From an optimization exercise on the open Yosys and OpenROAD flow, aimed at small area; shortcuts taken in it are not production practice.
RTL that was checked went through simulation tests only; none was proved equivalent to the original.
The series may have gaps, and a smaller design here may also do less where the tests do not look.
The RTL of run 17 was laid out without a check of its function.
The flow treats the clock pin as an ideal source, which a real chip does not have.

===== config.mk =====
export PLATFORM = sky130hd
export DESIGN_NAME = top
export DESIGN_NICKNAME = top
export VERILOG_FILES = /design/flow/design.v
export SDC_FILE = /design/flow/constraint.sdc
export NUM_CORES = 4
export LEC_CHECK = 0
export CAP_MARGIN = 20
export CORE_MARGIN = 2
export CORE_UTILIZATION = 40
export SLEW_MARGIN = 20

===== constraint.sdc =====
create_clock -name core_clock -period 10.0 [get_ports {clk}]
set_input_delay 2.0000 -clock core_clock [delete_from_list [all_inputs] [get_ports {clk}]]
set_output_delay 2.0000 -clock core_clock [all_outputs]
set_load 0.01 [all_outputs]

===== design.v =====
`timescale 1ns/1ps
module tcounter (
    input        clk,
    input        rst,
    input        clear,
    output       done
    );
   localparam [6:0] START = 7'b0010001;
   reg [6:0] c;
   wire      low6 = &c[5:0];
   assign    done = low6 & c[6];
   wire      fb   = ~(c[6] ^ c[0]) | low6;
   always @(posedge clk or posedge rst)
     if (rst) c[6] <= 1'b0;
     else     c[6] <= clear ? START[6] : c[5];
   always @(posedge clk)
     c[5:0] <= clear ? START[5:0] : {c[4:0], fb};
endmodule
`timescale 1ns/1ps
module debouncer (
   input  clk,
   input  rst,
   input  btn,
   output btn_db
   );
   localparam [1:0] IDLE = 2'd0, PRESS = 2'd1, PULSE = 2'd2, RELEASE = 2'd3;
   reg [1:0] ph;
   wire      t;
   wire clear = (ph == PULSE) |
                (ph == IDLE  & ~(btn & t)) |
                (ph == PRESS & ~btn);
   tcounter T1 (.clk(clk), .rst(rst), .clear(clear), .done(t));
   assign btn_db = (ph == PULSE);
   always @(posedge clk or posedge rst) begin
      if (rst)
        ph <= IDLE;
      else
        case (ph)
          IDLE:    if (btn) ph <= PRESS;
          PRESS:   if (!btn) ph <= t ? PULSE : IDLE;
          PULSE:   ph <= RELEASE;
          RELEASE: if (t) ph <= IDLE;
        endcase
   end
endmodule
`timescale 1ns/1ps
module transmit(
    input cw,
    input ccw,
    input arm_up,
    input arm_down,
    input load_line_up,
    input load_line_down,
    input [1:0] speed,
    output wire [7:0] uart_send_byte
);
    assign uart_send_byte = {speed,
                             cw & ~ccw, ccw & ~cw,
                             arm_up & ~arm_down, arm_down & ~arm_up,
                             load_line_up & ~load_line_down, load_line_down & ~load_line_up};
endmodule
`timescale 1ns/1ps
module uart_tx (
    input clk,
    input rst,
    input [7:0] data_in,
    output reg tx
);
    localparam [1:0] IDLE = 2'd0, LOAD = 2'd1, SEND = 2'd2, DONE = 2'd3;
    localparam [13:0] TFIRE = 14'b10010111110000;
    localparam [13:0] TMASK = 14'b01111111111111;   
    reg [1:0]  state;
    reg [7:0]  last_data;
    reg [9:0]  sh;
    reg [13:0] c;
    wire hit  = ((c & TMASK) == (TFIRE & TMASK));
    wire send = (state == SEND);
    wire fire = send & hit;
    wire fin  = ~|sh;
    always @(posedge clk or posedge rst) begin
        if (rst) begin
            state     <= IDLE;
            tx        <= 1'b1;
            last_data <= 8'b0;
        end else begin
            case (state)
                IDLE: begin
                    last_data <= data_in;
                    if (data_in != last_data) state <= LOAD;
                end
                LOAD: state <= SEND;
                SEND: if (hit) begin
                    tx <= sh[0] | fin;
                    if (fin) state <= DONE;
                end
                DONE: state <= IDLE;
            endcase
        end
    end
    always @(posedge clk) begin
        if (state == LOAD)
            sh <= {1'b1, data_in, 1'b0};
        else if (fire)
            sh <= {1'b0, sh[9:1]};
        c <= send ? {c[12:0], c[13] ^ c[0] ^ hit} : TFIRE;
    end
endmodule
module sev_seg_display (
        input clk,
        input rst,
        input [7:0] data_in,
        output wire [6:0] seg,
        output wire [3:0] an
);
    localparam [15:0] DSTART = 16'b0110011010000110;
    localparam [15:0] DLAST  = 16'b0011001101000011;
    localparam [15:0] DMASK  = 16'b0111111111111011;
    reg [15:0] d;
    reg [1:0]  digit;       
    reg [1:0]  pair;        
    reg        live;        
    reg [1:0]  sdigit;      
    reg [1:0]  spair;
    wire       wrap = ((d & DMASK) == (DLAST & DMASK));
    wire [1:0] digit_n = digit + {1'b0, wrap};
    always @(posedge clk or posedge rst) begin
        if (rst) begin
            d     <= DSTART;
            digit <= 2'd0;
            pair  <= 2'd0;
            live  <= 1'b0;
        end else begin
            d     <= {d[14:0], d[15] ^ d[8] ^ wrap};
            digit <= digit_n;
            pair  <= data_in[{digit_n, 1'b0} +: 2];
            live  <= 1'b1;
        end
    end
    always @(posedge clk) begin
        sdigit <= digit;
        spair  <= pair;
    end
    reg [6:0] s;
    always @(*) begin
        case (sdigit)
            2'd0, 2'd1: s = spair[0] ? 7'b0100011 : spair[1] ? 7'b0011100 : 7'b0111111;
            2'd2:       s = spair[0] ? 7'b1000111 : spair[1] ? 7'b0101111 : 7'b1111111;
            default:    case (spair)
                            2'd0: s = 7'b1111001;
                            2'd1: s = 7'b0100100;
                            2'd2: s = 7'b0110000;
                            default: s = 7'b0011001;
                        endcase
        endcase
    end
    assign seg = live ? s : 7'b1111111;
    assign an  = live ? ~(4'b0001 << sdigit) : 4'b1111;
endmodule
`timescale 1ns/1ps
module top (
	input  btn_up,
	input  btn_dn,
	input  clk,
	input  rst,
	input  cw,
	input  ccw,
	input  arm_up,
	input  arm_down,
	input  load_line_up,
	input  load_line_down,
	output wire [7:0] uart_data,
	output wire tx,
	output wire [6:0] seg,
	output wire [3:0] an
);
    reg  [1:0] speed;
    wire speed_up, speed_dn;   
    debouncer db_up   (.clk(clk), .rst(rst), .btn(btn_up), .btn_db(speed_up));
    debouncer db_down (.clk(clk), .rst(rst), .btn(btn_dn), .btn_db(speed_dn));
    always @(posedge clk or posedge rst) begin
        if (rst)
            speed <= 2'b00;
        else if (speed_dn && speed != 2'b00)
            speed <= speed - 2'b01;
        else if (speed_up && speed != 2'b11)
            speed <= speed + 2'b01;
    end
    transmit tx_module (
        .cw(cw), .ccw(ccw),
        .arm_up(arm_up), .arm_down(arm_down),
        .load_line_up(load_line_up), .load_line_down(load_line_down),
        .speed(speed),
        .uart_send_byte(uart_data)
    );
    uart_tx uart_module (.clk(clk), .rst(rst), .data_in(uart_data), .tx(tx));
    sev_seg_display display (.clk(clk), .rst(rst), .data_in(uart_data), .seg(seg), .an(an));
endmodule

===== run.sh =====
#!/bin/bash
# synth_recipe.tcl (not shown) runs the flow's synth.tcl, then flattens the netlist and writes it again
# the make line also repeats each setting of config.mk as NAME=value (left out here)
make -C /OpenROAD-flow-scripts/flow DESIGN_CONFIG=/design/flow/config.mk WORK_HOME=/design/flow/orfs CLKGATE_MAP_FILE= SYNTH_SCRIPT=/design/flow/synth_recipe.tcl finish

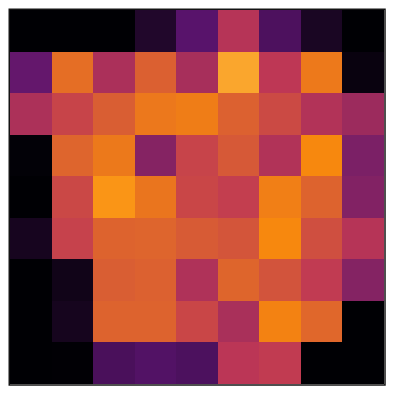
run_1/util_map.png
Drawn at 4 px/um. The die is cut into 9 by 9 equal tiles; black is low, pale yellow is high, 0 to 100% covered.
16% of the tiles are nearly empty. The fullest tile reaches 81%. The emptiest ninth of the die: south-west.

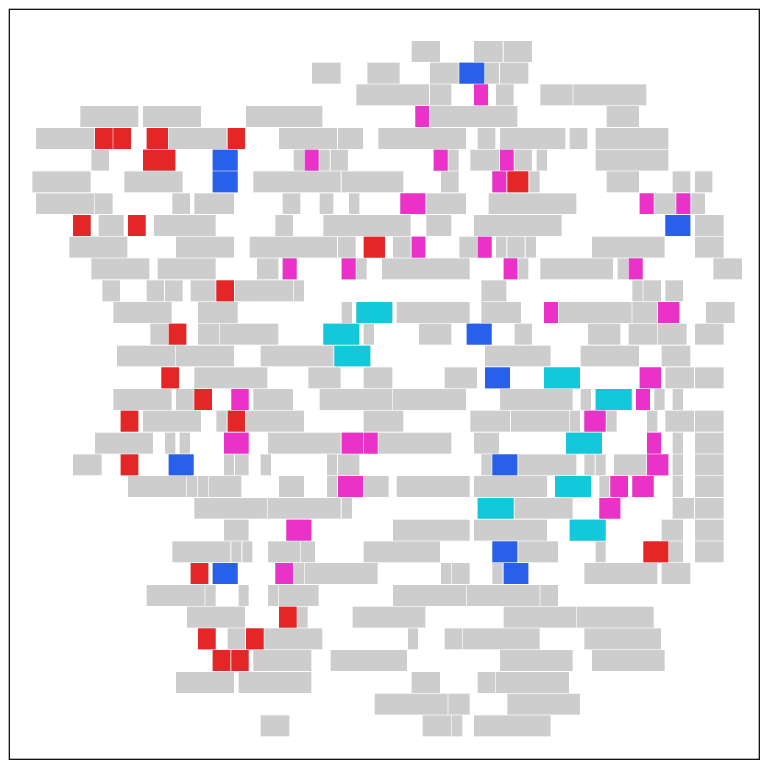
run_1/gates.png
Drawn at 8 px/um.
and/or cells: drawn in red, cells 23, most used and2_1. aoi and oai cells: drawn in magenta, cells 32, most used o21ai_0. fa/ha/maj cells: drawn in cyan, cells 9, most used ha_1. xor and xnor cells: drawn in blue, cells 11, most used xnor2_1.

==> results.tsv, run 1 <==
metric	value	unit
worst setup path class	in -> out	
clock buffers	10	
R2R cell count	6	
clock-cell share of area	4.74	%
M1 WL	2620	um
Hold-fix buffers, CTS	0	
NumNets Final	328	
skew final	0.00798	ns
period utilization	55.2	%
xor/xnor share of the synthesized area	3.00	%
ranking of synthesized cells by area	dfrtp_1 (25%), dfxtp_1 (20%), edfxtp_1 (7.5%)	
met2 usage	20.6	%
Post-CTS Repair Setup Buffers	0	
Levels on crit path	3	
Crit-path slowest cell	clkdlybuf4s50_1	
worst hold path type	reg -> reg	
DR pass1 iterations	4	
CTS Buf Count	9	
Commonest cells post-synth	dfrtp_1 (32), dfxtp_1 (32), nand2_1 (26), nand2b_1 (17), and2_1 (16)	
H-Tree Depth	3	
worst skew pair latency	0.35	ns
CP Max Fanout	5	
launch point of the worst hold path	display.pair[0]$_DFF_PP0_	
max reg flops	16	
worst hold stages	0	
Slew headroom	63.6	%
share of cells above drive strength 1	13.4	%
outcome	no timing/DRC/antenna violations	
Remaining Overflow, GRT	0	
final hold vios	0	
Non-Clock Buffer Count	30	
CP peak stage delay	0.61	ns
vias	2038	
proportion of synthesized area in mux cells	5.58	%
post-cts resize count	0	
wire length on met3	235	um
worst setup margin	4.48	ns
Post-Syn Area per Cell	11.6	um2
RD Place Congestion	0.728	
post-route cell area	3780	um2
Setup crit end	uart_data[5]	
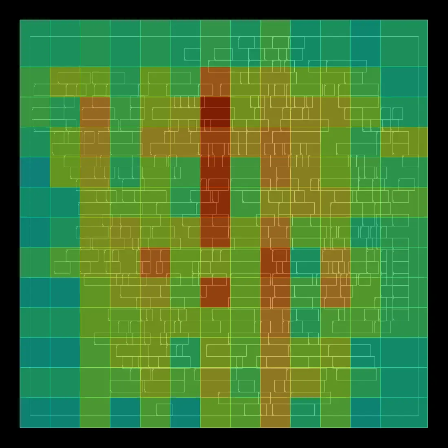
run_1/congestion_map.png
final core occ: 48.6%
global routing usage on met1: 18.8%
GR Util All Layers: 13.8%

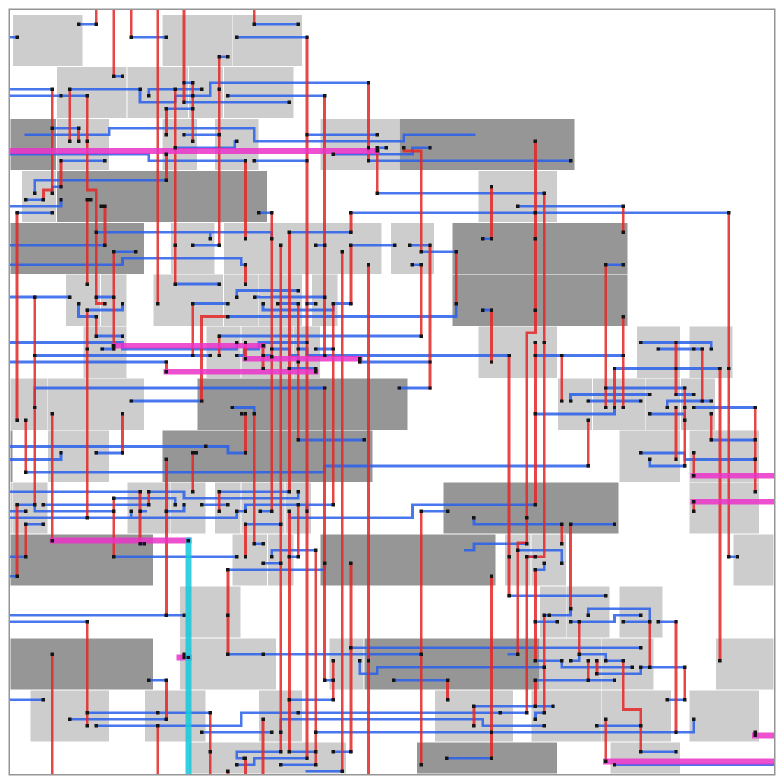
run_1/closeup.png
Window x 50 to 90, y 50 to 90 um. Cells in grey, sequential cells in the stronger grey; small squares are vias.
M2: drawn in red. M3: drawn in magenta. M4: drawn in cyan. M1: drawn in blue.
Sequential cells in the window: 13. Netlist names of flops here include uart_module.last_data (6), uart_module.sh (5). Most frequent: clkdlybuf4s50_1 (13), o21ai_0 (9). 81 logic cells have their middle in the window.

run_1/class_map.png
Drawn at 4 px/um.
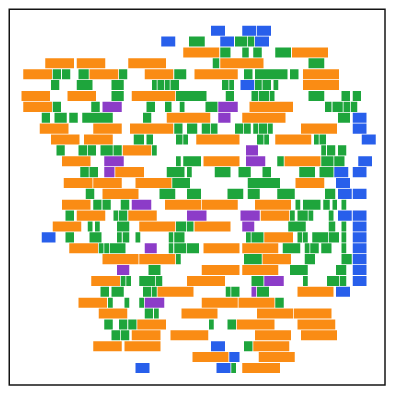

==> run 2, diff against run 1 <==
==> flow/run.sh (new file) <==
#!/bin/bash
export BUFFER_PORTS_ARGS="-buffer_cell sky130_fd_sc_hd__buf_1"
export CTS_ARGS="-sink_clustering_enable -repair_clock_nets -dont_use_dummy_load -buf_list sky130_fd_sc_hd__clkbuf_16 -sink_clustering_size 100 -sink_clustering_max_diameter 500"
bash standard.sh > standard.log 2>&1
==> standard.sh (new file) <==
#!/bin/bash
# synth_recipe.tcl (not shown) runs the flow's synth.tcl, then flattens the netlist and writes it again
# the make line also repeats each setting of config.mk as NAME=value (left out here)
make -C /OpenROAD-flow-scripts/flow DESIGN_CONFIG=/design/flow/config.mk WORK_HOME=/design/flow/orfs CLKGATE_MAP_FILE= SYNTH_SCRIPT=/design/flow/synth_recipe.tcl "${@:-finish}"
removed: run.sh
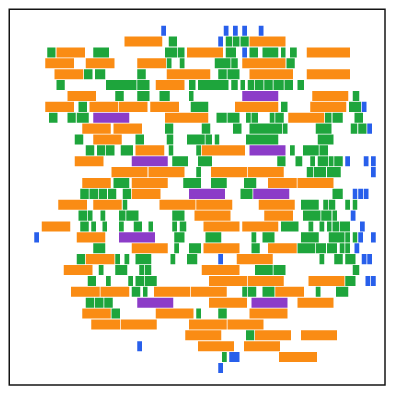
run_2/class_map.png
Drawn at 4 px/um.
remaining logic cells: drawn in green, cells 188, share of their area 36%. remaining buffers and delay cells: drawn in blue, cells 30, share of their area 3.3%. clock-net drivers: drawn in purple, cells 9, share of their area 6.4%. registers: drawn in orange, cells 80, share of their area 54%.

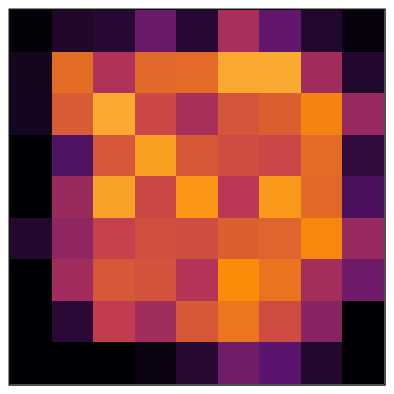
run_2/util_map.png
Drawn at 4 px/um. The die is cut into 9 by 9 equal tiles; black is low, pale yellow is high, 0 to 100% covered.
9.9% of the tiles are over 75% full. The mean over all tiles is 40%. The fullest tile reaches 81%. 12% of the tiles are nearly empty. The emptiest ninth of the die: south-west. The densest ninth of the die: centre.

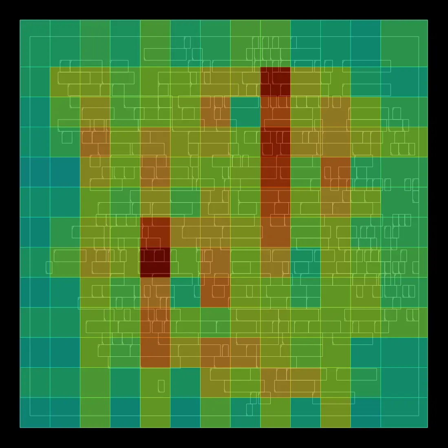
run_2/congestion_map.png
final core occ: 46.9%
GR Util All Layers: 14.0%
global routing usage on met1: 19.4%

==> run 2 against run 1 <==
Still clean. Synthesized area unchanged. Routed wire length up 3.8%. Critical endpoint is now uart_data[0]. Largest cell class unchanged.
==> results.tsv, run 2 <==
metric	value	unit	change
outcome	no timing/DRC/antenna violations		unchanged
proportion of synthesized area in mux cells	5.58	%	unchanged
Commonest cells post-synth	dfrtp_1 (32), dfxtp_1 (32), nand2_1 (26), nand2b_1 (17), and2_1 (16)		unchanged
Post-CTS Repair Setup Buffers	0		unchanged
final hold vios	0		unchanged
vias	2068		was 2038
period utilization	47.5	%	was 55.2%
M1 WL	2680	um	was 2620 um
CTS Buf Count	9		unchanged
NumNets Final	328		unchanged
CP peak stage delay	0.36	ns	was 0.61 ns
R2R cell count	4		was 6
Crit-path slowest cell	nor2b_1		was clkdlybuf4s50_1
worst hold path type	reg -> reg		unchanged
clock-cell share of area	6.18	%	was 4.74%
RD Place Congestion	0.772		was 0.728
worst skew pair latency	0.33	ns	was 0.35 ns
post-cts resize count	0		unchanged
Levels on crit path	3		unchanged
Setup crit end	uart_data[0]		was uart_data[5]
skew final	0.0185	ns	was 0.00798 ns
Non-Clock Buffer Count	30		unchanged
Hold-fix buffers, CTS	0		unchanged
xor/xnor share of the synthesized area	3.00	%	unchanged
worst setup margin	5.25	ns	was 4.48 ns
Slew headroom	59.0	%	was 63.6%
CP Max Fanout	5		unchanged
Remaining Overflow, GRT	0		unchanged
H-Tree Depth	3		unchanged
met2 usage	20.1	%	was 20.6%
share of cells above drive strength 1	11.7	%	was 13.4%
run_2/closeup.png
Window x 50 to 90, y 50 to 90 um. Cells in grey, sequential cells in the stronger grey; small squares are vias.
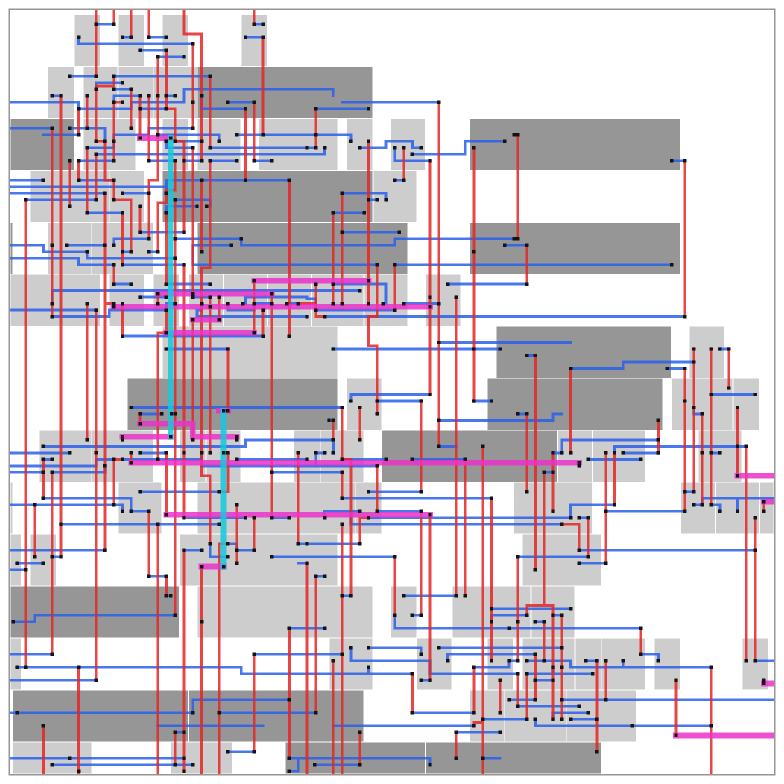

==> run 3, diff against run 2 <==
==> flow/run.sh (replaced) <==
#!/bin/bash
export BUFFER_PORTS_ARGS="-buffer_cell sky130_fd_sc_hd__buf_1"
export CTS_ARGS="-repair_clock_nets -dont_use_dummy_load -buf_list sky130_fd_sc_hd__clkbuf_8"
bash standard.sh > standard.log 2>&1
--- a/config.mk
+++ b/config.mk
@@ -8,4 +8,4 @@
 export CAP_MARGIN = 20
 export CORE_MARGIN = 2
-export CORE_UTILIZATION = 40
+export CORE_UTILIZATION = 65
 export SLEW_MARGIN = 20
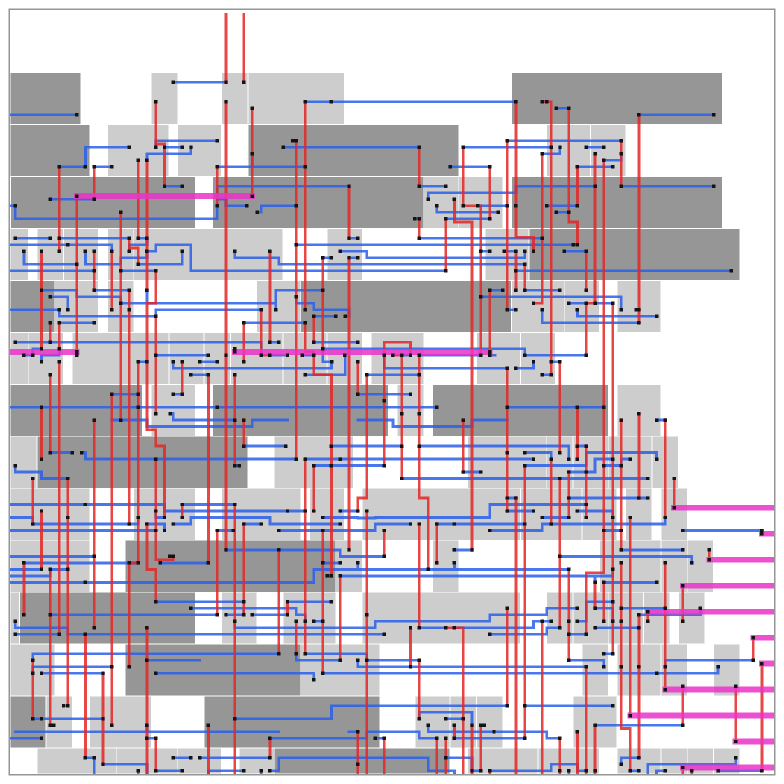
run_3/closeup.png
Window x 34 to 74, y 34 to 74 um. Cells in grey, sequential cells in the stronger grey; small squares are vias.
M3: drawn in magenta. M1: drawn in blue. M2: drawn in red.
Sequential cells in the window: 18. 104 logic cells have their middle in the window. Netlist names of flops here include uart_module.sh (9), uart_module.last_data (6). Most frequent: buf_1 (14), o21ai_0 (11), nand2_1 (11).

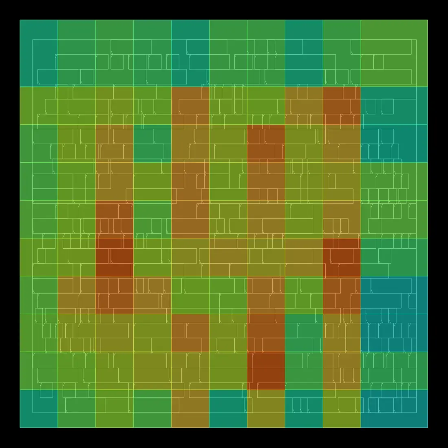
run_3/congestion_map.png
global routing usage on met1: 29.2%
met2 usage: 30.6%
M3 GR Usage: 6.50%

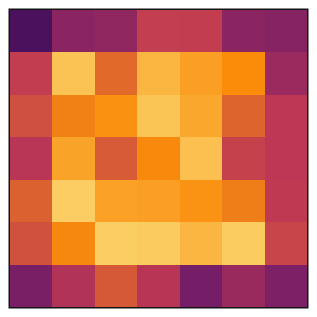
run_3/util_map.png
Drawn at 4 px/um. The die is cut into 7 by 7 equal tiles; black is low, pale yellow is high, 0 to 100% covered.
The mean over all tiles is 62%. The fullest tile reaches 89%. 35% of the tiles are over 75% full. The densest ninth of the die: centre.

==> run 3 against run 2 <==
Worst setup slack improved by 0.042 ns. Fmax increased by 0.90%. Final area decreased by 4.0%. Critical endpoint unchanged. Largest cell class unchanged.
==> results.tsv, run 3 <==
metric	value	unit	change
outcome	no timing/DRC/antenna violations		unchanged
wire length on met3	212	um	was 280 um
worst setup margin	5.29	ns	was 5.25 ns
worst hold stages	0		unchanged
clock-cell share of area	3.54	%	was 6.18%
Commonest cells post-synth	dfrtp_1 (32), dfxtp_1 (32), nand2_1 (26), nand2b_1 (17), and2_1 (16)		unchanged
skew final	0.0191	ns	was 0.0185 ns
worst skew pair latency	0.34	ns	was 0.33 ns
CP Max Fanout	5		unchanged
share of cells above drive strength 1	11.7	%	unchanged
Non-Clock Buffer Count	30		unchanged
xor/xnor share of the synthesized area	3.00	%	unchanged
Slew headroom	62.4	%	was 59.0%
DR pass1 iterations	4		unchanged
ranking of synthesized cells by area	dfrtp_1 (25%), dfxtp_1 (20%), edfxtp_1 (7.5%)		unchanged
worst hold path type	reg -> reg		unchanged
Setup crit end	uart_data[0]		unchanged
proportion of synthesized area in mux cells	5.58	%	unchanged
final hold vios	0		unchanged
Remaining Overflow, GRT	0		unchanged
clock buffers	9		unchanged
M1 WL	2610	um	was 2680 um
CTS Buf Count	9		unchanged
Post-Syn Area per Cell	11.6	um2	unchanged
post-cts resize count	0		unchanged
GR Util All Layers	20.8	%	was 14.0%
vias	1970		was 2068
Levels on crit path	3		unchanged
worst setup path class	in -> out		unchanged
final core occ	73.6	%	was 46.9%
run_3/gates.png
Drawn at 10 px/um.
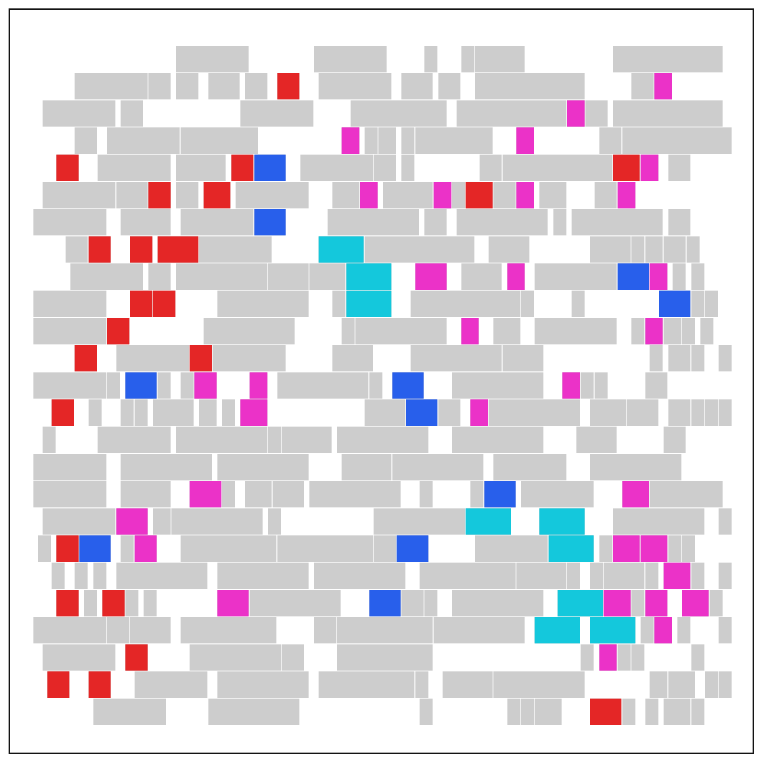

==> run 4, diff against run 3 <==
==> flow/run.sh (replaced) <==
#!/bin/bash
export BUFFER_PORTS_ARGS="-buffer_cell sky130_fd_sc_hd__buf_1"
export CTS_ARGS="-repair_clock_nets -dont_use_dummy_load -buf_list sky130_fd_sc_hd__clkbuf_16 -sink_buffer_max_cap_derate 1.0"
bash standard.sh > standard.log 2>&1
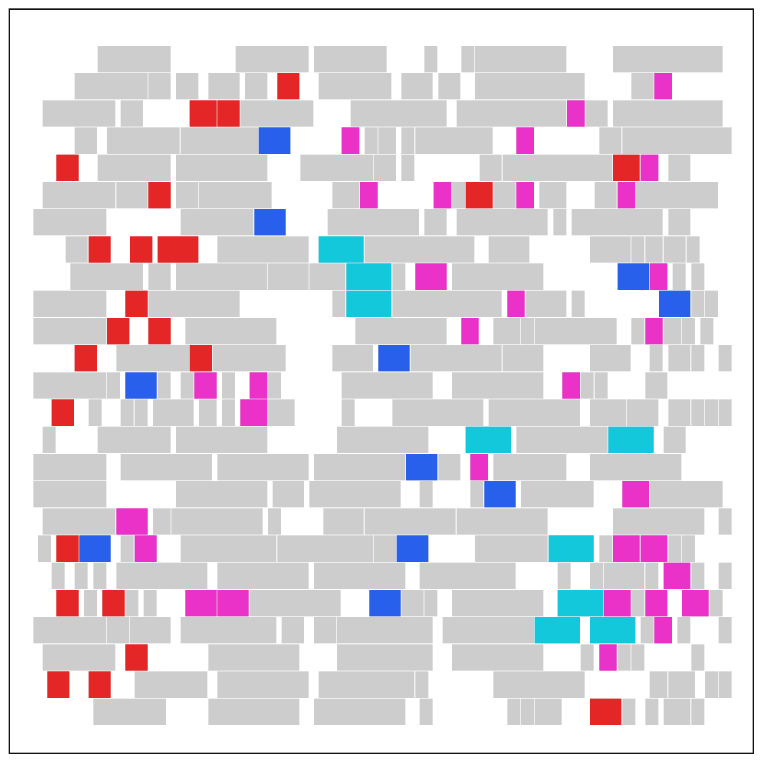
run_4/gates.png
Drawn at 10 px/um.
xor and xnor cells: drawn in blue, cells 11, most used xnor2_1. aoi and oai cells: drawn in magenta, cells 32, most used o21ai_0, where widely spread. and/or cells: drawn in red, cells 23, most used and2_1. fa/ha/maj cells: drawn in cyan, cells 9, most used ha_1.

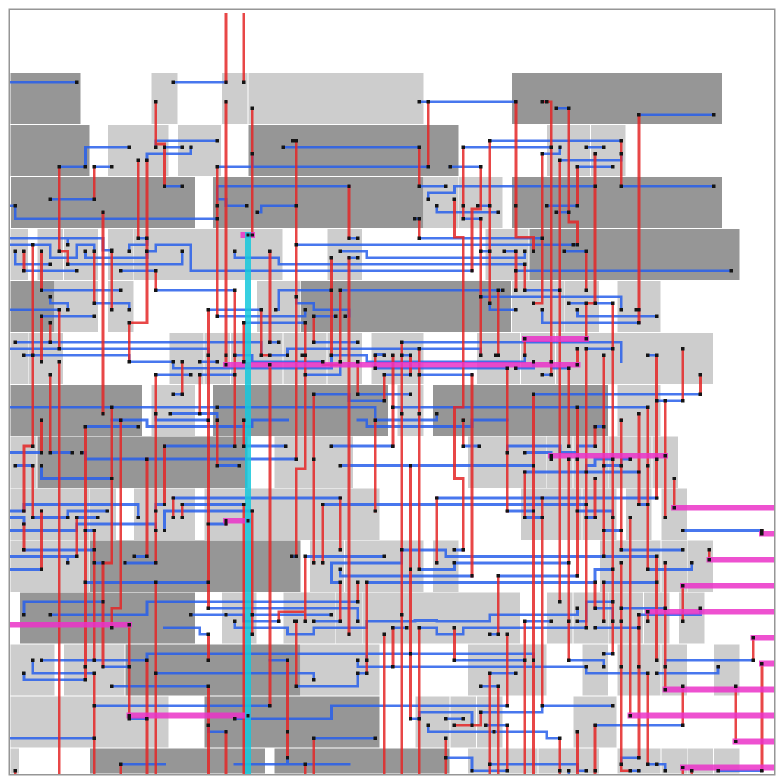
run_4/closeup.png
Window x 34 to 74, y 34 to 74 um. Cells in grey, sequential cells in the stronger grey; small squares are vias.
M1: drawn in blue. M2: drawn in red. M3: drawn in magenta. M4: drawn in cyan.
Netlist names of flops here include uart_module.sh (9), uart_module.last_data (6). Sequential cells in the window: 19. 103 logic cells have their middle in the window. Most frequent: buf_1 (14), o21ai_0 (11), nand2_1 (11).

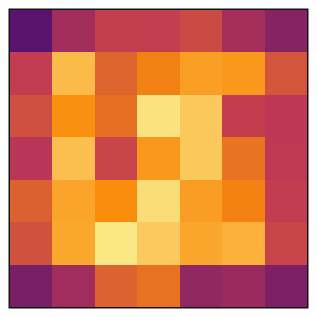
run_4/util_map.png
Drawn at 4 px/um. The die is cut into 7 by 7 equal tiles; black is low, pale yellow is high, 0 to 100% covered.
The fullest tile reaches 95%. 37% of the tiles are over 75% full. The mean over all tiles is 64%.

==> run 4 against run 3 <==
Sequential share of layout area is 1.5 points lower. Die area stayed put. Clock skew is 0.0064 ns lower. First-iteration DRC count is 13% lower. Still clean. Core utilization is 2.1 points higher. Final area is 2.9% higher. Synthesized cell count stayed put. Worst setup slack worse by 0.014 ns. Global-route usage is 1.4 points higher. Fmax is 0.29% lower. Critical endpoint unchanged.
==> results.tsv, run 4 <==
metric	value	unit	change
outcome	no timing/DRC/antenna violations		unchanged
ranking of synthesized cells by area	dfrtp_1 (25%), dfxtp_1 (20%), edfxtp_1 (7.5%)		unchanged
DR pass1 iterations	4		unchanged
clock-cell share of area	6.26	%	was 3.54%
Levels on crit path	3		unchanged
R2R cell count	6		unchanged
NumNets Final	328		unchanged
CP peak stage delay	0.34	ns	was 0.33 ns
period utilization	47.2	%	was 47.1%
Compound-Gate Fraction of Synth Area	7.72	%	unchanged
Hold-fix buffers, CTS	0		unchanged
met2 usage	34.2	%	was 30.6%
GR Util All Layers	22.2	%	was 20.8%
Setup crit end	uart_data[0]		unchanged
launch point of the worst hold path	display.pair[0]$_DFF_PP0_		was display.d[9]$_DFF_PP1_
CTS Buf Count	9		unchanged
fraction of area in multi-input gates	34.4	%	was 35.4%
M3 GR Usage	4.07	%	was 6.50%
final hold vios	0		unchanged
Slew headroom	59.9	%	was 62.4%
clock buffers	9		unchanged
post-cts resize count	0		unchanged
worst hold stages	0		unchanged
vias	2032		was 1970
global routing usage on met1	30.6	%	was 29.2%
Post-CTS Repair Setup Buffers	0		unchanged
skew final	0.0126	ns	was 0.0191 ns
Placed Area	3370	um2	unchanged
Crit-path slowest cell	nor2b_1		unchanged
RD Place Congestion	0.768		unchanged
max reg flops	16		unchanged
CP Max Fanout	5		unchanged
final core occ	75.7	%	was 73.6%
M1 WL	2730	um	was 2610 um
share of cells above drive strength 1	11.7	%	unchanged
Post-Syn Area per Cell	11.6	um2	unchanged
Non-Clock Buffer Count	30		unchanged
Biggest register	display.d		unchanged
worst setup margin	5.28	ns	was 5.29 ns
post-route cell area	3600	um2	was 3500 um2
run_4/class_map.png
Drawn at 4 px/um.
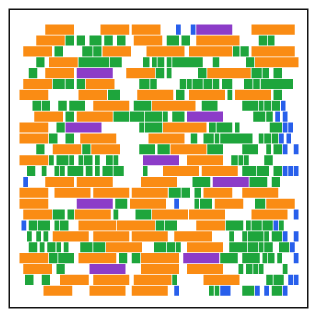

==> run 5, diff against run 4 <==
==> flow/run.sh (replaced) <==
#!/bin/bash
export BUFFER_PORTS_ARGS="-buffer_cell sky130_fd_sc_hd__buf_1"
export CTS_ARGS="-sink_clustering_enable -repair_clock_nets -dont_use_dummy_load -buf_list sky130_fd_sc_hd__clkbuf_8 -sink_buffer_max_cap_derate 1.0 -sink_clustering_size 100 -sink_clustering_max_diameter 500"
bash standard.sh > standard.log 2>&1
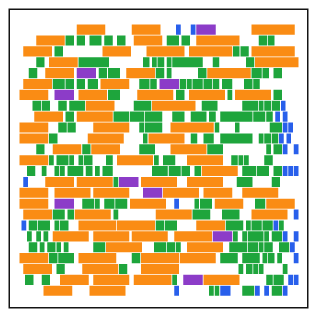
run_5/class_map.png
Drawn at 4 px/um.
clock-net drivers: drawn in purple, cells 9, share of their area 3.6%. registers: drawn in orange, cells 80, share of their area 55%. remaining logic cells: drawn in green, cells 188, share of their area 38%. remaining buffers and delay cells: drawn in blue, cells 30, share of their area 3.4%.

==> run 5 against run 4 <==
Die area stayed put. Register-to-register slack better by 0.12 ns. Sequential share of layout area increased by 1.5 points. First-iteration DRC count grew 14%. Worst hold slack gained 0.0035 ns. Core utilization fell by 2.1 points. Via count down 3.1%. Synthesized cell count stayed put. Fmax up 0.29%. Synthesized area is the same. Critical path type unchanged. Critical endpoint unchanged.
==> results.tsv, run 5 <==
metric	value	unit	change
met2 usage	30.6	%	was 34.2%
period utilization	47.1	%	was 47.2%
final hold vios	0		unchanged
worst hold path type	reg -> reg		unchanged
M3 GR Usage	6.50	%	was 4.07%
post-cts resize count	0		unchanged
xor/xnor share of the synthesized area	3.00	%	unchanged
skew final	0.0191	ns	was 0.0126 ns
Post-CTS Repair Setup Buffers	0		unchanged
M1 WL	2610	um	was 2730 um
GR Util All Layers	20.8	%	was 22.2%
fraction of area in multi-input gates	35.4	%	was 34.4%
Remaining Overflow, GRT	0		unchanged
post-route cell area	3500	um2	was 3600 um2
CP peak stage delay	0.33	ns	was 0.34 ns
worst skew pair latency	0.34	ns	was 0.33 ns
Compound-Gate Fraction of Synth Area	7.72	%	unchanged
actual slew at the worst max-slew pin	0.564	ns	was 0.601 ns
proportion of synthesized area in mux cells	5.58	%	unchanged
final core occ	73.6	%	was 75.7%
outcome	no timing/DRC/antenna violations		unchanged
clock buffers	9		unchanged
worst setup path class	in -> out		unchanged
WL final	5110	um	was 5560 um
CTS Buf Count	9		unchanged
NumNets Final	328		unchanged
H-Tree Depth	3		unchanged
max reg flops	16		unchanged
Seq area share	54.1	%	was 52.6%
clock-cell share of area	3.54	%	was 6.26%
wire length on met3	212	um	was 187 um
Hold-fix buffers, CTS	0		unchanged
fraction of registers with async set/reset	50.0	%	unchanged
Placed Area	3370	um2	unchanged
global routing usage on met1	29.2	%	was 30.6%
Crit-path slowest cell	nor2b_1		unchanged
vias	1970		was 2032
RD Place Congestion	0.768		unchanged
Slew headroom	62.4	%	was 59.9%
worst hold stages	0		unchanged
R2R cell count	6		unchanged
DR pass1 iterations	4		unchanged
Levels on crit path	3		unchanged
worst setup margin	5.29	ns	was 5.28 ns
Commonest cells post-synth	dfrtp_1 (32), dfxtp_1 (32), nand2_1 (26), nand2b_1 (17), and2_1 (16)		unchanged
==> run 6, diff against run 5 <==
--- a/design.v
+++ b/design.v
@@ -67,5 +67,5 @@
     output reg tx
 );
-    localparam [1:0] IDLE = 2'd0, LOAD = 2'd1, SEND = 2'd2, DONE = 2'd3;
+    localparam [1:0] IDLE = 2'd0, LOAD = 2'd1, SEND = 2'd3, DONE = 2'd2;
     localparam [13:0] TFIRE = 14'b10010111110000;
     localparam [13:0] TMASK = 14'b01111111111111;   
@@ -123,5 +123,13 @@
     reg [1:0]  spair;
     wire       wrap = ((d & DMASK) == (DLAST & DMASK));
-    wire [1:0] digit_n = digit + {1'b0, wrap};
+    wire [1:0] digit_n = {digit[1] ^ (digit[0] & wrap), digit[0] ^ wrap};
+    reg  [1:0] pair_n;
+    always @(*)
+        case (digit_n)
+            2'd0:    pair_n = data_in[1:0];
+            2'd1:    pair_n = data_in[3:2];
+            2'd2:    pair_n = data_in[5:4];
+            default: pair_n = data_in[7:6];
+        endcase
     always @(posedge clk or posedge rst) begin
         if (rst) begin
@@ -133,5 +141,5 @@
             d     <= {d[14:0], d[15] ^ d[8] ^ wrap};
             digit <= digit_n;
-            pair  <= data_in[{digit_n, 1'b0} +: 2];
+            pair  <= pair_n;
             live  <= 1'b1;
         end
@@ -141,19 +149,19 @@
         spair  <= pair;
     end
-    reg [6:0] s;
-    always @(*) begin
-        case (sdigit)
-            2'd0, 2'd1: s = spair[0] ? 7'b0100011 : spair[1] ? 7'b0011100 : 7'b0111111;
-            2'd2:       s = spair[0] ? 7'b1000111 : spair[1] ? 7'b0101111 : 7'b1111111;
-            default:    case (spair)
-                            2'd0: s = 7'b1111001;
-                            2'd1: s = 7'b0100100;
-                            2'd2: s = 7'b0110000;
-                            default: s = 7'b0011001;
-                        endcase
-        endcase
-    end
-    assign seg = live ? s : 7'b1111111;
-    assign an  = live ? ~(4'b0001 << sdigit) : 4'b1111;
+    wire p1 = spair[1], p0 = spair[0];
+    wire lo = ~sdigit[1];                  
+    wire d2 = sdigit[1] & ~sdigit[0];
+    wire d3 = sdigit[1] & sdigit[0];
+    wire [6:0] s;
+    assign s[6] = ~lo & ~p1 & (d2 | ~p0);
+    assign s[5] = lo ? ~p1 : d2 ? ~p0 : ~(p1 & p0);
+    assign s[4] = d3 ? (p1 | ~p0) : ~p0 & ~(d2 & p1);
+    assign s[3] = d3 ? ~(p1 ^ p0) : ~p0;
+    assign s[2] = lo ? ~p0 : d2 | (~p1 & p0);
+    assign s[1] = lo ? ~p1 : d2;
+    assign s[0] = lo ? ~p1 : d2 | ~(p1 ^ p0);
+    assign seg = s | {7{~live}};
+    assign an  = {~live | ~d3, ~live | ~d2,
+                  ~live | ~(lo & sdigit[0]), ~live | ~(lo & ~sdigit[0])};
 endmodule
 `timescale 1ns/1ps
==> flow/run.sh (replaced) <==
#!/bin/bash
export BUFFER_PORTS_ARGS="-buffer_cell sky130_fd_sc_hd__buf_1"
export CTS_ARGS="-sink_clustering_enable -repair_clock_nets -dont_use_dummy_load -buf_list {sky130_fd_sc_hd__clkbuf_4 sky130_fd_sc_hd__clkbuf_8}"
bash standard.sh > standard.log 2>&1
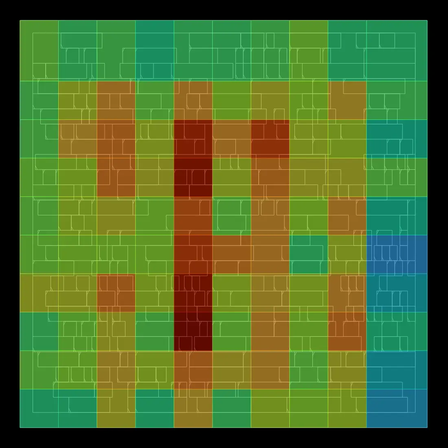
run_6/congestion_map.png
M3 GR Usage: 8.98%
GR Util All Layers: 21.6%

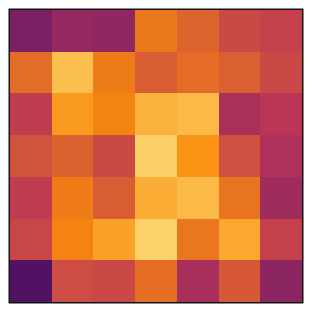
run_6/util_map.png
Drawn at 4 px/um. The die is cut into 7 by 7 equal tiles; black is low, pale yellow is high, 0 to 100% covered.
22% of the tiles are over 75% full. The densest ninth of the die: centre. The mean over all tiles is 62%. The fullest tile reaches 90%.

==> run 6 against run 5 <==
Still clean. Critical path depth unchanged. Critical endpoint is now uart_data[3]. Highest routed layer unchanged.
==> results.tsv, run 6 <==
metric	value	unit	change
R2R cell count	6		unchanged
worst setup margin	5.33	ns	was 5.29 ns
launch point of the worst hold path	display.pair[1]$_DFF_PP0_		was display.d[9]$_DFF_PP1_
met2 usage	31.2	%	was 30.6%
xor/xnor share of the synthesized area	2.55	%	was 3.00%
CTS Buf Count	9		unchanged
final hold vios	0		unchanged
max reg flops	16		unchanged
outcome	no timing/DRC/antenna violations		unchanged
Non-Clock Buffer Count	30		unchanged
CP peak stage delay	0.39	ns	was 0.33 ns
DR pass1 iterations	4		unchanged
share of cells above drive strength 1	16.0	%	was 11.7%
actual slew at the worst max-slew pin	0.695	ns	was 0.564 ns
M1 WL	2480	um	was 2610 um
ranking of synthesized cells by area	dfrtp_1 (26%), dfxtp_1 (21%), edfxtp_1 (7.8%)		was dfrtp_1 (25%), dfxtp_1 (20%), edfxtp_1 (7.5%)
post-cts resize count	0		unchanged
Slew headroom	53.5	%	was 62.4%
period utilization	46.7	%	was 47.1%
Biggest register	display.d		unchanged
fraction of registers with async set/reset	50.0	%	unchanged
post-route cell area	3360	um2	was 3500 um2
clock buffers	9		unchanged
skew final	0.0194	ns	was 0.0191 ns
Post-CTS Repair Setup Buffers	0		unchanged
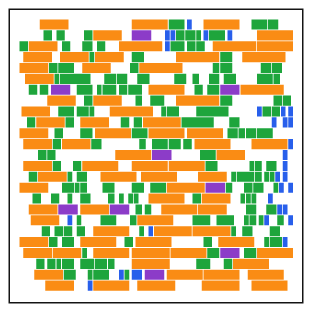
run_6/class_map.png
Drawn at 4 px/um.
remaining logic cells: drawn in green, cells 162, share of their area 35%. clock-net drivers: drawn in purple, cells 9, share of their area 3.8%. remaining buffers and delay cells: drawn in blue, cells 30, share of their area 3.5%. registers: drawn in orange, cells 80, share of their area 57%.

run_6/closeup.png
Window x 33 to 73, y 33 to 73 um. Cells in grey, sequential cells in the stronger grey; small squares are vias.
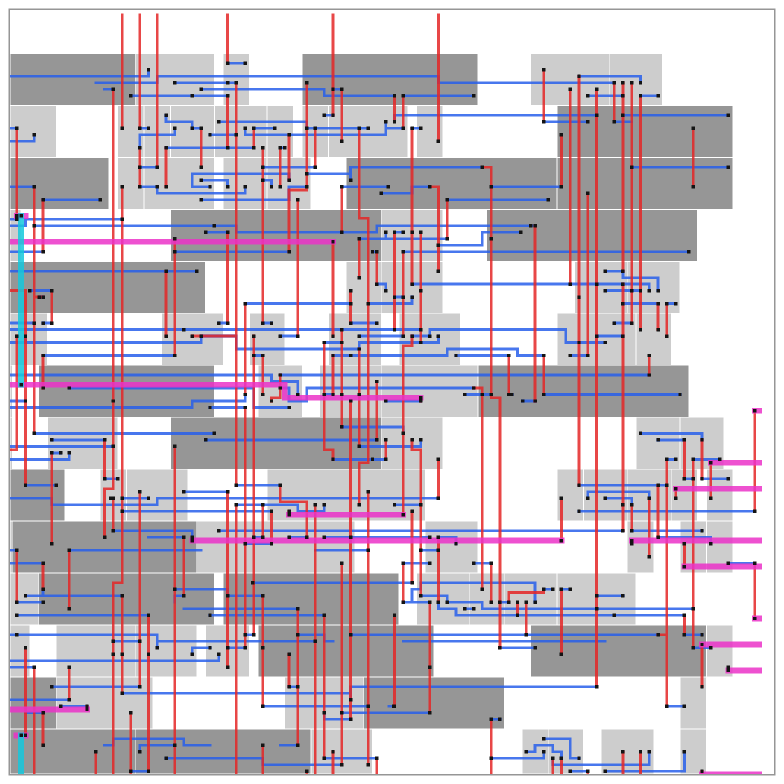

==> run 7, diff against run 6 <==
==> flow/run.sh (replaced) <==
#!/bin/bash
export BUFFER_PORTS_ARGS="-buffer_cell sky130_fd_sc_hd__buf_1"
export CTS_ARGS="-sink_clustering_enable -repair_clock_nets -dont_use_dummy_load -buf_list sky130_fd_sc_hd__clkbuf_4"
bash standard.sh > standard.log 2>&1
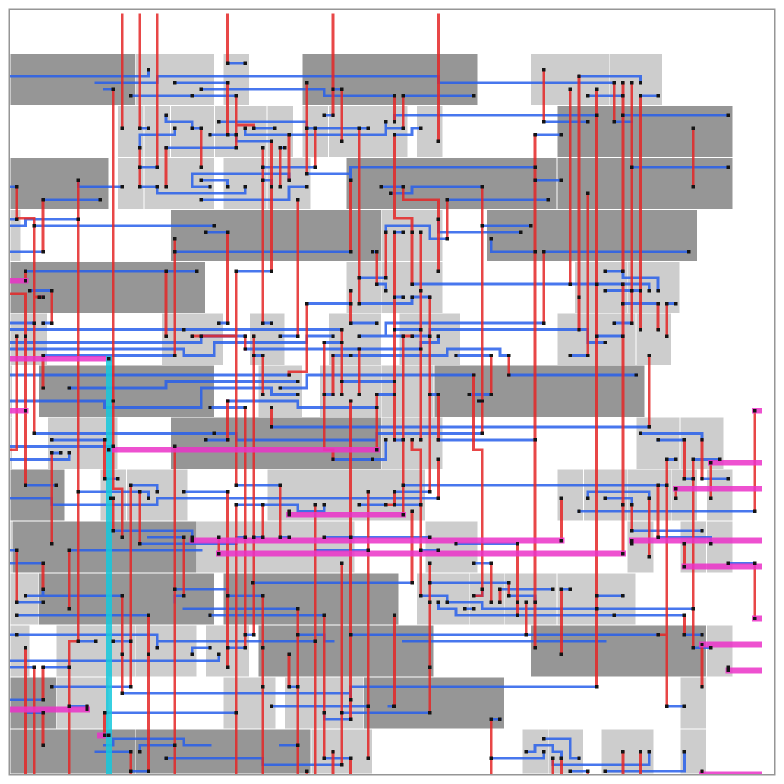
run_7/closeup.png
Window x 33 to 73, y 33 to 73 um. Cells in grey, sequential cells in the stronger grey; small squares are vias.
M4: drawn in cyan. M1: drawn in blue. M3: drawn in magenta. M2: drawn in red.
Netlist names of flops here include uart_module.last_data (7), uart_module.sh (6), display.pair (2). 85 logic cells have their middle in the window. Sequential cells in the window: 19. Most frequent: buf_1 (15), dfrtp_1 (11).

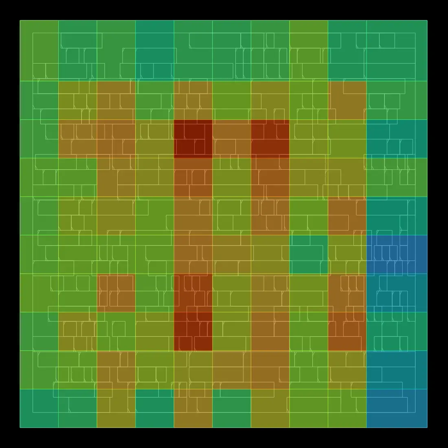
run_7/congestion_map.png
routed len/inst: 15.3 um
Most Crowded Layer GR: met2

==> run 7 against run 6 <==
Highest routed layer unchanged. Non-clock buffer count is the same. First-iteration DRC count grew 11%. Critical endpoint unchanged. Largest cell class unchanged. Clock skew grew 0.014 ns. Via count grew 0.42%. Still clean. Sequential share of layout area grew 0.96 points. Worst hold slack gained 0.0050 ns. Critical path depth is the same. Clock-buffer cell count is the same. Critical path type unchanged. Sequential cell count is the same. Final area shrank 1.7%. Routed wire length grew 0.12%.
==> results.tsv, run 7 <==
metric	value	unit	change
Slew headroom	52.3	%	was 53.5%
R2R cell count	6		unchanged
fraction of area in multi-input gates	34.2	%	was 33.6%
GR Util All Layers	21.3	%	was 21.6%
NumNets Final	296		unchanged
worst skew pair latency	0.41	ns	was 0.35 ns
actual slew at the worst max-slew pin	0.715	ns	was 0.695 ns
Post-CTS Repair Setup Buffers	0		unchanged
skew final	0.0334	ns	was 0.0194 ns
Compound-Gate Fraction of Synth Area	7.20	%	unchanged
clock buffers	9		unchanged
Crit-path slowest cell	nor2b_1		unchanged
launch point of the worst hold path	display.pair[1]$_DFF_PP0_		unchanged
Remaining Overflow, GRT	0		unchanged
RD Place Congestion	0.796		unchanged
Placed Area	3240	um2	unchanged
WL final	5120	um	about the same
Non-Clock Buffer Count	30		unchanged
period utilization	46.8	%	was 46.7%
Post-Syn Area per Cell	12.3	um2	unchanged
share of cells above drive strength 1	16.0	%	unchanged
final hold vios	0		unchanged
outcome	no timing/DRC/antenna violations		unchanged
post-route cell area	3300	um2	was 3360 um2
met2 usage	31.3	%	was 31.2%
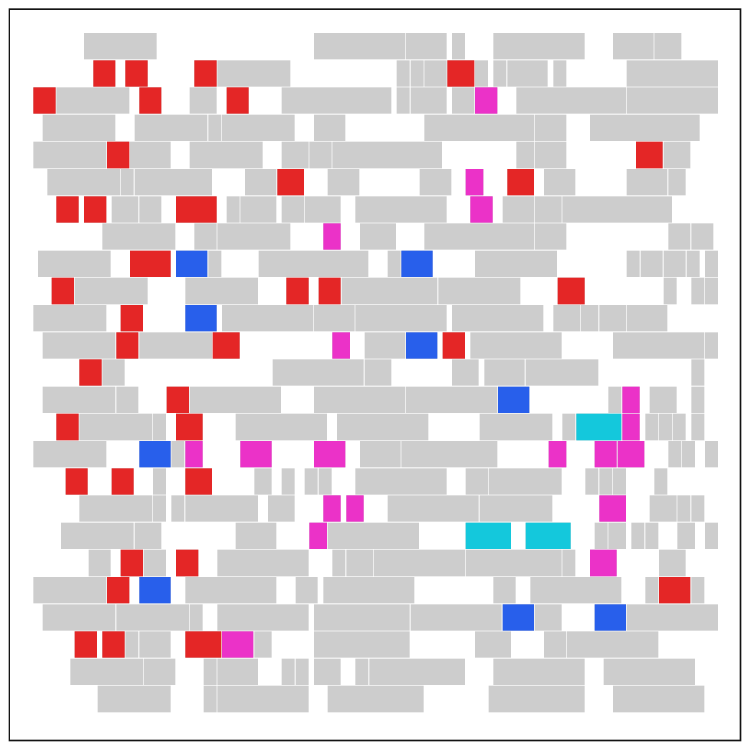
run_7/gates.png
Drawn at 10 px/um.
fa/ha/maj cells: drawn in cyan, cells 3, most used ha_1. xor and xnor cells: drawn in blue, cells 9, most used xnor2_1. aoi and oai cells: drawn in magenta, cells 19, most used o21ai_0. and/or cells: drawn in red, cells 37, most used and2_1.

==> run 8, diff against run 7 <==
==> flow/run.sh (replaced) <==
#!/bin/bash
# The standard layout (standard.sh), with two changes: the port buffers
# use the smallest buffer cell, and clock tree synthesis uses clkbuf_4 and
# no dummy load cells. The full make output goes to standard.log.
export BUFFER_PORTS_ARGS="-buffer_cell sky130_fd_sc_hd__buf_1"
export CTS_ARGS="-sink_clustering_enable -repair_clock_nets -dont_use_dummy_load -buf_list sky130_fd_sc_hd__clkbuf_4"
bash standard.sh > standard.log 2>&1
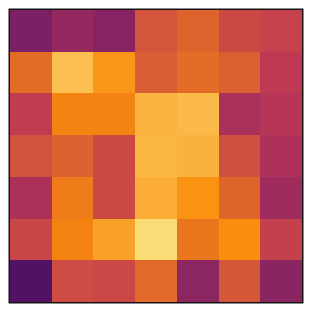
run_8/util_map.png
Drawn at 4 px/um. The die is cut into 7 by 7 equal tiles; black is low, pale yellow is high, 0 to 100% covered.
The mean over all tiles is 61%. 22% of the tiles are over 75% full. The densest ninth of the die: centre.

==> run 8 against run 7 <==
Still clean. Core utilization stayed put. Sequential cell count stayed put. First-iteration DRC count is the same. Via count stayed put.
==> results.tsv, run 8 <==
metric	value	unit	change
final hold vios	0		unchanged
M1 WL	2500	um	unchanged
proportion of synthesized area in mux cells	5.74	%	unchanged
CP peak stage delay	0.40	ns	about the same
vias	1931		unchanged
CP Max Fanout	6		unchanged
actual slew at the worst max-slew pin	0.715	ns	unchanged
Post-CTS Repair Setup Buffers	0		unchanged
share of cells above drive strength 1	16.0	%	unchanged
met2 usage	31.3	%	unchanged
clock buffers	9		unchanged
Crit-path slowest cell	nor2b_1		unchanged
worst setup margin	5.32	ns	unchanged
RD Place Congestion	0.796		unchanged
Most Crowded Layer GR	met2		unchanged
Slew headroom	52.3	%	unchanged
worst setup path class	in -> out		unchanged
final core occ	70.9	%	unchanged
fraction of registers with async set/reset	50.0	%	unchanged
period utilization	46.8	%	unchanged
Hold-fix buffers, CTS	0		unchanged
GR Util All Layers	21.3	%	unchanged
Remaining Overflow, GRT	0		unchanged
skew final	0.0334	ns	unchanged
worst skew pair latency	0.41	ns	about the same
Non-Clock Buffer Count	30		unchanged
max reg flops	16		unchanged
M3 GR Usage	7.73	%	unchanged
Levels on crit path	3		unchanged
NumNets Final	296		unchanged
worst hold stages	0		unchanged
worst hold path type	reg -> reg		unchanged
outcome	no timing/DRC/antenna violations		unchanged
Commonest cells post-synth	dfrtp_1 (32), dfxtp_1 (32), nand2_1 (15), and2_1 (10), mux2_2 (10)		unchanged
WL final	5120	um	unchanged
post-cts resize count	0		unchanged
fraction of area in multi-input gates	34.2	%	unchanged
xor/xnor share of the synthesized area	2.55	%	unchanged
routed len/inst	15.3	um	unchanged
R2R cell count	6		unchanged
H-Tree Depth	3		unchanged
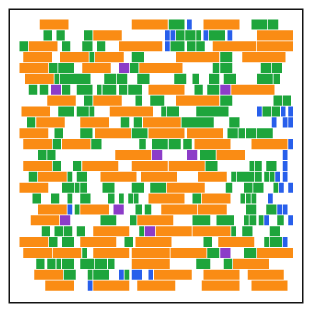
run_8/class_map.png
Drawn at 4 px/um.
registers: drawn in orange, cells 80, share of their area 58%. clock-net drivers: drawn in purple, cells 9, share of their area 2.1%. remaining logic cells: drawn in green, cells 162, share of their area 36%. remaining buffers and delay cells: drawn in blue, cells 30, share of their area 3.6%.

==> run 9, diff against run 8 <==
--- a/design.v
+++ b/design.v
@@ -7,13 +7,16 @@
     );
    localparam [6:0] START = 7'b0010001;
-   reg [6:0] c;
+   localparam [6:0] INV = 7'b0101010;
+   localparam [6:0] BSTART = START ^ INV;
+   reg [6:0] b;
+   wire [6:0] c = b ^ INV;
    wire      low6 = &c[5:0];
    assign    done = low6 & c[6];
    wire      fb   = ~(c[6] ^ c[0]) | low6;
    always @(posedge clk or posedge rst)
-     if (rst) c[6] <= 1'b0;
-     else     c[6] <= clear ? START[6] : c[5];
+     if (rst) b[6] <= INV[6];
+     else     b[6] <= clear ? BSTART[6] : ~b[5];
    always @(posedge clk)
-     c[5:0] <= clear ? START[5:0] : {c[4:0], fb};
+     b[5:0] <= clear ? BSTART[5:0] : {~b[4:0], fb ^ INV[0]};
 endmodule
 `timescale 1ns/1ps
@@ -70,8 +73,11 @@
     localparam [13:0] TFIRE = 14'b10010111110000;
     localparam [13:0] TMASK = 14'b01111111111111;   
+    localparam [13:0] TINV  = 14'b01010101010101;
+    localparam [13:0] UFIRE = TFIRE ^ TINV;
     reg [1:0]  state;
     reg [7:0]  last_data;
     reg [9:0]  sh;
-    reg [13:0] c;
+    reg [13:0] u;
+    wire [13:0] c = u ^ TINV;
     wire hit  = ((c & TMASK) == (TFIRE & TMASK));
     wire send = (state == SEND);
@@ -103,5 +109,5 @@
         else if (fire)
             sh <= {1'b0, sh[9:1]};
-        c <= send ? {c[12:0], c[13] ^ c[0] ^ hit} : TFIRE;
+        u <= send ? {~u[12:0], c[13] ^ c[0] ^ hit ^ TINV[0]} : UFIRE;
     end
 endmodule
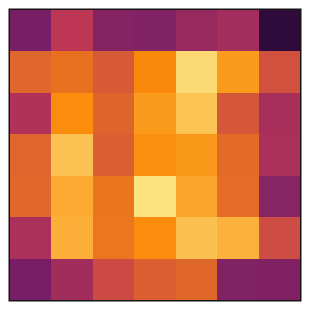
run_9/util_map.png
Drawn at 4 px/um. The die is cut into 7 by 7 equal tiles; black is low, pale yellow is high, 0 to 100% covered.
The densest ninth of the die: centre. 31% of the tiles are over 75% full. The mean over all tiles is 61%. The fullest tile reaches 94%.

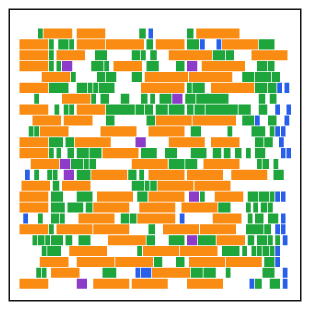
run_9/class_map.png
Drawn at 4 px/um.
clock-net drivers: drawn in purple, cells 9, share of their area 2.1%. registers: drawn in orange, cells 80, share of their area 59%. remaining buffers and delay cells: drawn in blue, cells 30, share of their area 3.6%. remaining logic cells: drawn in green, cells 171, share of their area 35%.

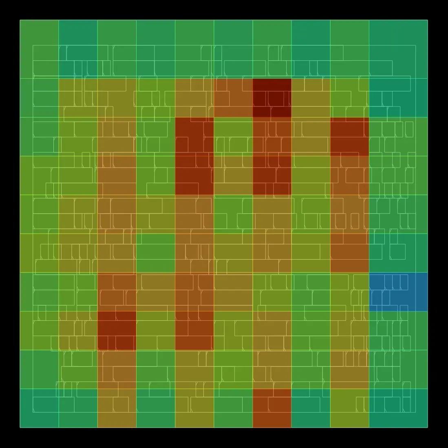
run_9/congestion_map.png
final core occ: 73.6%
global routing usage on met1: 29.8%
GR Util All Layers: 21.7%
met2 usage: 32.3%

==> run 9 against run 8 <==
Clock skew fell by 0.011 ns. Via count rose by 2.3%. Clock-buffer cell count did not move. Register-to-register slack improved by 0.10 ns. First-iteration DRC count rose by 6.7%. Highest routed layer unchanged. Worst setup slack got worse by 0.039 ns. Sequential share of layout area rose by 0.59 points.
==> results.tsv, run 9 <==
metric	value	unit	change
outcome	no timing/DRC/antenna violations		unchanged
post-cts resize count	0		unchanged
Levels on crit path	3		unchanged
die area	5260	um2	was 5330 um2
Slew headroom	47.8	%	was 52.3%
Crit-path slowest cell	nor2b_1		unchanged
fraction of registers with async set/reset	50.0	%	unchanged
Placed Area	3200	um2	was 3240 um2
Largest regs	display.d (16), uart_module.u (14), uart_module.sh (10)		was display.d (16), uart_module.c (14), uart_module.sh (10)
CTS Buf Count	9		unchanged
Setup crit end	uart_data[0]		was uart_data[3]
R2R setup slack	7.42	ns	was 7.32 ns
proportion of synthesized area in mux cells	4.43	%	was 5.74%
Seq area share	57.9	%	was 57.3%
wire length on met3	244	um	was 262 um
vias in the first global route	1875		was 1774
skew final	0.0227	ns	was 0.0334 ns
worst hold stages	0		unchanged
Non-Clock Buffer Count	30		unchanged
Post-Syn Area per Cell	11.8	um2	was 12.3 um2
clock buffers	9		unchanged
Critical Path Start	load_line_down		was arm_up
worst setup path class	in -> out		unchanged
synthesis-to-finish area growth	7.18	%	was 6.80%
routed len/inst	14.7	um	was 15.3 um
Biggest register	display.d		unchanged
R2R cell count	6		unchanged
period utilization	47.2	%	was 46.8%
worst setup margin	5.28	ns	was 5.32 ns
NumNets Final	305		was 296
RD Place Congestion	0.774		was 0.796
Synth Cell Area	3050	um2	was 3090 um2
vias	1976		was 1931
drt via density	5.78		was 5.76
actual slew at the worst max-slew pin	0.782	ns	was 0.715 ns
M3 GR Usage	6.39	%	was 7.73%
DR pass1 iterations	4		unchanged
Compound-Gate Fraction of Synth Area	8.00	%	was 7.20%
share of cells above drive strength 1	12.4	%	was 16.0%
Setup crit start kind	primary input		unchanged
clock-cell share of area	2.07	%	was 2.05%
xor/xnor share of the synthesized area	3.16	%	was 2.55%
launch point of the worst hold path	display.pair[0]$_DFF_PP0_		was display.pair[1]$_DFF_PP0_
CP Max Fanout	5		was 6
Post-CTS Repair Setup Buffers	0		unchanged
post-route cell area	3270	um2	was 3300 um2
Commonest cells post-synth	dfrtp_1 (32), dfxtp_1 (32), nand2_1 (29), nor2_1 (16), o21ai_0 (10)		was dfrtp_1 (32), dfxtp_1 (32), nand2_1 (15), and2_1 (10), mux2_2 (10)
max reg flops	16		unchanged
fraction of area in multi-input gates	33.5	%	was 34.2%
H-Tree Depth	3		unchanged
worst skew pair latency	0.41	ns	about the same
M1 WL	2450	um	was 2500 um
run_9/gates.png
Drawn at 10 px/um.
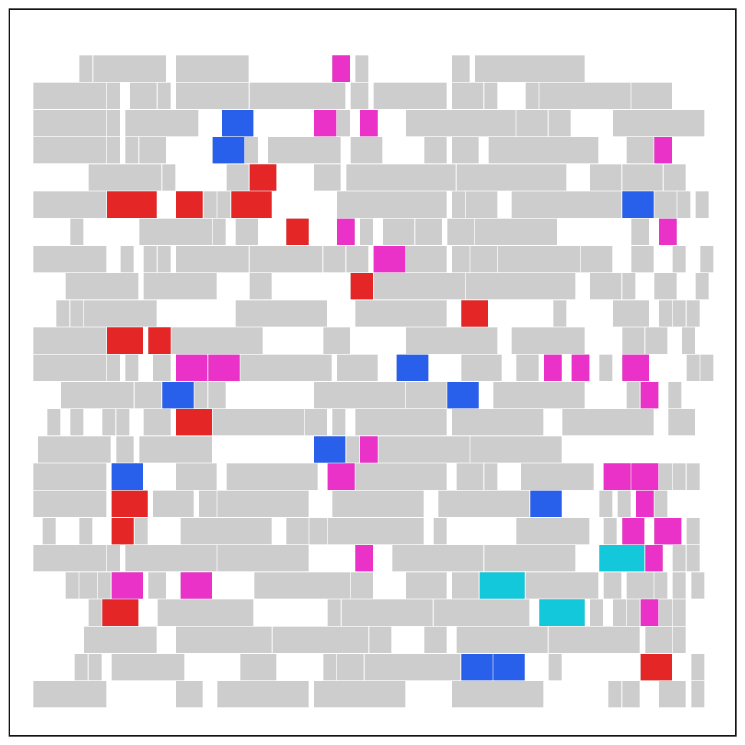

==> run 10, diff against run 9 <==
--- a/design.v
+++ b/design.v
@@ -77,11 +77,17 @@
     reg [1:0]  state;
     reg [7:0]  last_data;
-    reg [9:0]  sh;
     reg [13:0] u;
+    reg [7:0]  ring;
+    localparam [3:0] KSTART = 4'b0010;
+    localparam [3:0] KINV   = 4'b1010;
+    reg [3:0]  kb;
+    wire [3:0] k = kb ^ KINV;
     wire [13:0] c = u ^ TINV;
     wire hit  = ((c & TMASK) == (TFIRE & TMASK));
     wire send = (state == SEND);
-    wire fire = send & hit;
-    wire fin  = ~|sh;
+    wire load = (state == LOAD);
+    wire start = ~k[2] & ~k[0];         
+    wire high  = ~k[3] & ~k[1];         
+    wire fin   = k[2] & ~k[1] & k[0];   
     always @(posedge clk or posedge rst) begin
         if (rst) begin
@@ -97,5 +103,5 @@
                 LOAD: state <= SEND;
                 SEND: if (hit) begin
-                    tx <= sh[0] | fin;
+                    tx <= ~start & (high | ring[7]);
                     if (fin) state <= DONE;
                 end
@@ -105,9 +111,9 @@
     end
     always @(posedge clk) begin
-        if (state == LOAD)
-            sh <= {1'b1, data_in, 1'b0};
-        else if (fire)
-            sh <= {1'b0, sh[9:1]};
-        u <= send ? {~u[12:0], c[13] ^ c[0] ^ hit ^ TINV[0]} : UFIRE;
+        u    <= send ? {~u[12:0], c[13] ^ c[0] ^ hit ^ TINV[0]} : UFIRE;
+        ring <= load ? {data_in[7], data_in[0], data_in[1], data_in[2],
+                        data_in[3], data_in[4], data_in[5], data_in[6]}
+                     : {ring[6:0], ring[7]};
+        kb   <= load ? KSTART ^ KINV : {~kb[2:0], k[3] ^ k[0] ^ KINV[0]};
     end
 endmodule
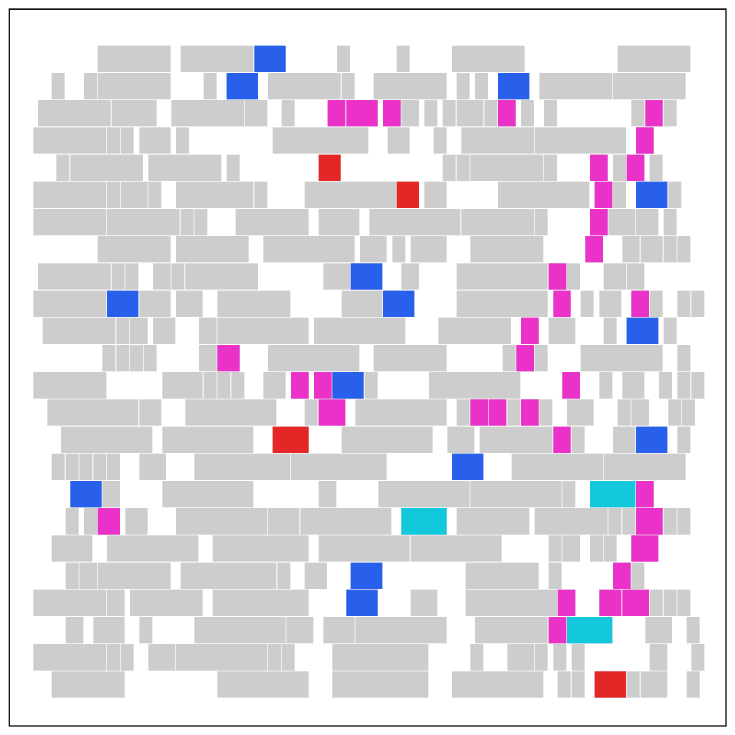
run_10/gates.png
Drawn at 10 px/um.
and/or cells: drawn in red, cells 4. xor and xnor cells: drawn in blue, cells 14, most used xnor2_1, where widely spread. aoi and oai cells: drawn in magenta, cells 34, most used o21ai_0. fa/ha/maj cells: drawn in cyan, cells 3, most used ha_1.

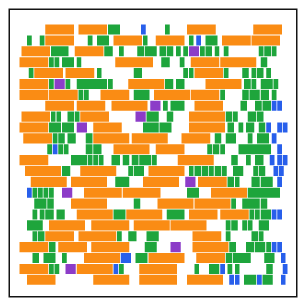
run_10/class_map.png
Drawn at 4 px/um.
remaining buffers and delay cells: drawn in blue, cells 30, share of their area 3.7%. remaining logic cells: drawn in green, cells 187, share of their area 35%. registers: drawn in orange, cells 82, share of their area 59%. clock-net drivers: drawn in purple, cells 9, share of their area 2.2%.

==> run 10 against run 9 <==
Still clean on timing, DRC and antenna. Routed wire length fell by 8.1%. Fmax grew 3.6%. Non-clock buffer count did not move. Clock skew increased by 0.0077 ns. Highest routed layer unchanged.
==> results.tsv, run 10 <==
metric	value	unit	change
Seq area share	58.3	%	was 57.9%
worst hold stages	0		unchanged
ranking of synthesized cells by area	dfxtp_1 (28%), dfrtp_1 (27%), dfstp_2 (7.1%)		was dfrtp_1 (26%), dfxtp_1 (21%), edfxtp_1 (7.9%)
R2R cell count	6		unchanged
WL final	4610	um	was 5020 um
fraction of area in multi-input gates	32.5	%	was 33.5%
M3 GR Usage	5.49	%	was 6.39%
outcome	no timing/DRC/antenna violations		unchanged
clock-cell share of area	2.13	%	was 2.07%
Remaining Overflow, GRT	0		unchanged
global routing usage on met1	30.1	%	was 29.8%
Levels on crit path	4		was 3
fraction of registers with async set/reset	48.8	%	was 50.0%
worst setup margin	5.44	ns	was 5.28 ns
die area	5120	um2	was 5260 um2
Post-Syn Area per Cell	10.7	um2	was 11.8 um2
Compound-Gate Fraction of Synth Area	6.92	%	was 8.00%
RD Place Congestion	0.853		was 0.774
Biggest register	display.d		unchanged
Setup crit end	uart_data[2]		was uart_data[0]
proportion of synthesized area in mux cells	3.04	%	was 4.43%
Hold-fix buffers, CTS	0		unchanged
share of cells above drive strength 1	9.42	%	was 12.4%
post-route cell area	3180	um2	was 3270 um2
Commonest cells post-synth	nand2_1 (49), dfxtp_1 (42), dfrtp_1 (32), o21ai_0 (22), nor2_1 (20)		was dfrtp_1 (32), dfxtp_1 (32), nand2_1 (29), nor2_1 (16), o21ai_0 (10)
DR pass1 iterations	4		unchanged
Crit-path slowest cell	nand2b_1		was nor2b_1
final core occ	72.5	%	was 73.6%
Critical Path Start	arm_up		was load_line_down
Placed Area	3110	um2	was 3200 um2
launch point of the worst hold path	display.pair[1]$_DFF_PP0_		was display.pair[0]$_DFF_PP0_
worst hold path type	reg -> reg		unchanged
skew final	0.0304	ns	was 0.0227 ns
worst setup path class	in -> out		unchanged
post-cts resize count	0		unchanged
vias in the first global route	1877		was 1875
R2R setup slack	7.74	ns	was 7.42 ns
Setup crit start kind	primary input		unchanged
drt via density	5.29		was 5.78
met2 usage	31.1	%	was 32.3%
Most Crowded Layer GR	met2		unchanged
wire length on met3	191	um	was 244 um
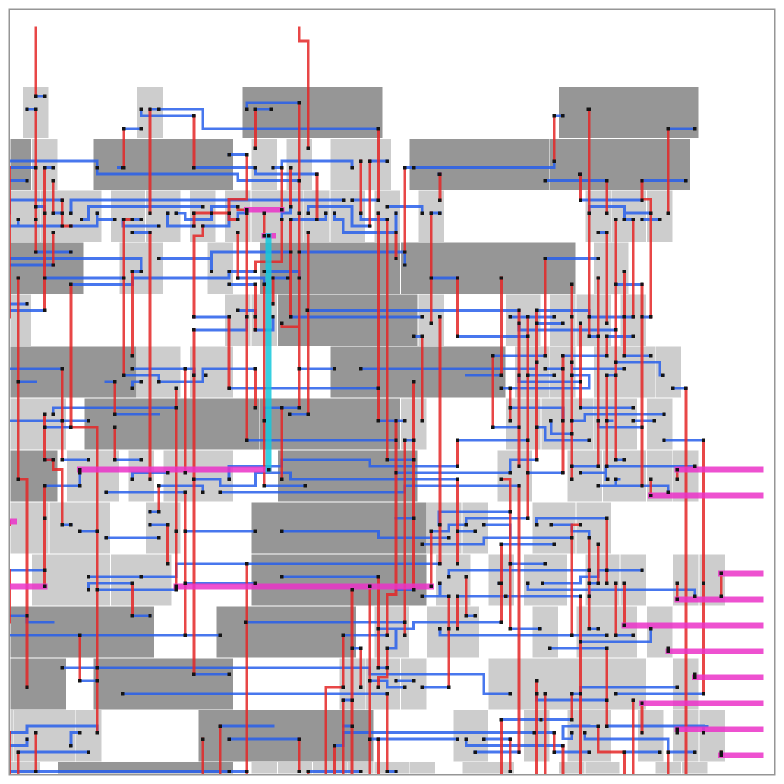
run_10/closeup.png
Window x 32 to 72, y 32 to 72 um. Cells in grey, sequential cells in the stronger grey; small squares are vias.
M4: drawn in cyan. M1: drawn in blue. M2: drawn in red. M3: drawn in magenta.
Sequential cells in the window: 19. Most frequent: nand2_1 (19), o21ai_0 (13), buf_1 (12). 103 logic cells have their middle in the window. Netlist names of flops here include uart_module.ring (7), uart_module.last_data (6), uart_module.kb (4).

run_10/util_map.png
Drawn at 4 px/um. The die is cut into 7 by 7 equal tiles; black is low, pale yellow is high, 0 to 100% covered.
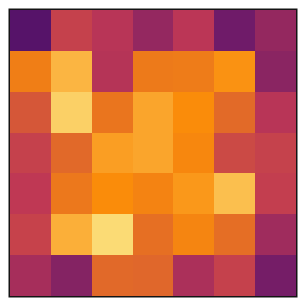

==> run 11, diff against run 10 <==
--- a/design.v
+++ b/design.v
@@ -154,5 +154,5 @@
             digit <= digit_n;
             pair  <= pair_n;
-            live  <= 1'b1;
+            live  <= ~rst;   
         end
     end
==> flow/run.sh (replaced) <==
#!/bin/bash
# The standard layout (standard.sh), with these changes:
# - after the standard synthesis, each combinational cell is given its
#   smallest drive strength (downsize.py; registers are not touched), since
#   the 10 ns clock leaves ample slack; the resizer still repairs slew and
#   capacitance afterwards;
# - the port buffers use the smallest buffer cell;
# - clock tree synthesis uses clkbuf_4 and no dummy load cells.
# Each step's full output goes to its own log file here.
set -e
R=$PWD/orfs/results/$FLOW_PLATFORM/top/base
export BUFFER_PORTS_ARGS="-buffer_cell sky130_fd_sc_hd__buf_1"
export CTS_ARGS="-sink_clustering_enable -repair_clock_nets -dont_use_dummy_load -buf_list sky130_fd_sc_hd__clkbuf_16 -sink_clustering_size 100 -sink_clustering_max_diameter 1000"
export PRE_CTS_TCL=$PWD/flow/pre_cts.tcl
bash standard.sh $R/1_2_yosys.v > synth.log 2>&1
python3 flow/downsize.py $FLOW_HOME/platforms/$FLOW_PLATFORM/lib/sky130_fd_sc_hd__tt_025C_1v80.lib $R/1_2_yosys.v > downsize.log 2>&1
bash standard.sh > standard.log 2>&1
==> flow/downsize.py (new file) <==
#!/usr/bin/env python3
"""Give every combinational cell of a mapped netlist the smallest-area drive
strength of its kind (same function and pins, e.g. nor4_4 -> nor4_1).
Registers, tie cells and buffers are left as they are.
usage: downsize.py LIBERTY NETLIST  (NETLIST is rewritten in place)"""
import re, sys, collections

lib, net = sys.argv[1], sys.argv[2]
text = open(lib).read()
area = {m.group(1): float(m.group(2)) for m in re.finditer(
    r'cell\s*\(\s*"?(sky130_fd_sc_hd__\w+?)"?\s*\)\s*\{.*?area\s*:\s*([\d.]+)', text, re.S)}
dont = re.compile(r'__(lpflow|probe|df|edf|sdf|sedf|dl|conb|buf|clkbuf|clkinv|clkdly|tap|fill|decap|diode|ha_|fa_|macro)')
kinds = collections.defaultdict(list)
for c in area:
    m = re.match(r'(sky130_fd_sc_hd__\w+)_(\d+)$', c)
    if m and not dont.search(c):
        kinds[m.group(1)].append(c)
best = {}
for k, cells in kinds.items():
    for c in cells:
        small = min(cells, key=lambda x: (area[x], int(x.rsplit('_', 1)[1])))
        if area[small] < area[c]:
            best[c] = small
v = open(net).read()
count = collections.Counter()
def swap(m):
    c = m.group(1)
    if c in best:
        count[(c, best[c])] += 1
        return best[c] + m.group(2)
    return m.group(0)
v = re.sub(r'\b(sky130_fd_sc_hd__\w+)(\s+\S+\s*\()', swap, v)
open(net, 'w').write(v)
for (a, b), n in sorted(count.items()):
    print(f'{n:4d} {a} -> {b} ({area[a]} -> {area[b]})')
print('area saved:', round(sum(n * (area[a] - area[b]) for (a, b), n in count.items()), 3))
==> flow/pre_cts.tcl (new file) <==
set_max_fanout 100 [current_design]
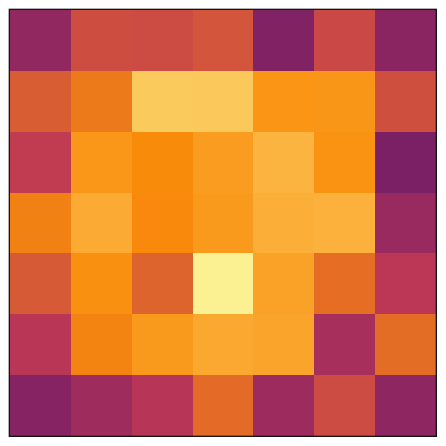
run_11/util_map.png
Drawn at 6 px/um. The die is cut into 7 by 7 equal tiles; black is low, pale yellow is high, 0 to 100% covered.
The densest ninth of the die: centre. 37% of the tiles are over 75% full. The fullest tile reaches 97%.

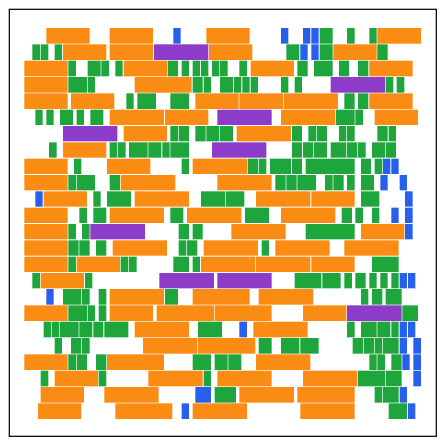
run_11/class_map.png
Drawn at 6 px/um.
registers: drawn in orange, cells 82, share of their area 58%. remaining buffers and delay cells: drawn in blue, cells 30, share of their area 3.6%. remaining logic cells: drawn in green, cells 182, share of their area 32%. clock-net drivers: drawn in purple, cells 9, share of their area 7.0%.

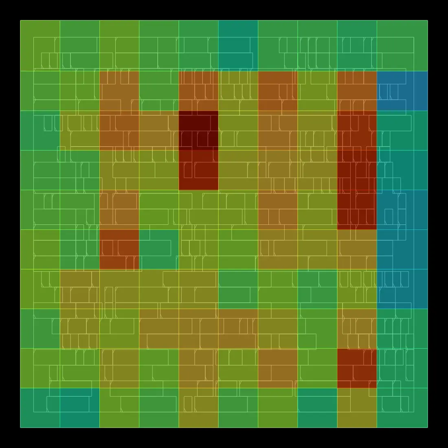
run_11/congestion_map.png
global routing usage on met1: 27.5%
routed len/inst: 13.7 um

==> run 11 against run 10 <==
Sequential share of layout area down 1.9 points. Clock skew down 0.014 ns. Synthesized area down 1.7%. Synthesized cell count down 1.8%. Clock-buffer cell count unchanged. Worst hold slack worse by 0.015 ns. Global-route usage up 0.71 points. Fmax down 0.88%. First-iteration DRC count up 91%. Register-to-register slack worse by 0.16 ns. Routed wire length up 5.2%.
==> results.tsv, run 11 <==
metric	value	unit	change
max reg flops	16		unchanged
clock buffers	9		unchanged
Biggest register	display.d		unchanged
worst hold path type	reg -> reg		unchanged
die area	5030	um2	was 5120 um2
post-route cell area	3280	um2	was 3180 um2
Largest regs	display.d (16), uart_module.u (14)		unchanged
Placed Area	3060	um2	was 3110 um2
Crit-path slowest cell	nand2b_1		unchanged
post-cts resize count	0		unchanged
Non-Clock Buffer Count	30		unchanged
worst skew pair latency	0.32	ns	was 0.40 ns
final hold vios	0		unchanged
Synth Cell Area	2910	um2	was 2960 um2
period utilization	46.0	%	was 45.6%
R2R setup slack	7.58	ns	was 7.74 ns
actual slew at the worst max-slew pin	0.487	ns	
Levels on crit path	4		unchanged
Remaining Overflow, GRT	0		unchanged
vias in the first global route	1867		was 1877
drt via density	5.45		was 5.29
share of cells above drive strength 1	8.58	%	was 9.42%
Post-CTS Repair Setup Buffers	0		unchanged
M3 GR Usage	7.55	%	was 5.49%
DR pass1 iterations	4		unchanged
Setup crit end	uart_data[1]		was uart_data[2]
Setup crit start kind	primary input		unchanged
Slew headroom	67.2	%	
Post-Syn Area per Cell	10.7	um2	about the same
outcome	no timing/DRC/antenna violations		unchanged
met2 usage	34.6	%	was 31.1%
synthesis-to-finish area growth	12.7	%	was 7.22%
GR Util All Layers	21.7	%	was 21.0%
clock-cell share of area	6.86	%	was 2.13%
run_11/closeup.png
Window x 31 to 71, y 31 to 71 um. Cells in grey, sequential cells in the stronger grey; small squares are vias.
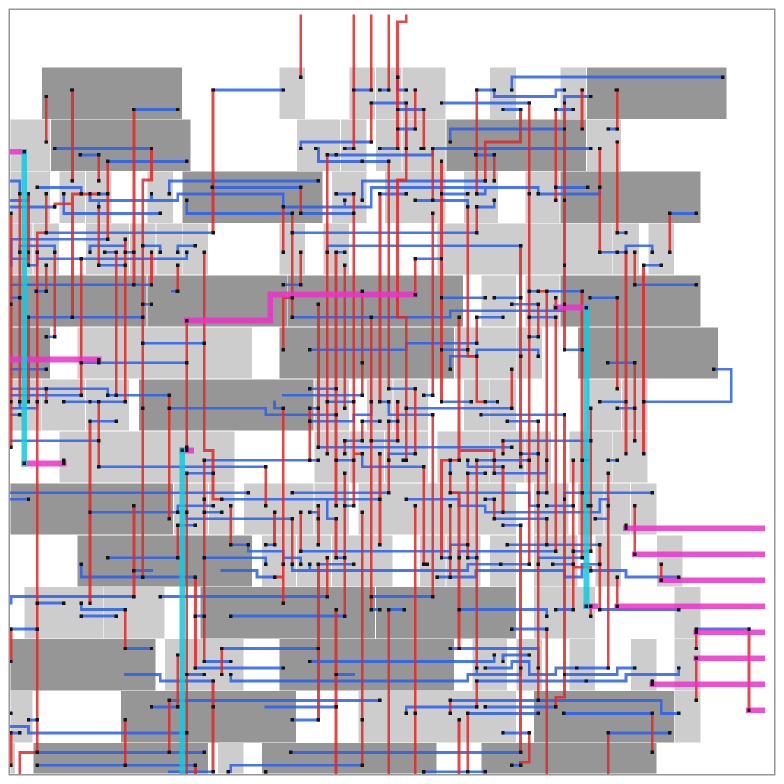

==> run 12, diff against run 11 <==
--- a/flow/run.sh
+++ b/flow/run.sh
@@ -11,6 +11,5 @@
 R=$PWD/orfs/results/$FLOW_PLATFORM/top/base
 export BUFFER_PORTS_ARGS="-buffer_cell sky130_fd_sc_hd__buf_1"
-export CTS_ARGS="-sink_clustering_enable -repair_clock_nets -dont_use_dummy_load -buf_list sky130_fd_sc_hd__clkbuf_16 -sink_clustering_size 100 -sink_clustering_max_diameter 1000"
-export PRE_CTS_TCL=$PWD/flow/pre_cts.tcl
+export CTS_ARGS="-repair_clock_nets -dont_use_dummy_load -buf_list sky130_fd_sc_hd__clkbuf_8 -distance_between_buffers 500 -sink_clustering_levels 1"
 bash standard.sh $R/1_2_yosys.v > synth.log 2>&1
 python3 flow/downsize.py $FLOW_HOME/platforms/$FLOW_PLATFORM/lib/sky130_fd_sc_hd__tt_025C_1v80.lib $R/1_2_yosys.v > downsize.log 2>&1
removed: flow/pre_cts.tcl
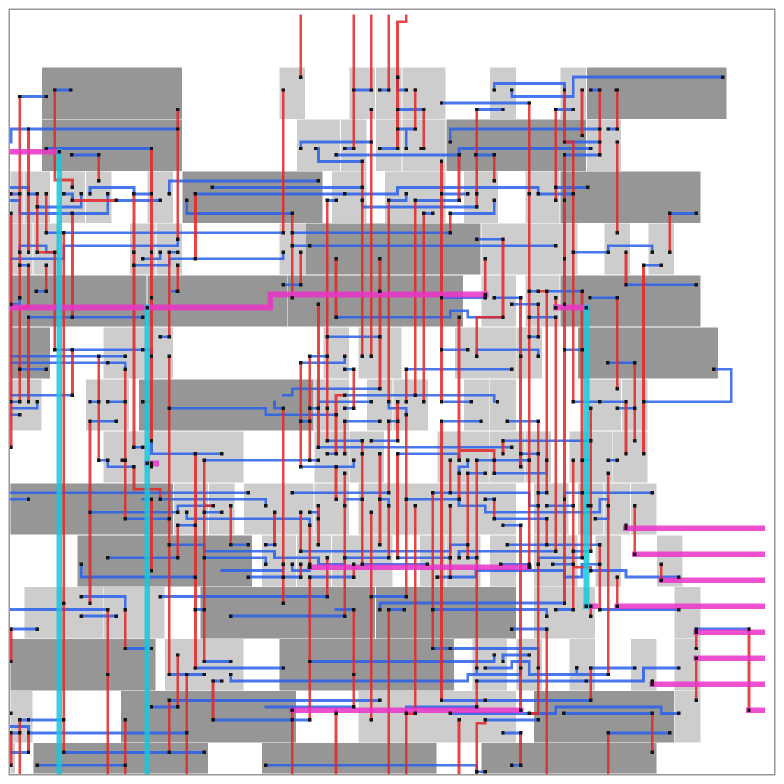
run_12/closeup.png
Window x 31 to 71, y 31 to 71 um. Cells in grey, sequential cells in the stronger grey; small squares are vias.
M4: drawn in cyan. M3: drawn in magenta. M2: drawn in red. M1: drawn in blue.
Most frequent: nand2_1 (19), o21ai_0 (16), buf_1 (13). 109 logic cells have their middle in the window. Sequential cells in the window: 24. Netlist names of flops here include uart_module.last_data (8), uart_module.ring (8), display.pair (2).

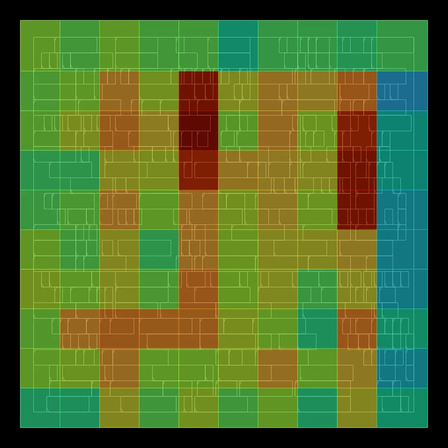
run_12/congestion_map.png
met2 usage: 31.5%
M3 GR Usage: 8.40%

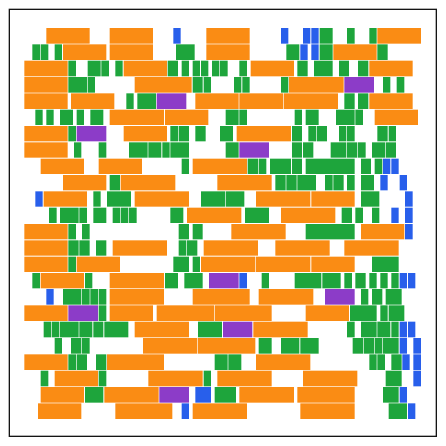
run_12/class_map.png
Drawn at 6 px/um.
registers: drawn in orange, cells 82, share of their area 59%. remaining logic cells: drawn in green, cells 182, share of their area 33%. clock-net drivers: drawn in purple, cells 9, share of their area 4.0%. remaining buffers and delay cells: drawn in blue, cells 30, share of their area 3.7%.

==> run 12 against run 11 <==
Fmax rose by 0.38%. Routed wire length fell by 4.8%. Clock skew rose by 0.0067 ns. Core utilization fell by 2.3 points. Worst hold slack improved by 0.0034 ns. Critical path depth did not move. Non-clock buffer count did not move. Clock-buffer cell count did not move. Critical path type unchanged. Largest cell class unchanged.
==> results.tsv, run 12 <==
metric	value	unit	change
WL final	4620	um	was 4850 um
vias in the first global route	1838		was 1867
DR pass1 iterations	4		unchanged
Non-Clock Buffer Count	30		unchanged
Crit-path slowest cell	nand2b_1		unchanged
WP data required	8.00	ns	about the same
worst skew pair latency	0.34	ns	was 0.32 ns
Setup crit start kind	primary input		unchanged
max reg flops	16		unchanged
Biggest register	display.d		unchanged
Hold-fix buffers, CTS	0		unchanged
Slew headroom	67.4	%	was 67.2%
worst hold stages	0		unchanged
routed len/inst	13.0	um	was 13.7 um
H-Tree Depth	3		
synthesis-to-finish area growth	9.24	%	was 12.7%
wire length on met3	252	um	was 221 um
outcome	no timing/DRC/antenna violations		unchanged
launch point of the worst hold path	display.pair[0]$_DFF_PP0_		unchanged
Post-CTS Repair Setup Buffers	0		unchanged
post-route ant nets	0		unchanged
Most Crowded Layer GR	met2		unchanged
CP Max Fanout	4		unchanged
Placed Area	3060	um2	unchanged
worst setup margin	5.42	ns	was 5.40 ns
CTS Buf Count	9		unchanged
CP peak stage delay	0.21	ns	was 0.22 ns
R2R setup slack	7.57	ns	was 7.58 ns
post-route cell area	3180	um2	was 3280 um2
R2R cell count	6		unchanged
final core occ	73.6	%	was 75.9%
Remaining Overflow, GRT	0		unchanged
NumNets Final	318		unchanged
fraction of area in multi-input gates	30.8	%	was 29.8%
CTS Root Cell	clkbuf_8		
fin cells	355		unchanged
clock buffers	9		unchanged
Setup crit end	uart_data[1]		unchanged
Seq Cell Count	82		unchanged
worst hold path type	reg -> reg		unchanged
share of cells above drive strength 1	8.58	%	unchanged
global routing usage on met1	26.9	%	was 27.5%
Critical Path Start	load_line_down		unchanged
post-cts resize count	0		unchanged
RD Place Congestion	0.788		unchanged
worst setup path class	in -> out		unchanged
run_12/util_map.png
Drawn at 6 px/um. The die is cut into 7 by 7 equal tiles; black is low, pale yellow is high, 0 to 100% covered.
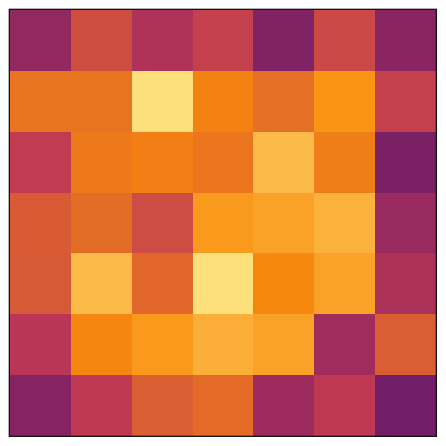

==> run 13, diff against run 12 <==
--- a/flow/run.sh
+++ b/flow/run.sh
@@ -11,5 +11,5 @@
 R=$PWD/orfs/results/$FLOW_PLATFORM/top/base
 export BUFFER_PORTS_ARGS="-buffer_cell sky130_fd_sc_hd__buf_1"
-export CTS_ARGS="-repair_clock_nets -dont_use_dummy_load -buf_list sky130_fd_sc_hd__clkbuf_8 -distance_between_buffers 500 -sink_clustering_levels 1"
+export CTS_ARGS="-sink_clustering_enable -repair_clock_nets -dont_use_dummy_load -buf_list sky130_fd_sc_hd__clkbuf_4"
 bash standard.sh $R/1_2_yosys.v > synth.log 2>&1
 python3 flow/downsize.py $FLOW_HOME/platforms/$FLOW_PLATFORM/lib/sky130_fd_sc_hd__tt_025C_1v80.lib $R/1_2_yosys.v > downsize.log 2>&1
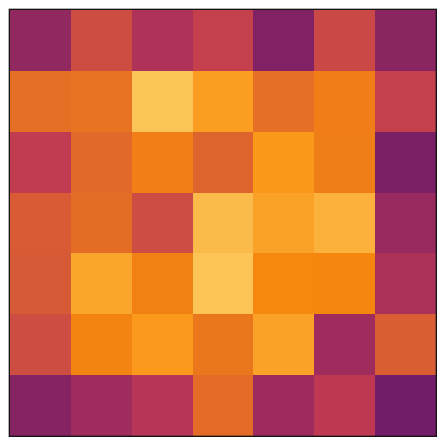
run_13/util_map.png
Drawn at 6 px/um. The die is cut into 7 by 7 equal tiles; black is low, pale yellow is high, 0 to 100% covered.
20% of the tiles are over 75% full. The fullest tile reaches 87%. The densest ninth of the die: centre. The mean over all tiles is 61%.

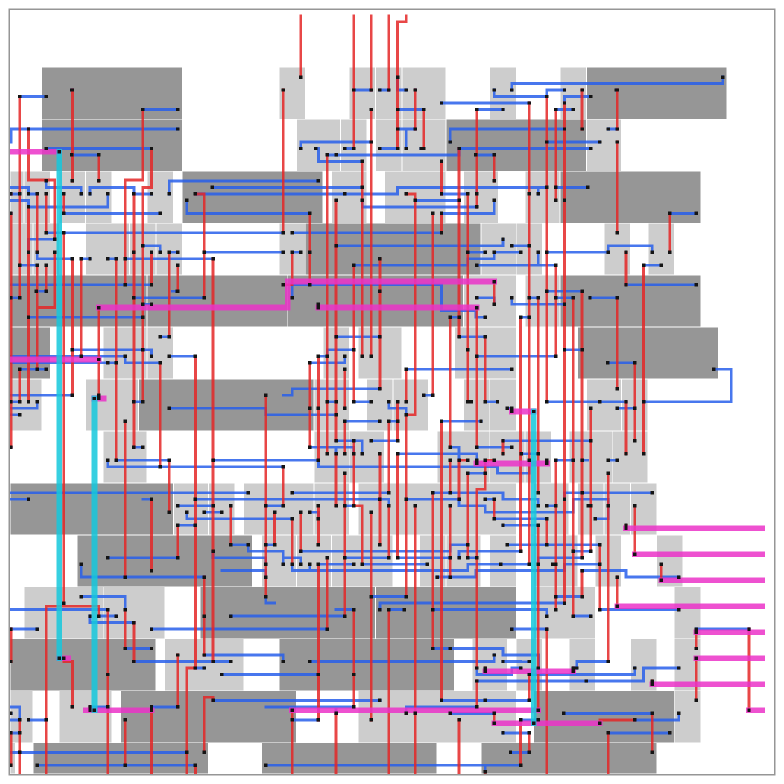
run_13/closeup.png
Window x 31 to 71, y 31 to 71 um. Cells in grey, sequential cells in the stronger grey; small squares are vias.
M1: drawn in blue. M2: drawn in red. M3: drawn in magenta. M4: drawn in cyan.
Sequential cells in the window: 24. Most frequent: nand2_1 (19), o21ai_0 (16), buf_1 (13). Netlist names of flops here include uart_module.last_data (8), uart_module.ring (8), display.pair (2). 110 logic cells have their middle in the window.

==> run 13 against run 12 <==
Fmax down 0.28%. Synthesized cell count did not move. Final area shrank 1.8%. Worst hold slack improved by 0.0086 ns. Register-to-register slack about the same. Cell count unchanged. Synthesized area stayed put. Die area is the same. Clock skew up 0.015 ns. Critical endpoint unchanged. Highest routed layer unchanged.
==> results.tsv, run 13 <==
metric	value	unit	change
R2R cell count	6		unchanged
outcome	no timing/DRC/antenna violations		unchanged
RD Place Congestion	0.788		unchanged
fraction of area in multi-input gates	31.3	%	was 30.8%
NumNets Final	318		unchanged
Hold-fix buffers, CTS	0		unchanged
CP Max Fanout	4		unchanged
met2 usage	31.0	%	was 31.5%
post-route cell area	3130	um2	was 3180 um2
Critical Path Start	load_line_down		unchanged
actual slew at the worst max-slew pin	0.483	ns	was 0.484 ns
Post-CTS Repair Setup Buffers	0		unchanged
Remaining Overflow, GRT	0		unchanged
post-cts resize count	0		unchanged
die area	5030	um2	unchanged
Biggest register	display.d		unchanged
Levels on crit path	4		unchanged
clock buffers	9		unchanged
M1 WL	2150	um	was 2160 um
wire length on met3	265	um	was 252 um
Most Crowded Layer GR	met2		unchanged
final hold vios	0		unchanged
drt via density	5.45		was 5.41
Non-Clock Buffer Count	30		unchanged
CTS Buf Count	9		unchanged
period utilization	45.9	%	was 45.8%
post-route ant nets	0		unchanged
Placed Area	3060	um2	unchanged
worst hold stages	0		unchanged
GR Util All Layers	20.8	%	was 20.9%
worst skew pair latency	0.40	ns	was 0.34 ns
Synth Cell Area	2910	um2	unchanged
vias	1933		was 1921
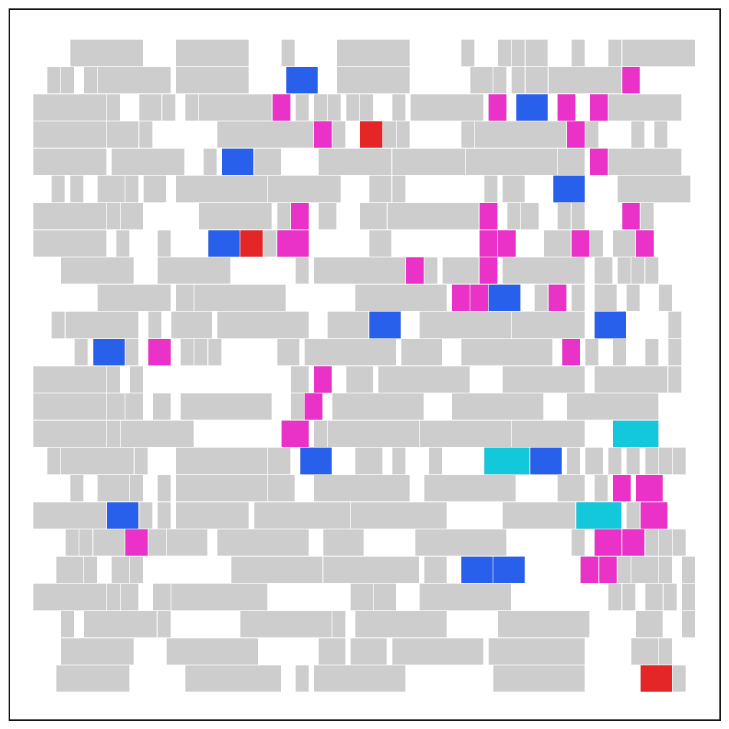
run_13/gates.png
Drawn at 10 px/um.
xor and xnor cells: drawn in blue, cells 14, most used xnor2_1. and/or cells: drawn in red, cells 3. fa/ha/maj cells: drawn in cyan, cells 3, most used ha_1. aoi and oai cells: drawn in magenta, cells 34, most used o21ai_0.

==> run 14, diff against run 13 <==
--- a/flow/run.sh
+++ b/flow/run.sh
@@ -11,5 +11,5 @@
 R=$PWD/orfs/results/$FLOW_PLATFORM/top/base
 export BUFFER_PORTS_ARGS="-buffer_cell sky130_fd_sc_hd__buf_1"
-export CTS_ARGS="-sink_clustering_enable -repair_clock_nets -dont_use_dummy_load -buf_list sky130_fd_sc_hd__clkbuf_4"
+export CTS_ARGS="-sink_clustering_enable -sink_clustering_size 40 -sink_clustering_max_diameter 200 -sink_clustering_levels 1 -repair_clock_nets -dont_use_dummy_load -buf_list sky130_fd_sc_hd__clkbuf_8"
 bash standard.sh $R/1_2_yosys.v > synth.log 2>&1
 python3 flow/downsize.py $FLOW_HOME/platforms/$FLOW_PLATFORM/lib/sky130_fd_sc_hd__tt_025C_1v80.lib $R/1_2_yosys.v > downsize.log 2>&1
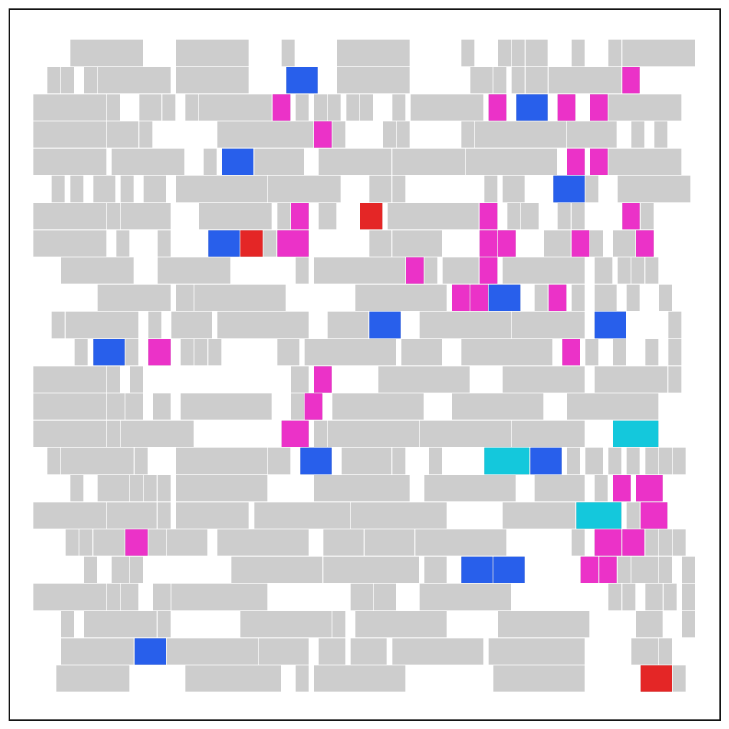
run_14/gates.png
Drawn at 10 px/um.
fa/ha/maj cells: drawn in cyan, cells 3, most used ha_1. xor and xnor cells: drawn in blue, cells 14, most used xnor2_1. and/or cells: drawn in red, cells 3. aoi and oai cells: drawn in magenta, cells 34, most used o21ai_0.

==> run 14 against run 13 <==
Die area stayed put. Critical path depth unchanged. Register-to-register slack about the same. Clock-buffer cell count is the same. Global-route usage increased by 0.15 points. Routed wire length decreased by 0.13%. Synthesized area unchanged. Final area grew 1.8%. Worst setup slack improved by 0.013 ns. Critical path type unchanged. Critical endpoint unchanged. Sequential share of layout area down 1.0 points. Largest cell class unchanged.
==> results.tsv, run 14 <==
metric	value	unit	change
outcome	no timing/DRC/antenna violations		unchanged
Non-Clock Buffer Count	30		unchanged
global routing usage on met1	26.9	%	was 26.3%
drt via density	5.41		was 5.45
post-route cell area	3180	um2	was 3130 um2
die area	5030	um2	unchanged
vias	1921		was 1933
Seq Cell Count	82		unchanged
Post-CTS Repair Setup Buffers	0		unchanged
wire length on met3	252	um	was 265 um
post-cts resize count	0		unchanged
Critical Path Start	load_line_down		unchanged
worst setup margin	5.42	ns	was 5.41 ns
skew final	0.0235	ns	was 0.0388 ns
clock-cell share of area	3.89	%	was 2.16%
M1 WL	2160	um	was 2150 um
CTS Buf Count	9		unchanged
WP data required	8.00	ns	about the same
fraction of area in multi-input gates	30.8	%	was 31.3%
max reg flops	16		unchanged
Setup crit start kind	primary input		unchanged
routed len/inst	13.0	um	about the same
R2R cell count	6		unchanged
Placed Area	3060	um2	unchanged
Largest regs	display.d (16), uart_module.u (14)		unchanged
Biggest register	display.d		unchanged
Post-Syn Area per Cell	10.7	um2	unchanged
Seq area share	58.2	%	was 59.2%
Slew headroom	67.4	%	was 67.5%
met2 usage	31.5	%	was 31.0%
M3 GR Usage	8.40	%	was 9.83%
fin cells	355		unchanged
worst hold path type	reg -> reg		unchanged
final core occ	73.6	%	was 72.3%
GR Util All Layers	20.9	%	was 20.8%
Setup crit end	uart_data[1]		unchanged
actual slew at the worst max-slew pin	0.484	ns	was 0.483 ns
Levels on crit path	4		unchanged
worst skew pair latency	0.34	ns	was 0.40 ns
launch point of the worst hold path	display.pair[0]$_DFF_PP0_		unchanged
worst setup path class	in -> out		unchanged
Remaining Overflow, GRT	0		unchanged
NumNets Final	318		unchanged
CP peak stage delay	0.21	ns	was 0.22 ns
H-Tree Depth	3		unchanged
synthesis-to-finish area growth	9.24	%	was 7.30%
post-route ant nets	0		unchanged
period utilization	45.8	%	was 45.9%
CTS Root Cell	clkbuf_8		was clkbuf_4
Synth Cell Area	2910	um2	unchanged
==> run 15, diff against run 14 <==
==> flow/run.sh (replaced) <==
#!/bin/bash
# The standard layout (standard.sh), with these changes:
# - after the standard synthesis, each combinational cell is given its
#   smallest drive strength (downsize.py; registers are not touched), since
#   the 10 ns clock leaves ample slack; the resizer still repairs slew and
#   capacitance afterwards;
# - the port buffers use the smallest buffer cell;
# - clock tree synthesis uses clkbuf_8 and no dummy load cells.
# Each step's full output goes to its own log file here.
set -e
R=$PWD/orfs/results/$FLOW_PLATFORM/top/base
export BUFFER_PORTS_ARGS="-buffer_cell sky130_fd_sc_hd__buf_1"
export CTS_ARGS="-sink_clustering_enable -repair_clock_nets -dont_use_dummy_load -buf_list sky130_fd_sc_hd__clkbuf_8"
bash standard.sh $R/1_2_yosys.v > synth.log 2>&1
python3 flow/downsize.py $FLOW_HOME/platforms/$FLOW_PLATFORM/lib/sky130_fd_sc_hd__tt_025C_1v80.lib $R/1_2_yosys.v > downsize.log 2>&1
bash standard.sh > standard.log 2>&1
==> run 15 against run 14 <==
Still clean on timing, DRC and antenna. Worst setup slack stayed put. First-iteration DRC count unchanged. Die area is the same. Synthesized area is the same. Clock-buffer cell count is the same. Clock skew unchanged. Critical path depth unchanged. Non-clock buffer count stayed put. Via count is the same. Critical endpoint unchanged.
==> results.tsv, run 15 <==
metric	value	unit	change
Post-Syn Area per Cell	10.7	um2	unchanged
share of cells above drive strength 1	8.58	%	unchanged
worst hold path type	reg -> reg		unchanged
Synth Cell Area	2910	um2	unchanged
CP peak stage delay	0.21	ns	about the same
Seq Cell Count	82		unchanged
RD Place Congestion	0.788		unchanged
period utilization	45.8	%	unchanged
R2R setup slack	7.57	ns	about the same
final hold vios	0		unchanged
DR pass1 iterations	4		unchanged
Largest regs	display.d (16), uart_module.u (14)		unchanged
worst hold stages	0		unchanged
Slew headroom	67.4	%	unchanged
M3 GR Usage	8.40	%	unchanged
post-route ant nets	0		unchanged
vias in the first global route	1838		unchanged
final core occ	73.6	%	unchanged
max reg flops	16		unchanged
global routing usage on met1	26.9	%	unchanged
post-cts resize count	0		unchanged
Most Crowded Layer GR	met2		unchanged
Crit-path slowest cell	nand2b_1		unchanged
GR Util All Layers	20.9	%	unchanged
worst setup path class	in -> out		unchanged
Biggest register	display.d		unchanged
actual slew at the worst max-slew pin	0.484	ns	unchanged
outcome	no timing/DRC/antenna violations		unchanged
Seq area share	58.2	%	unchanged
Placed Area	3060	um2	unchanged
clock buffers	9		unchanged
drt via density	5.41		unchanged
launch point of the worst hold path	display.pair[0]$_DFF_PP0_		unchanged
==> run 16, diff against run 15 <==
==> flow/run.sh (replaced) <==
#!/bin/bash
# The standard layout (standard.sh), with these changes:
# - after the standard synthesis, each combinational cell is given its
#   smallest-area drive strength, the strongest of equal area (downsize.py;
#   registers are not touched), since
#   the 10 ns clock leaves ample slack; the resizer still repairs slew and
#   capacitance afterwards;
# - the port buffers use the smallest buffer cell;
# - clock tree synthesis uses clkbuf_4 and no dummy load cells.
# Each step's full output goes to its own log file here.
set -e
R=$PWD/orfs/results/$FLOW_PLATFORM/top/base
export BUFFER_PORTS_ARGS="-buffer_cell sky130_fd_sc_hd__buf_1"
export CTS_ARGS="-sink_clustering_enable -repair_clock_nets -dont_use_dummy_load -buf_list sky130_fd_sc_hd__clkbuf_4"
bash standard.sh $R/1_2_yosys.v > synth.log 2>&1
python3 flow/downsize.py $FLOW_HOME/platforms/$FLOW_PLATFORM/lib/sky130_fd_sc_hd__tt_025C_1v80.lib $R/1_2_yosys.v > downsize.log 2>&1
bash standard.sh > standard.log 2>&1
--- a/flow/downsize.py
+++ b/flow/downsize.py
@@ -1,5 +1,6 @@
 #!/usr/bin/env python3
 """Give every combinational cell of a mapped netlist the smallest-area drive
-strength of its kind (same function and pins, e.g. nor4_4 -> nor4_1).
+strength of its kind (same function and pins, e.g. nor4_4 -> nor4_1), and of
+those the strongest (inv_1 -> inv_2, which has the same area).
 Registers, tie cells and buffers are left as they are.
 usage: downsize.py LIBERTY NETLIST  (NETLIST is rewritten in place)"""
@@ -19,6 +20,6 @@
 for k, cells in kinds.items():
     for c in cells:
-        small = min(cells, key=lambda x: (area[x], int(x.rsplit('_', 1)[1])))
-        if area[small] < area[c]:
+        small = min(cells, key=lambda x: (area[x], -int(x.rsplit('_', 1)[1])))
+        if small != c and area[small] <= area[c]:
             best[c] = small
 v = open(net).read()
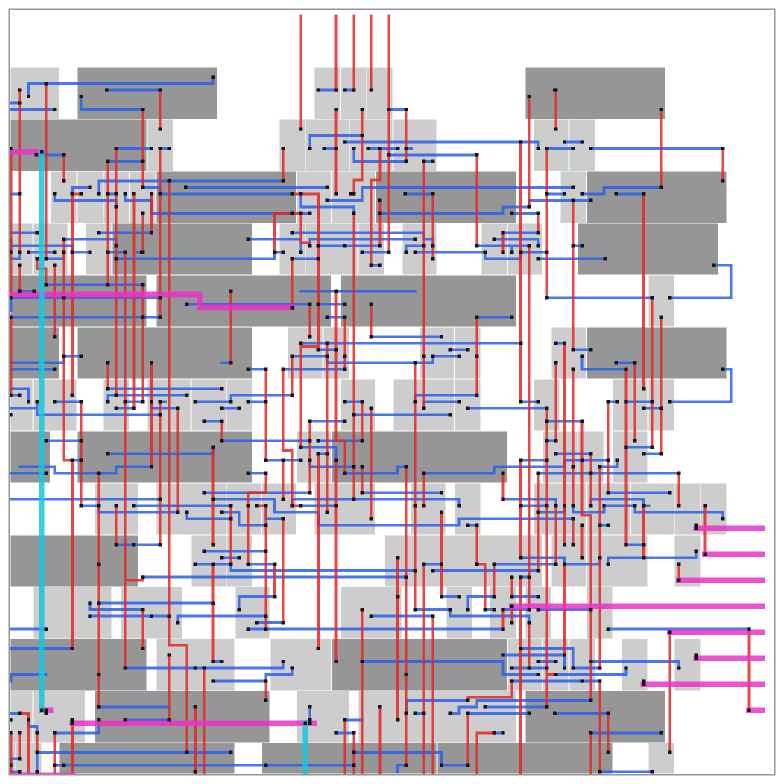
run_16/closeup.png
Window x 31 to 71, y 31 to 71 um. Cells in grey, sequential cells in the stronger grey; small squares are vias.
M1: drawn in blue. M2: drawn in red. M4: drawn in cyan. M3: drawn in magenta.
111 logic cells have their middle in the window. Most frequent: nand2_1 (20), o21ai_1 (16), buf_1 (13). Sequential cells in the window: 23. Netlist names of flops here include uart_module.last_data (8), uart_module.ring (8), display.pair (2).

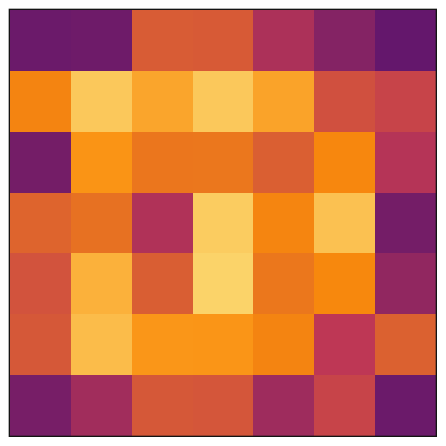
run_16/util_map.png
Drawn at 6 px/um. The die is cut into 7 by 7 equal tiles; black is low, pale yellow is high, 0 to 100% covered.
25% of the tiles are over 75% full. The mean over all tiles is 61%. The fullest tile reaches 90%.

==> run 16 against run 15 <==
Still clean. Clock-buffer cell count did not move. Core utilization fell by 1.5 points. Sequential share of layout area rose by 1.2 points. Fmax rose by 0.27%. Final area fell by 2.0%. Critical endpoint is now uart_data[4]. Highest routed layer unchanged.
==> results.tsv, run 16 <==
metric	value	unit	change
outcome	no timing/DRC/antenna violations		unchanged
Hold-fix buffers, CTS	0		unchanged
worst hold path type	reg -> reg		unchanged
final hold vios	0		unchanged
worst setup path class	in -> out		unchanged
WP data required	8.00	ns	about the same
Levels on crit path	4		unchanged
CP Max Fanout	5		was 4
worst skew pair latency	0.40	ns	was 0.34 ns
vias	1890		was 1921
share of cells above drive strength 1	12.3	%	was 8.58%
fraction of area in multi-input gates	31.4	%	was 30.8%
clock buffers	9		unchanged
actual slew at the worst max-slew pin	0.787	ns	was 0.484 ns
routed len/inst	12.6	um	was 13.0 um
R2R setup slack	7.56	ns	was 7.57 ns
Non-Clock Buffer Count	29		was 30
worst hold stages	0		unchanged
Synth Cell Area	2910	um2	unchanged
drt via density	5.34		was 5.41
Setup crit end	uart_data[4]		was uart_data[1]
period utilization	45.7	%	was 45.8%
synthesis-to-finish area growth	7.04	%	was 9.24%
fin cells	354		was 355
CP peak stage delay	0.24	ns	was 0.21 ns
max reg flops	16		unchanged
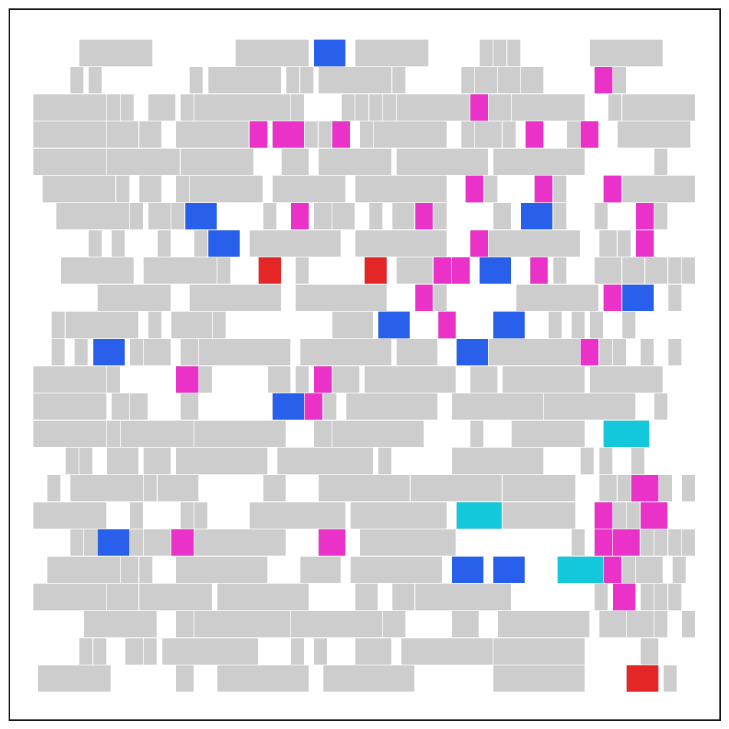
run_16/gates.png
Drawn at 10 px/um.
aoi and oai cells: drawn in magenta, cells 34, most used o21ai_1. xor and xnor cells: drawn in blue, cells 14, most used xnor2_1. fa/ha/maj cells: drawn in cyan, cells 3, most used ha_1. and/or cells: drawn in red, cells 3.

run_16/congestion_map.png
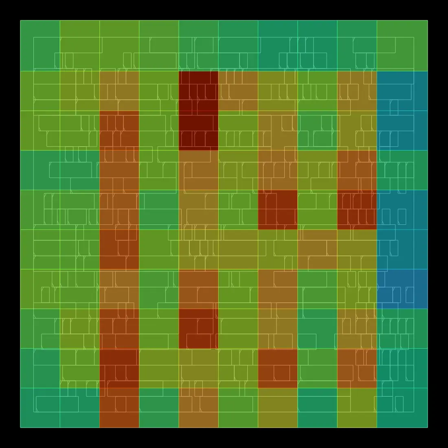

==> run 17, diff against run 16 <==
--- a/design.v
+++ b/design.v
@@ -126,7 +126,10 @@
 );
     localparam [15:0] DSTART = 16'b0110011010000110;
+    localparam [15:0] DNEXT  = 16'b1100110100001100;
     localparam [15:0] DLAST  = 16'b0011001101000011;
     localparam [15:0] DMASK  = 16'b0111111111111011;
-    reg [15:0] d;
+    localparam [15:0] DINV   = 16'b0101010101010101;
+    reg [15:0] db;
+    wire [15:0] d = db ^ DINV;
     reg [1:0]  digit;       
     reg [1:0]  pair;        
@@ -134,5 +137,5 @@
     reg [1:0]  sdigit;      
     reg [1:0]  spair;
-    wire       wrap = ((d & DMASK) == (DLAST & DMASK));
+    wire       wrap = live & ((d & DMASK) == (DLAST & DMASK));
     wire [1:0] digit_n = {digit[1] ^ (digit[0] & wrap), digit[0] ^ wrap};
     reg  [1:0] pair_n;
@@ -146,10 +149,8 @@
     always @(posedge clk or posedge rst) begin
         if (rst) begin
-            d     <= DSTART;
             digit <= 2'd0;
             pair  <= 2'd0;
             live  <= 1'b0;
         end else begin
-            d     <= {d[14:0], d[15] ^ d[8] ^ wrap};
             digit <= digit_n;
             pair  <= pair_n;
@@ -158,4 +159,5 @@
     end
     always @(posedge clk) begin
+        db     <= live ? {~db[14:0], d[15] ^ d[8] ^ wrap ^ DINV[0]} : DNEXT ^ DINV;
         sdigit <= digit;
         spair  <= pair;
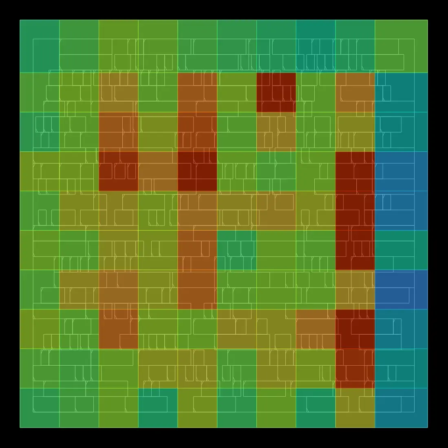
run_17/congestion_map.png
final core occ: 72.2%
routed len/inst: 13.1 um
met2 usage: 34.5%
GR Util All Layers: 21.2%
global routing usage on met1: 25.7%

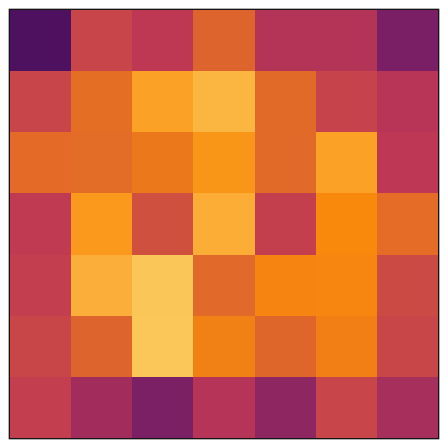
run_17/util_map.png
Drawn at 6 px/um. The die is cut into 7 by 7 equal tiles; black is low, pale yellow is high, 0 to 100% covered.
The fullest tile reaches 88%. 18% of the tiles are over 75% full. The mean over all tiles is 61%.

==> run 17 against run 16 <==
Via count rose by 9.6%. Non-clock buffer count stayed put. Global-route usage up 1.6 points. Worst setup slack worse by 0.014 ns. Critical path depth unchanged. Sequential cell count unchanged. Core utilization increased by 0.11 points. Sequential share of layout area shrank 3.3 points. Synthesized cell count is 8.4% higher. Fmax down 0.31%. Clock-buffer cell count is the same.
==> results.tsv, run 17 <==
metric	value	unit	change
clock-cell share of area	2.15	%	was 2.17%
fin cells	375		was 354
Setup crit start kind	primary input		unchanged
Crit-path slowest cell	nand2b_1		unchanged
Post-CTS Repair Setup Buffers	0		unchanged
worst setup path class	in -> out		unchanged
Slew headroom	60.1	%	was 47.5%
outcome	no timing/DRC/antenna violations		unchanged
worst skew pair latency	0.41	ns	was 0.40 ns
final hold vios	0		unchanged
CP Max Fanout	5		unchanged
CP peak stage delay	0.21	ns	was 0.24 ns
Synth Cell Area	2950	um2	was 2910 um2
R2R setup slack	7.77	ns	was 7.56 ns
Critical Path Start	load_line_down		was cw
fraction of area in multi-input gates	34.8	%	was 31.4%
Post-Syn Area per Cell	9.95	um2	was 10.7 um2
post-route ant nets	0		unchanged
period utilization	45.8	%	was 45.7%
Largest regs	display.db (16), uart_module.u (14)		was display.d (16), uart_module.u (14)
Biggest register	display.db		was display.d
RD Place Congestion	0.800		was 0.802
share of cells above drive strength 1	9.60	%	was 12.3%
vias	2072		was 1890
launch point of the worst hold path	display.pair[0]$_DFF_PP0_		unchanged
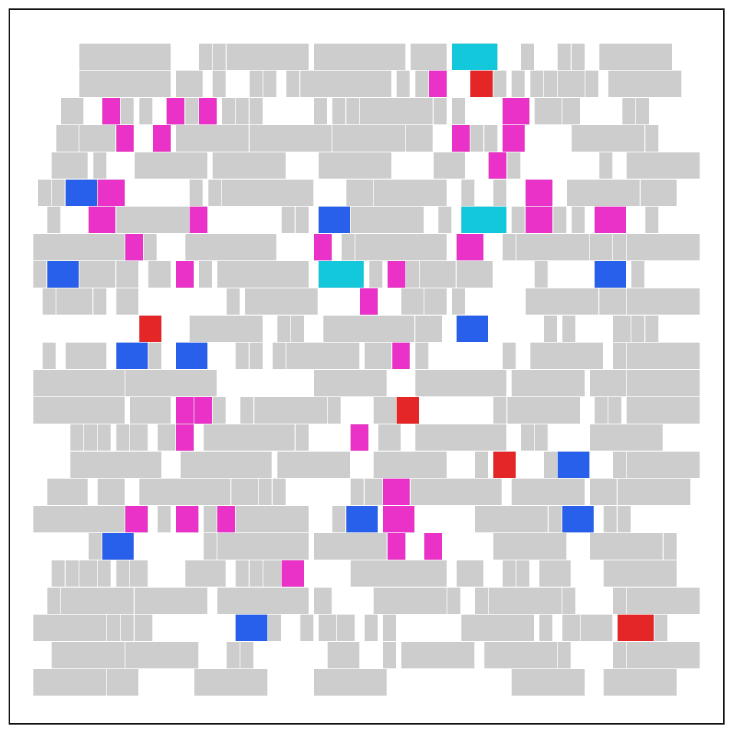
run_17/gates.png
Drawn at 10 px/um.
and/or cells: drawn in red, cells 5, most used or3_1. xor and xnor cells: drawn in blue, cells 12, most used xnor2_1. aoi and oai cells: drawn in magenta, cells 35, most used o21ai_1. fa/ha/maj cells: drawn in cyan, cells 3, most used ha_1.


==> layout pictures side by side <==
Logic cells by family.
image #1
Drawn at 10 px/um.
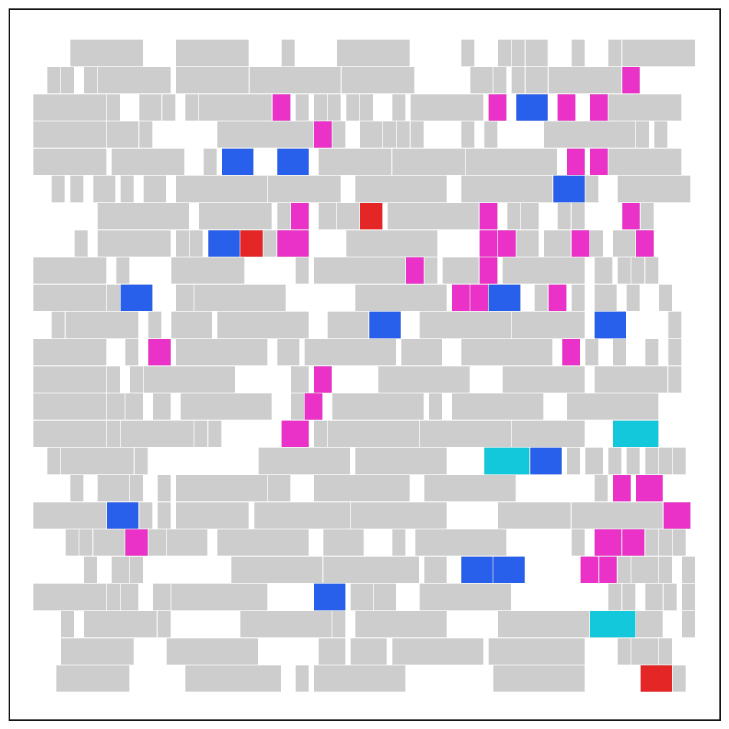
image #2
Drawn at 10 px/um.
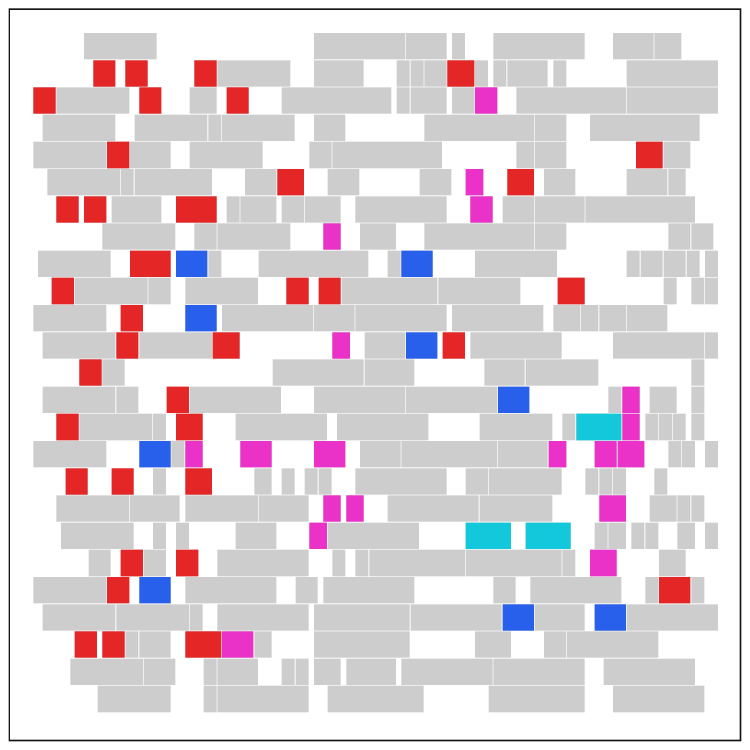
image #3
Drawn at 8 px/um.
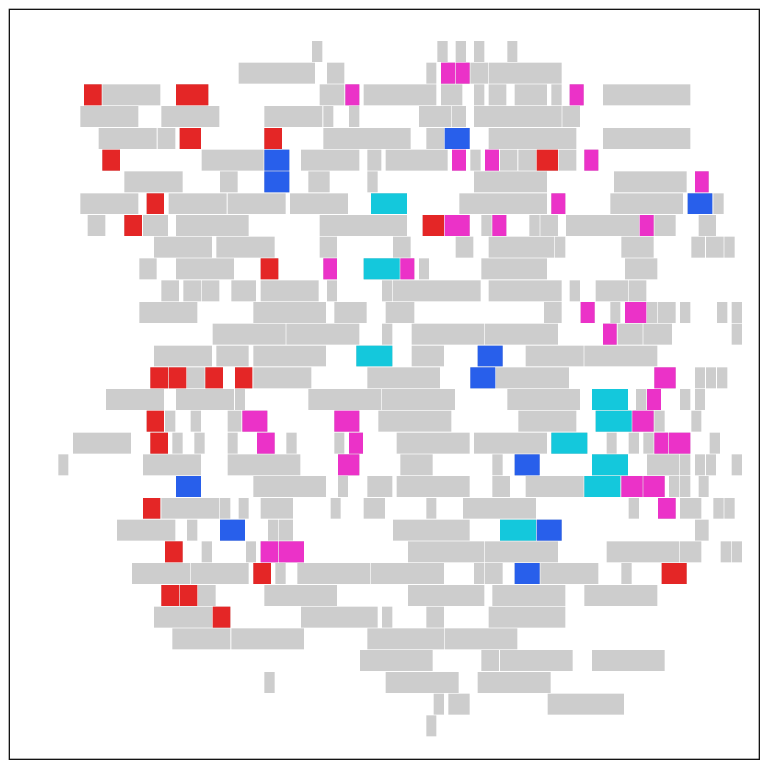
run 11 -> image #1
run 2 -> image #3
run 6 -> image #2
Of these, most cells: image #3

Key to image #1:
aoi and oai cells: drawn in magenta, cells 34, most used o21ai_0. and/or cells: drawn in red, cells 3. xor and xnor cells: drawn in blue, cells 14, most used xnor2_1. fa/ha/maj cells: drawn in cyan, cells 3, most used ha_1.


==> notes/layouts.md <==
Pictures saved along the way, in no particular order.

Track usage over the die.
(a)
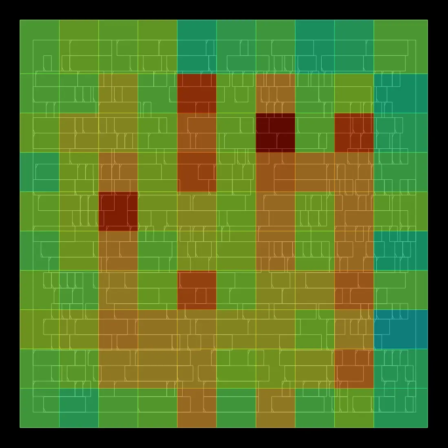
(b)
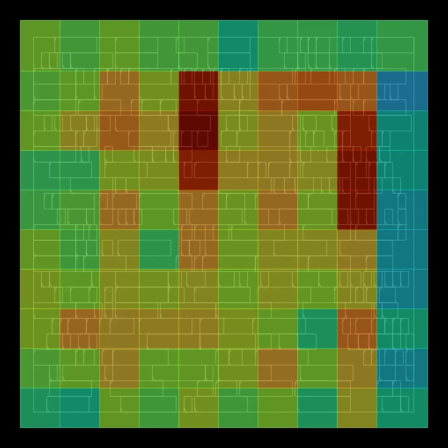
(c)
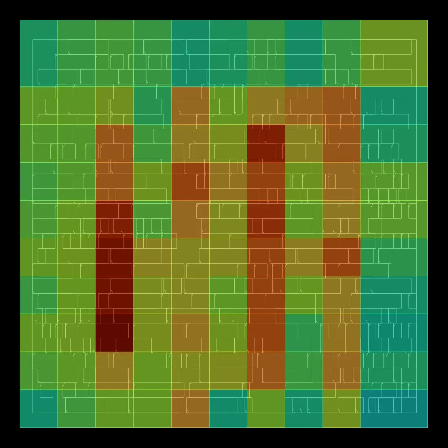
run 13: (b)
run 4: (c)
run 10: (a)

==> separate check: timing with driven ports <==
In the flow no input, the clock included, has a driving cell. The finished layouts below were timed again as built, in two steps.
Step 1 sets driving cells, clkbuf_16 on the clock port and buf_2 on the other inputs (assumed; they add their load-dependent delay and slew).
Step 2 adds t to the input delays and takes it off the output delays; t is the mean of the earliest and latest rising clock arrival at the registers after step 1. Input paths then give back, and output paths get back, about the clock's delay inside the block.
a / b / c = ideal ports / drivers / drivers and shift; a / b = the first two.
run	shift t [ns]	setup WS [ns]	worst setup path at the end	pins driven straight from the clock port
run 1	0.373	4.476 / 4.451 / 4.451	input to output	1
run 2	0.353	5.251 / 5.226 / 5.226	input to output	1
run 3	0.357	5.294 / 5.266 / 5.266	input to output	1
run 4	0.353	5.280 / 5.255 / 5.255	input to output	1
run 5	0.357	5.294 / 5.266 / 5.266	input to output	1
run 6	0.369	5.329 / 5.303 / 5.303	input to output	1
run 7	0.418	5.320 / 5.294 / 5.294	input to output	1
run 8	0.418	5.320 / 5.294 / 5.294	input to output	1
run 9	0.420	5.281 / 5.257 / 5.257	input to output	1
run 10	0.408	5.444 / 5.420 / 5.420	input to output	1
run 11	0.346	5.404 / 5.384 / 5.384	input to output	1
run 12	0.355	5.421 / 5.401 / 5.401	input to output	1
run 13	0.409	5.408 / 5.388 / 5.388	input to output	1
run 14	0.355	5.421 / 5.401 / 5.401	input to output	1
run 15	0.355	5.421 / 5.401 / 5.401	input to output	1
run 16	0.416	5.433 / 5.414 / 5.414	input to output	1
run 17	0.426	5.419 / 5.388 / 5.388	input to output	1
After both steps setup and hold are still met in every run listed. For run 17, which loses most, drivers alone change the setup slack by -0.031 ns; drivers and shift together by -0.031 ns.
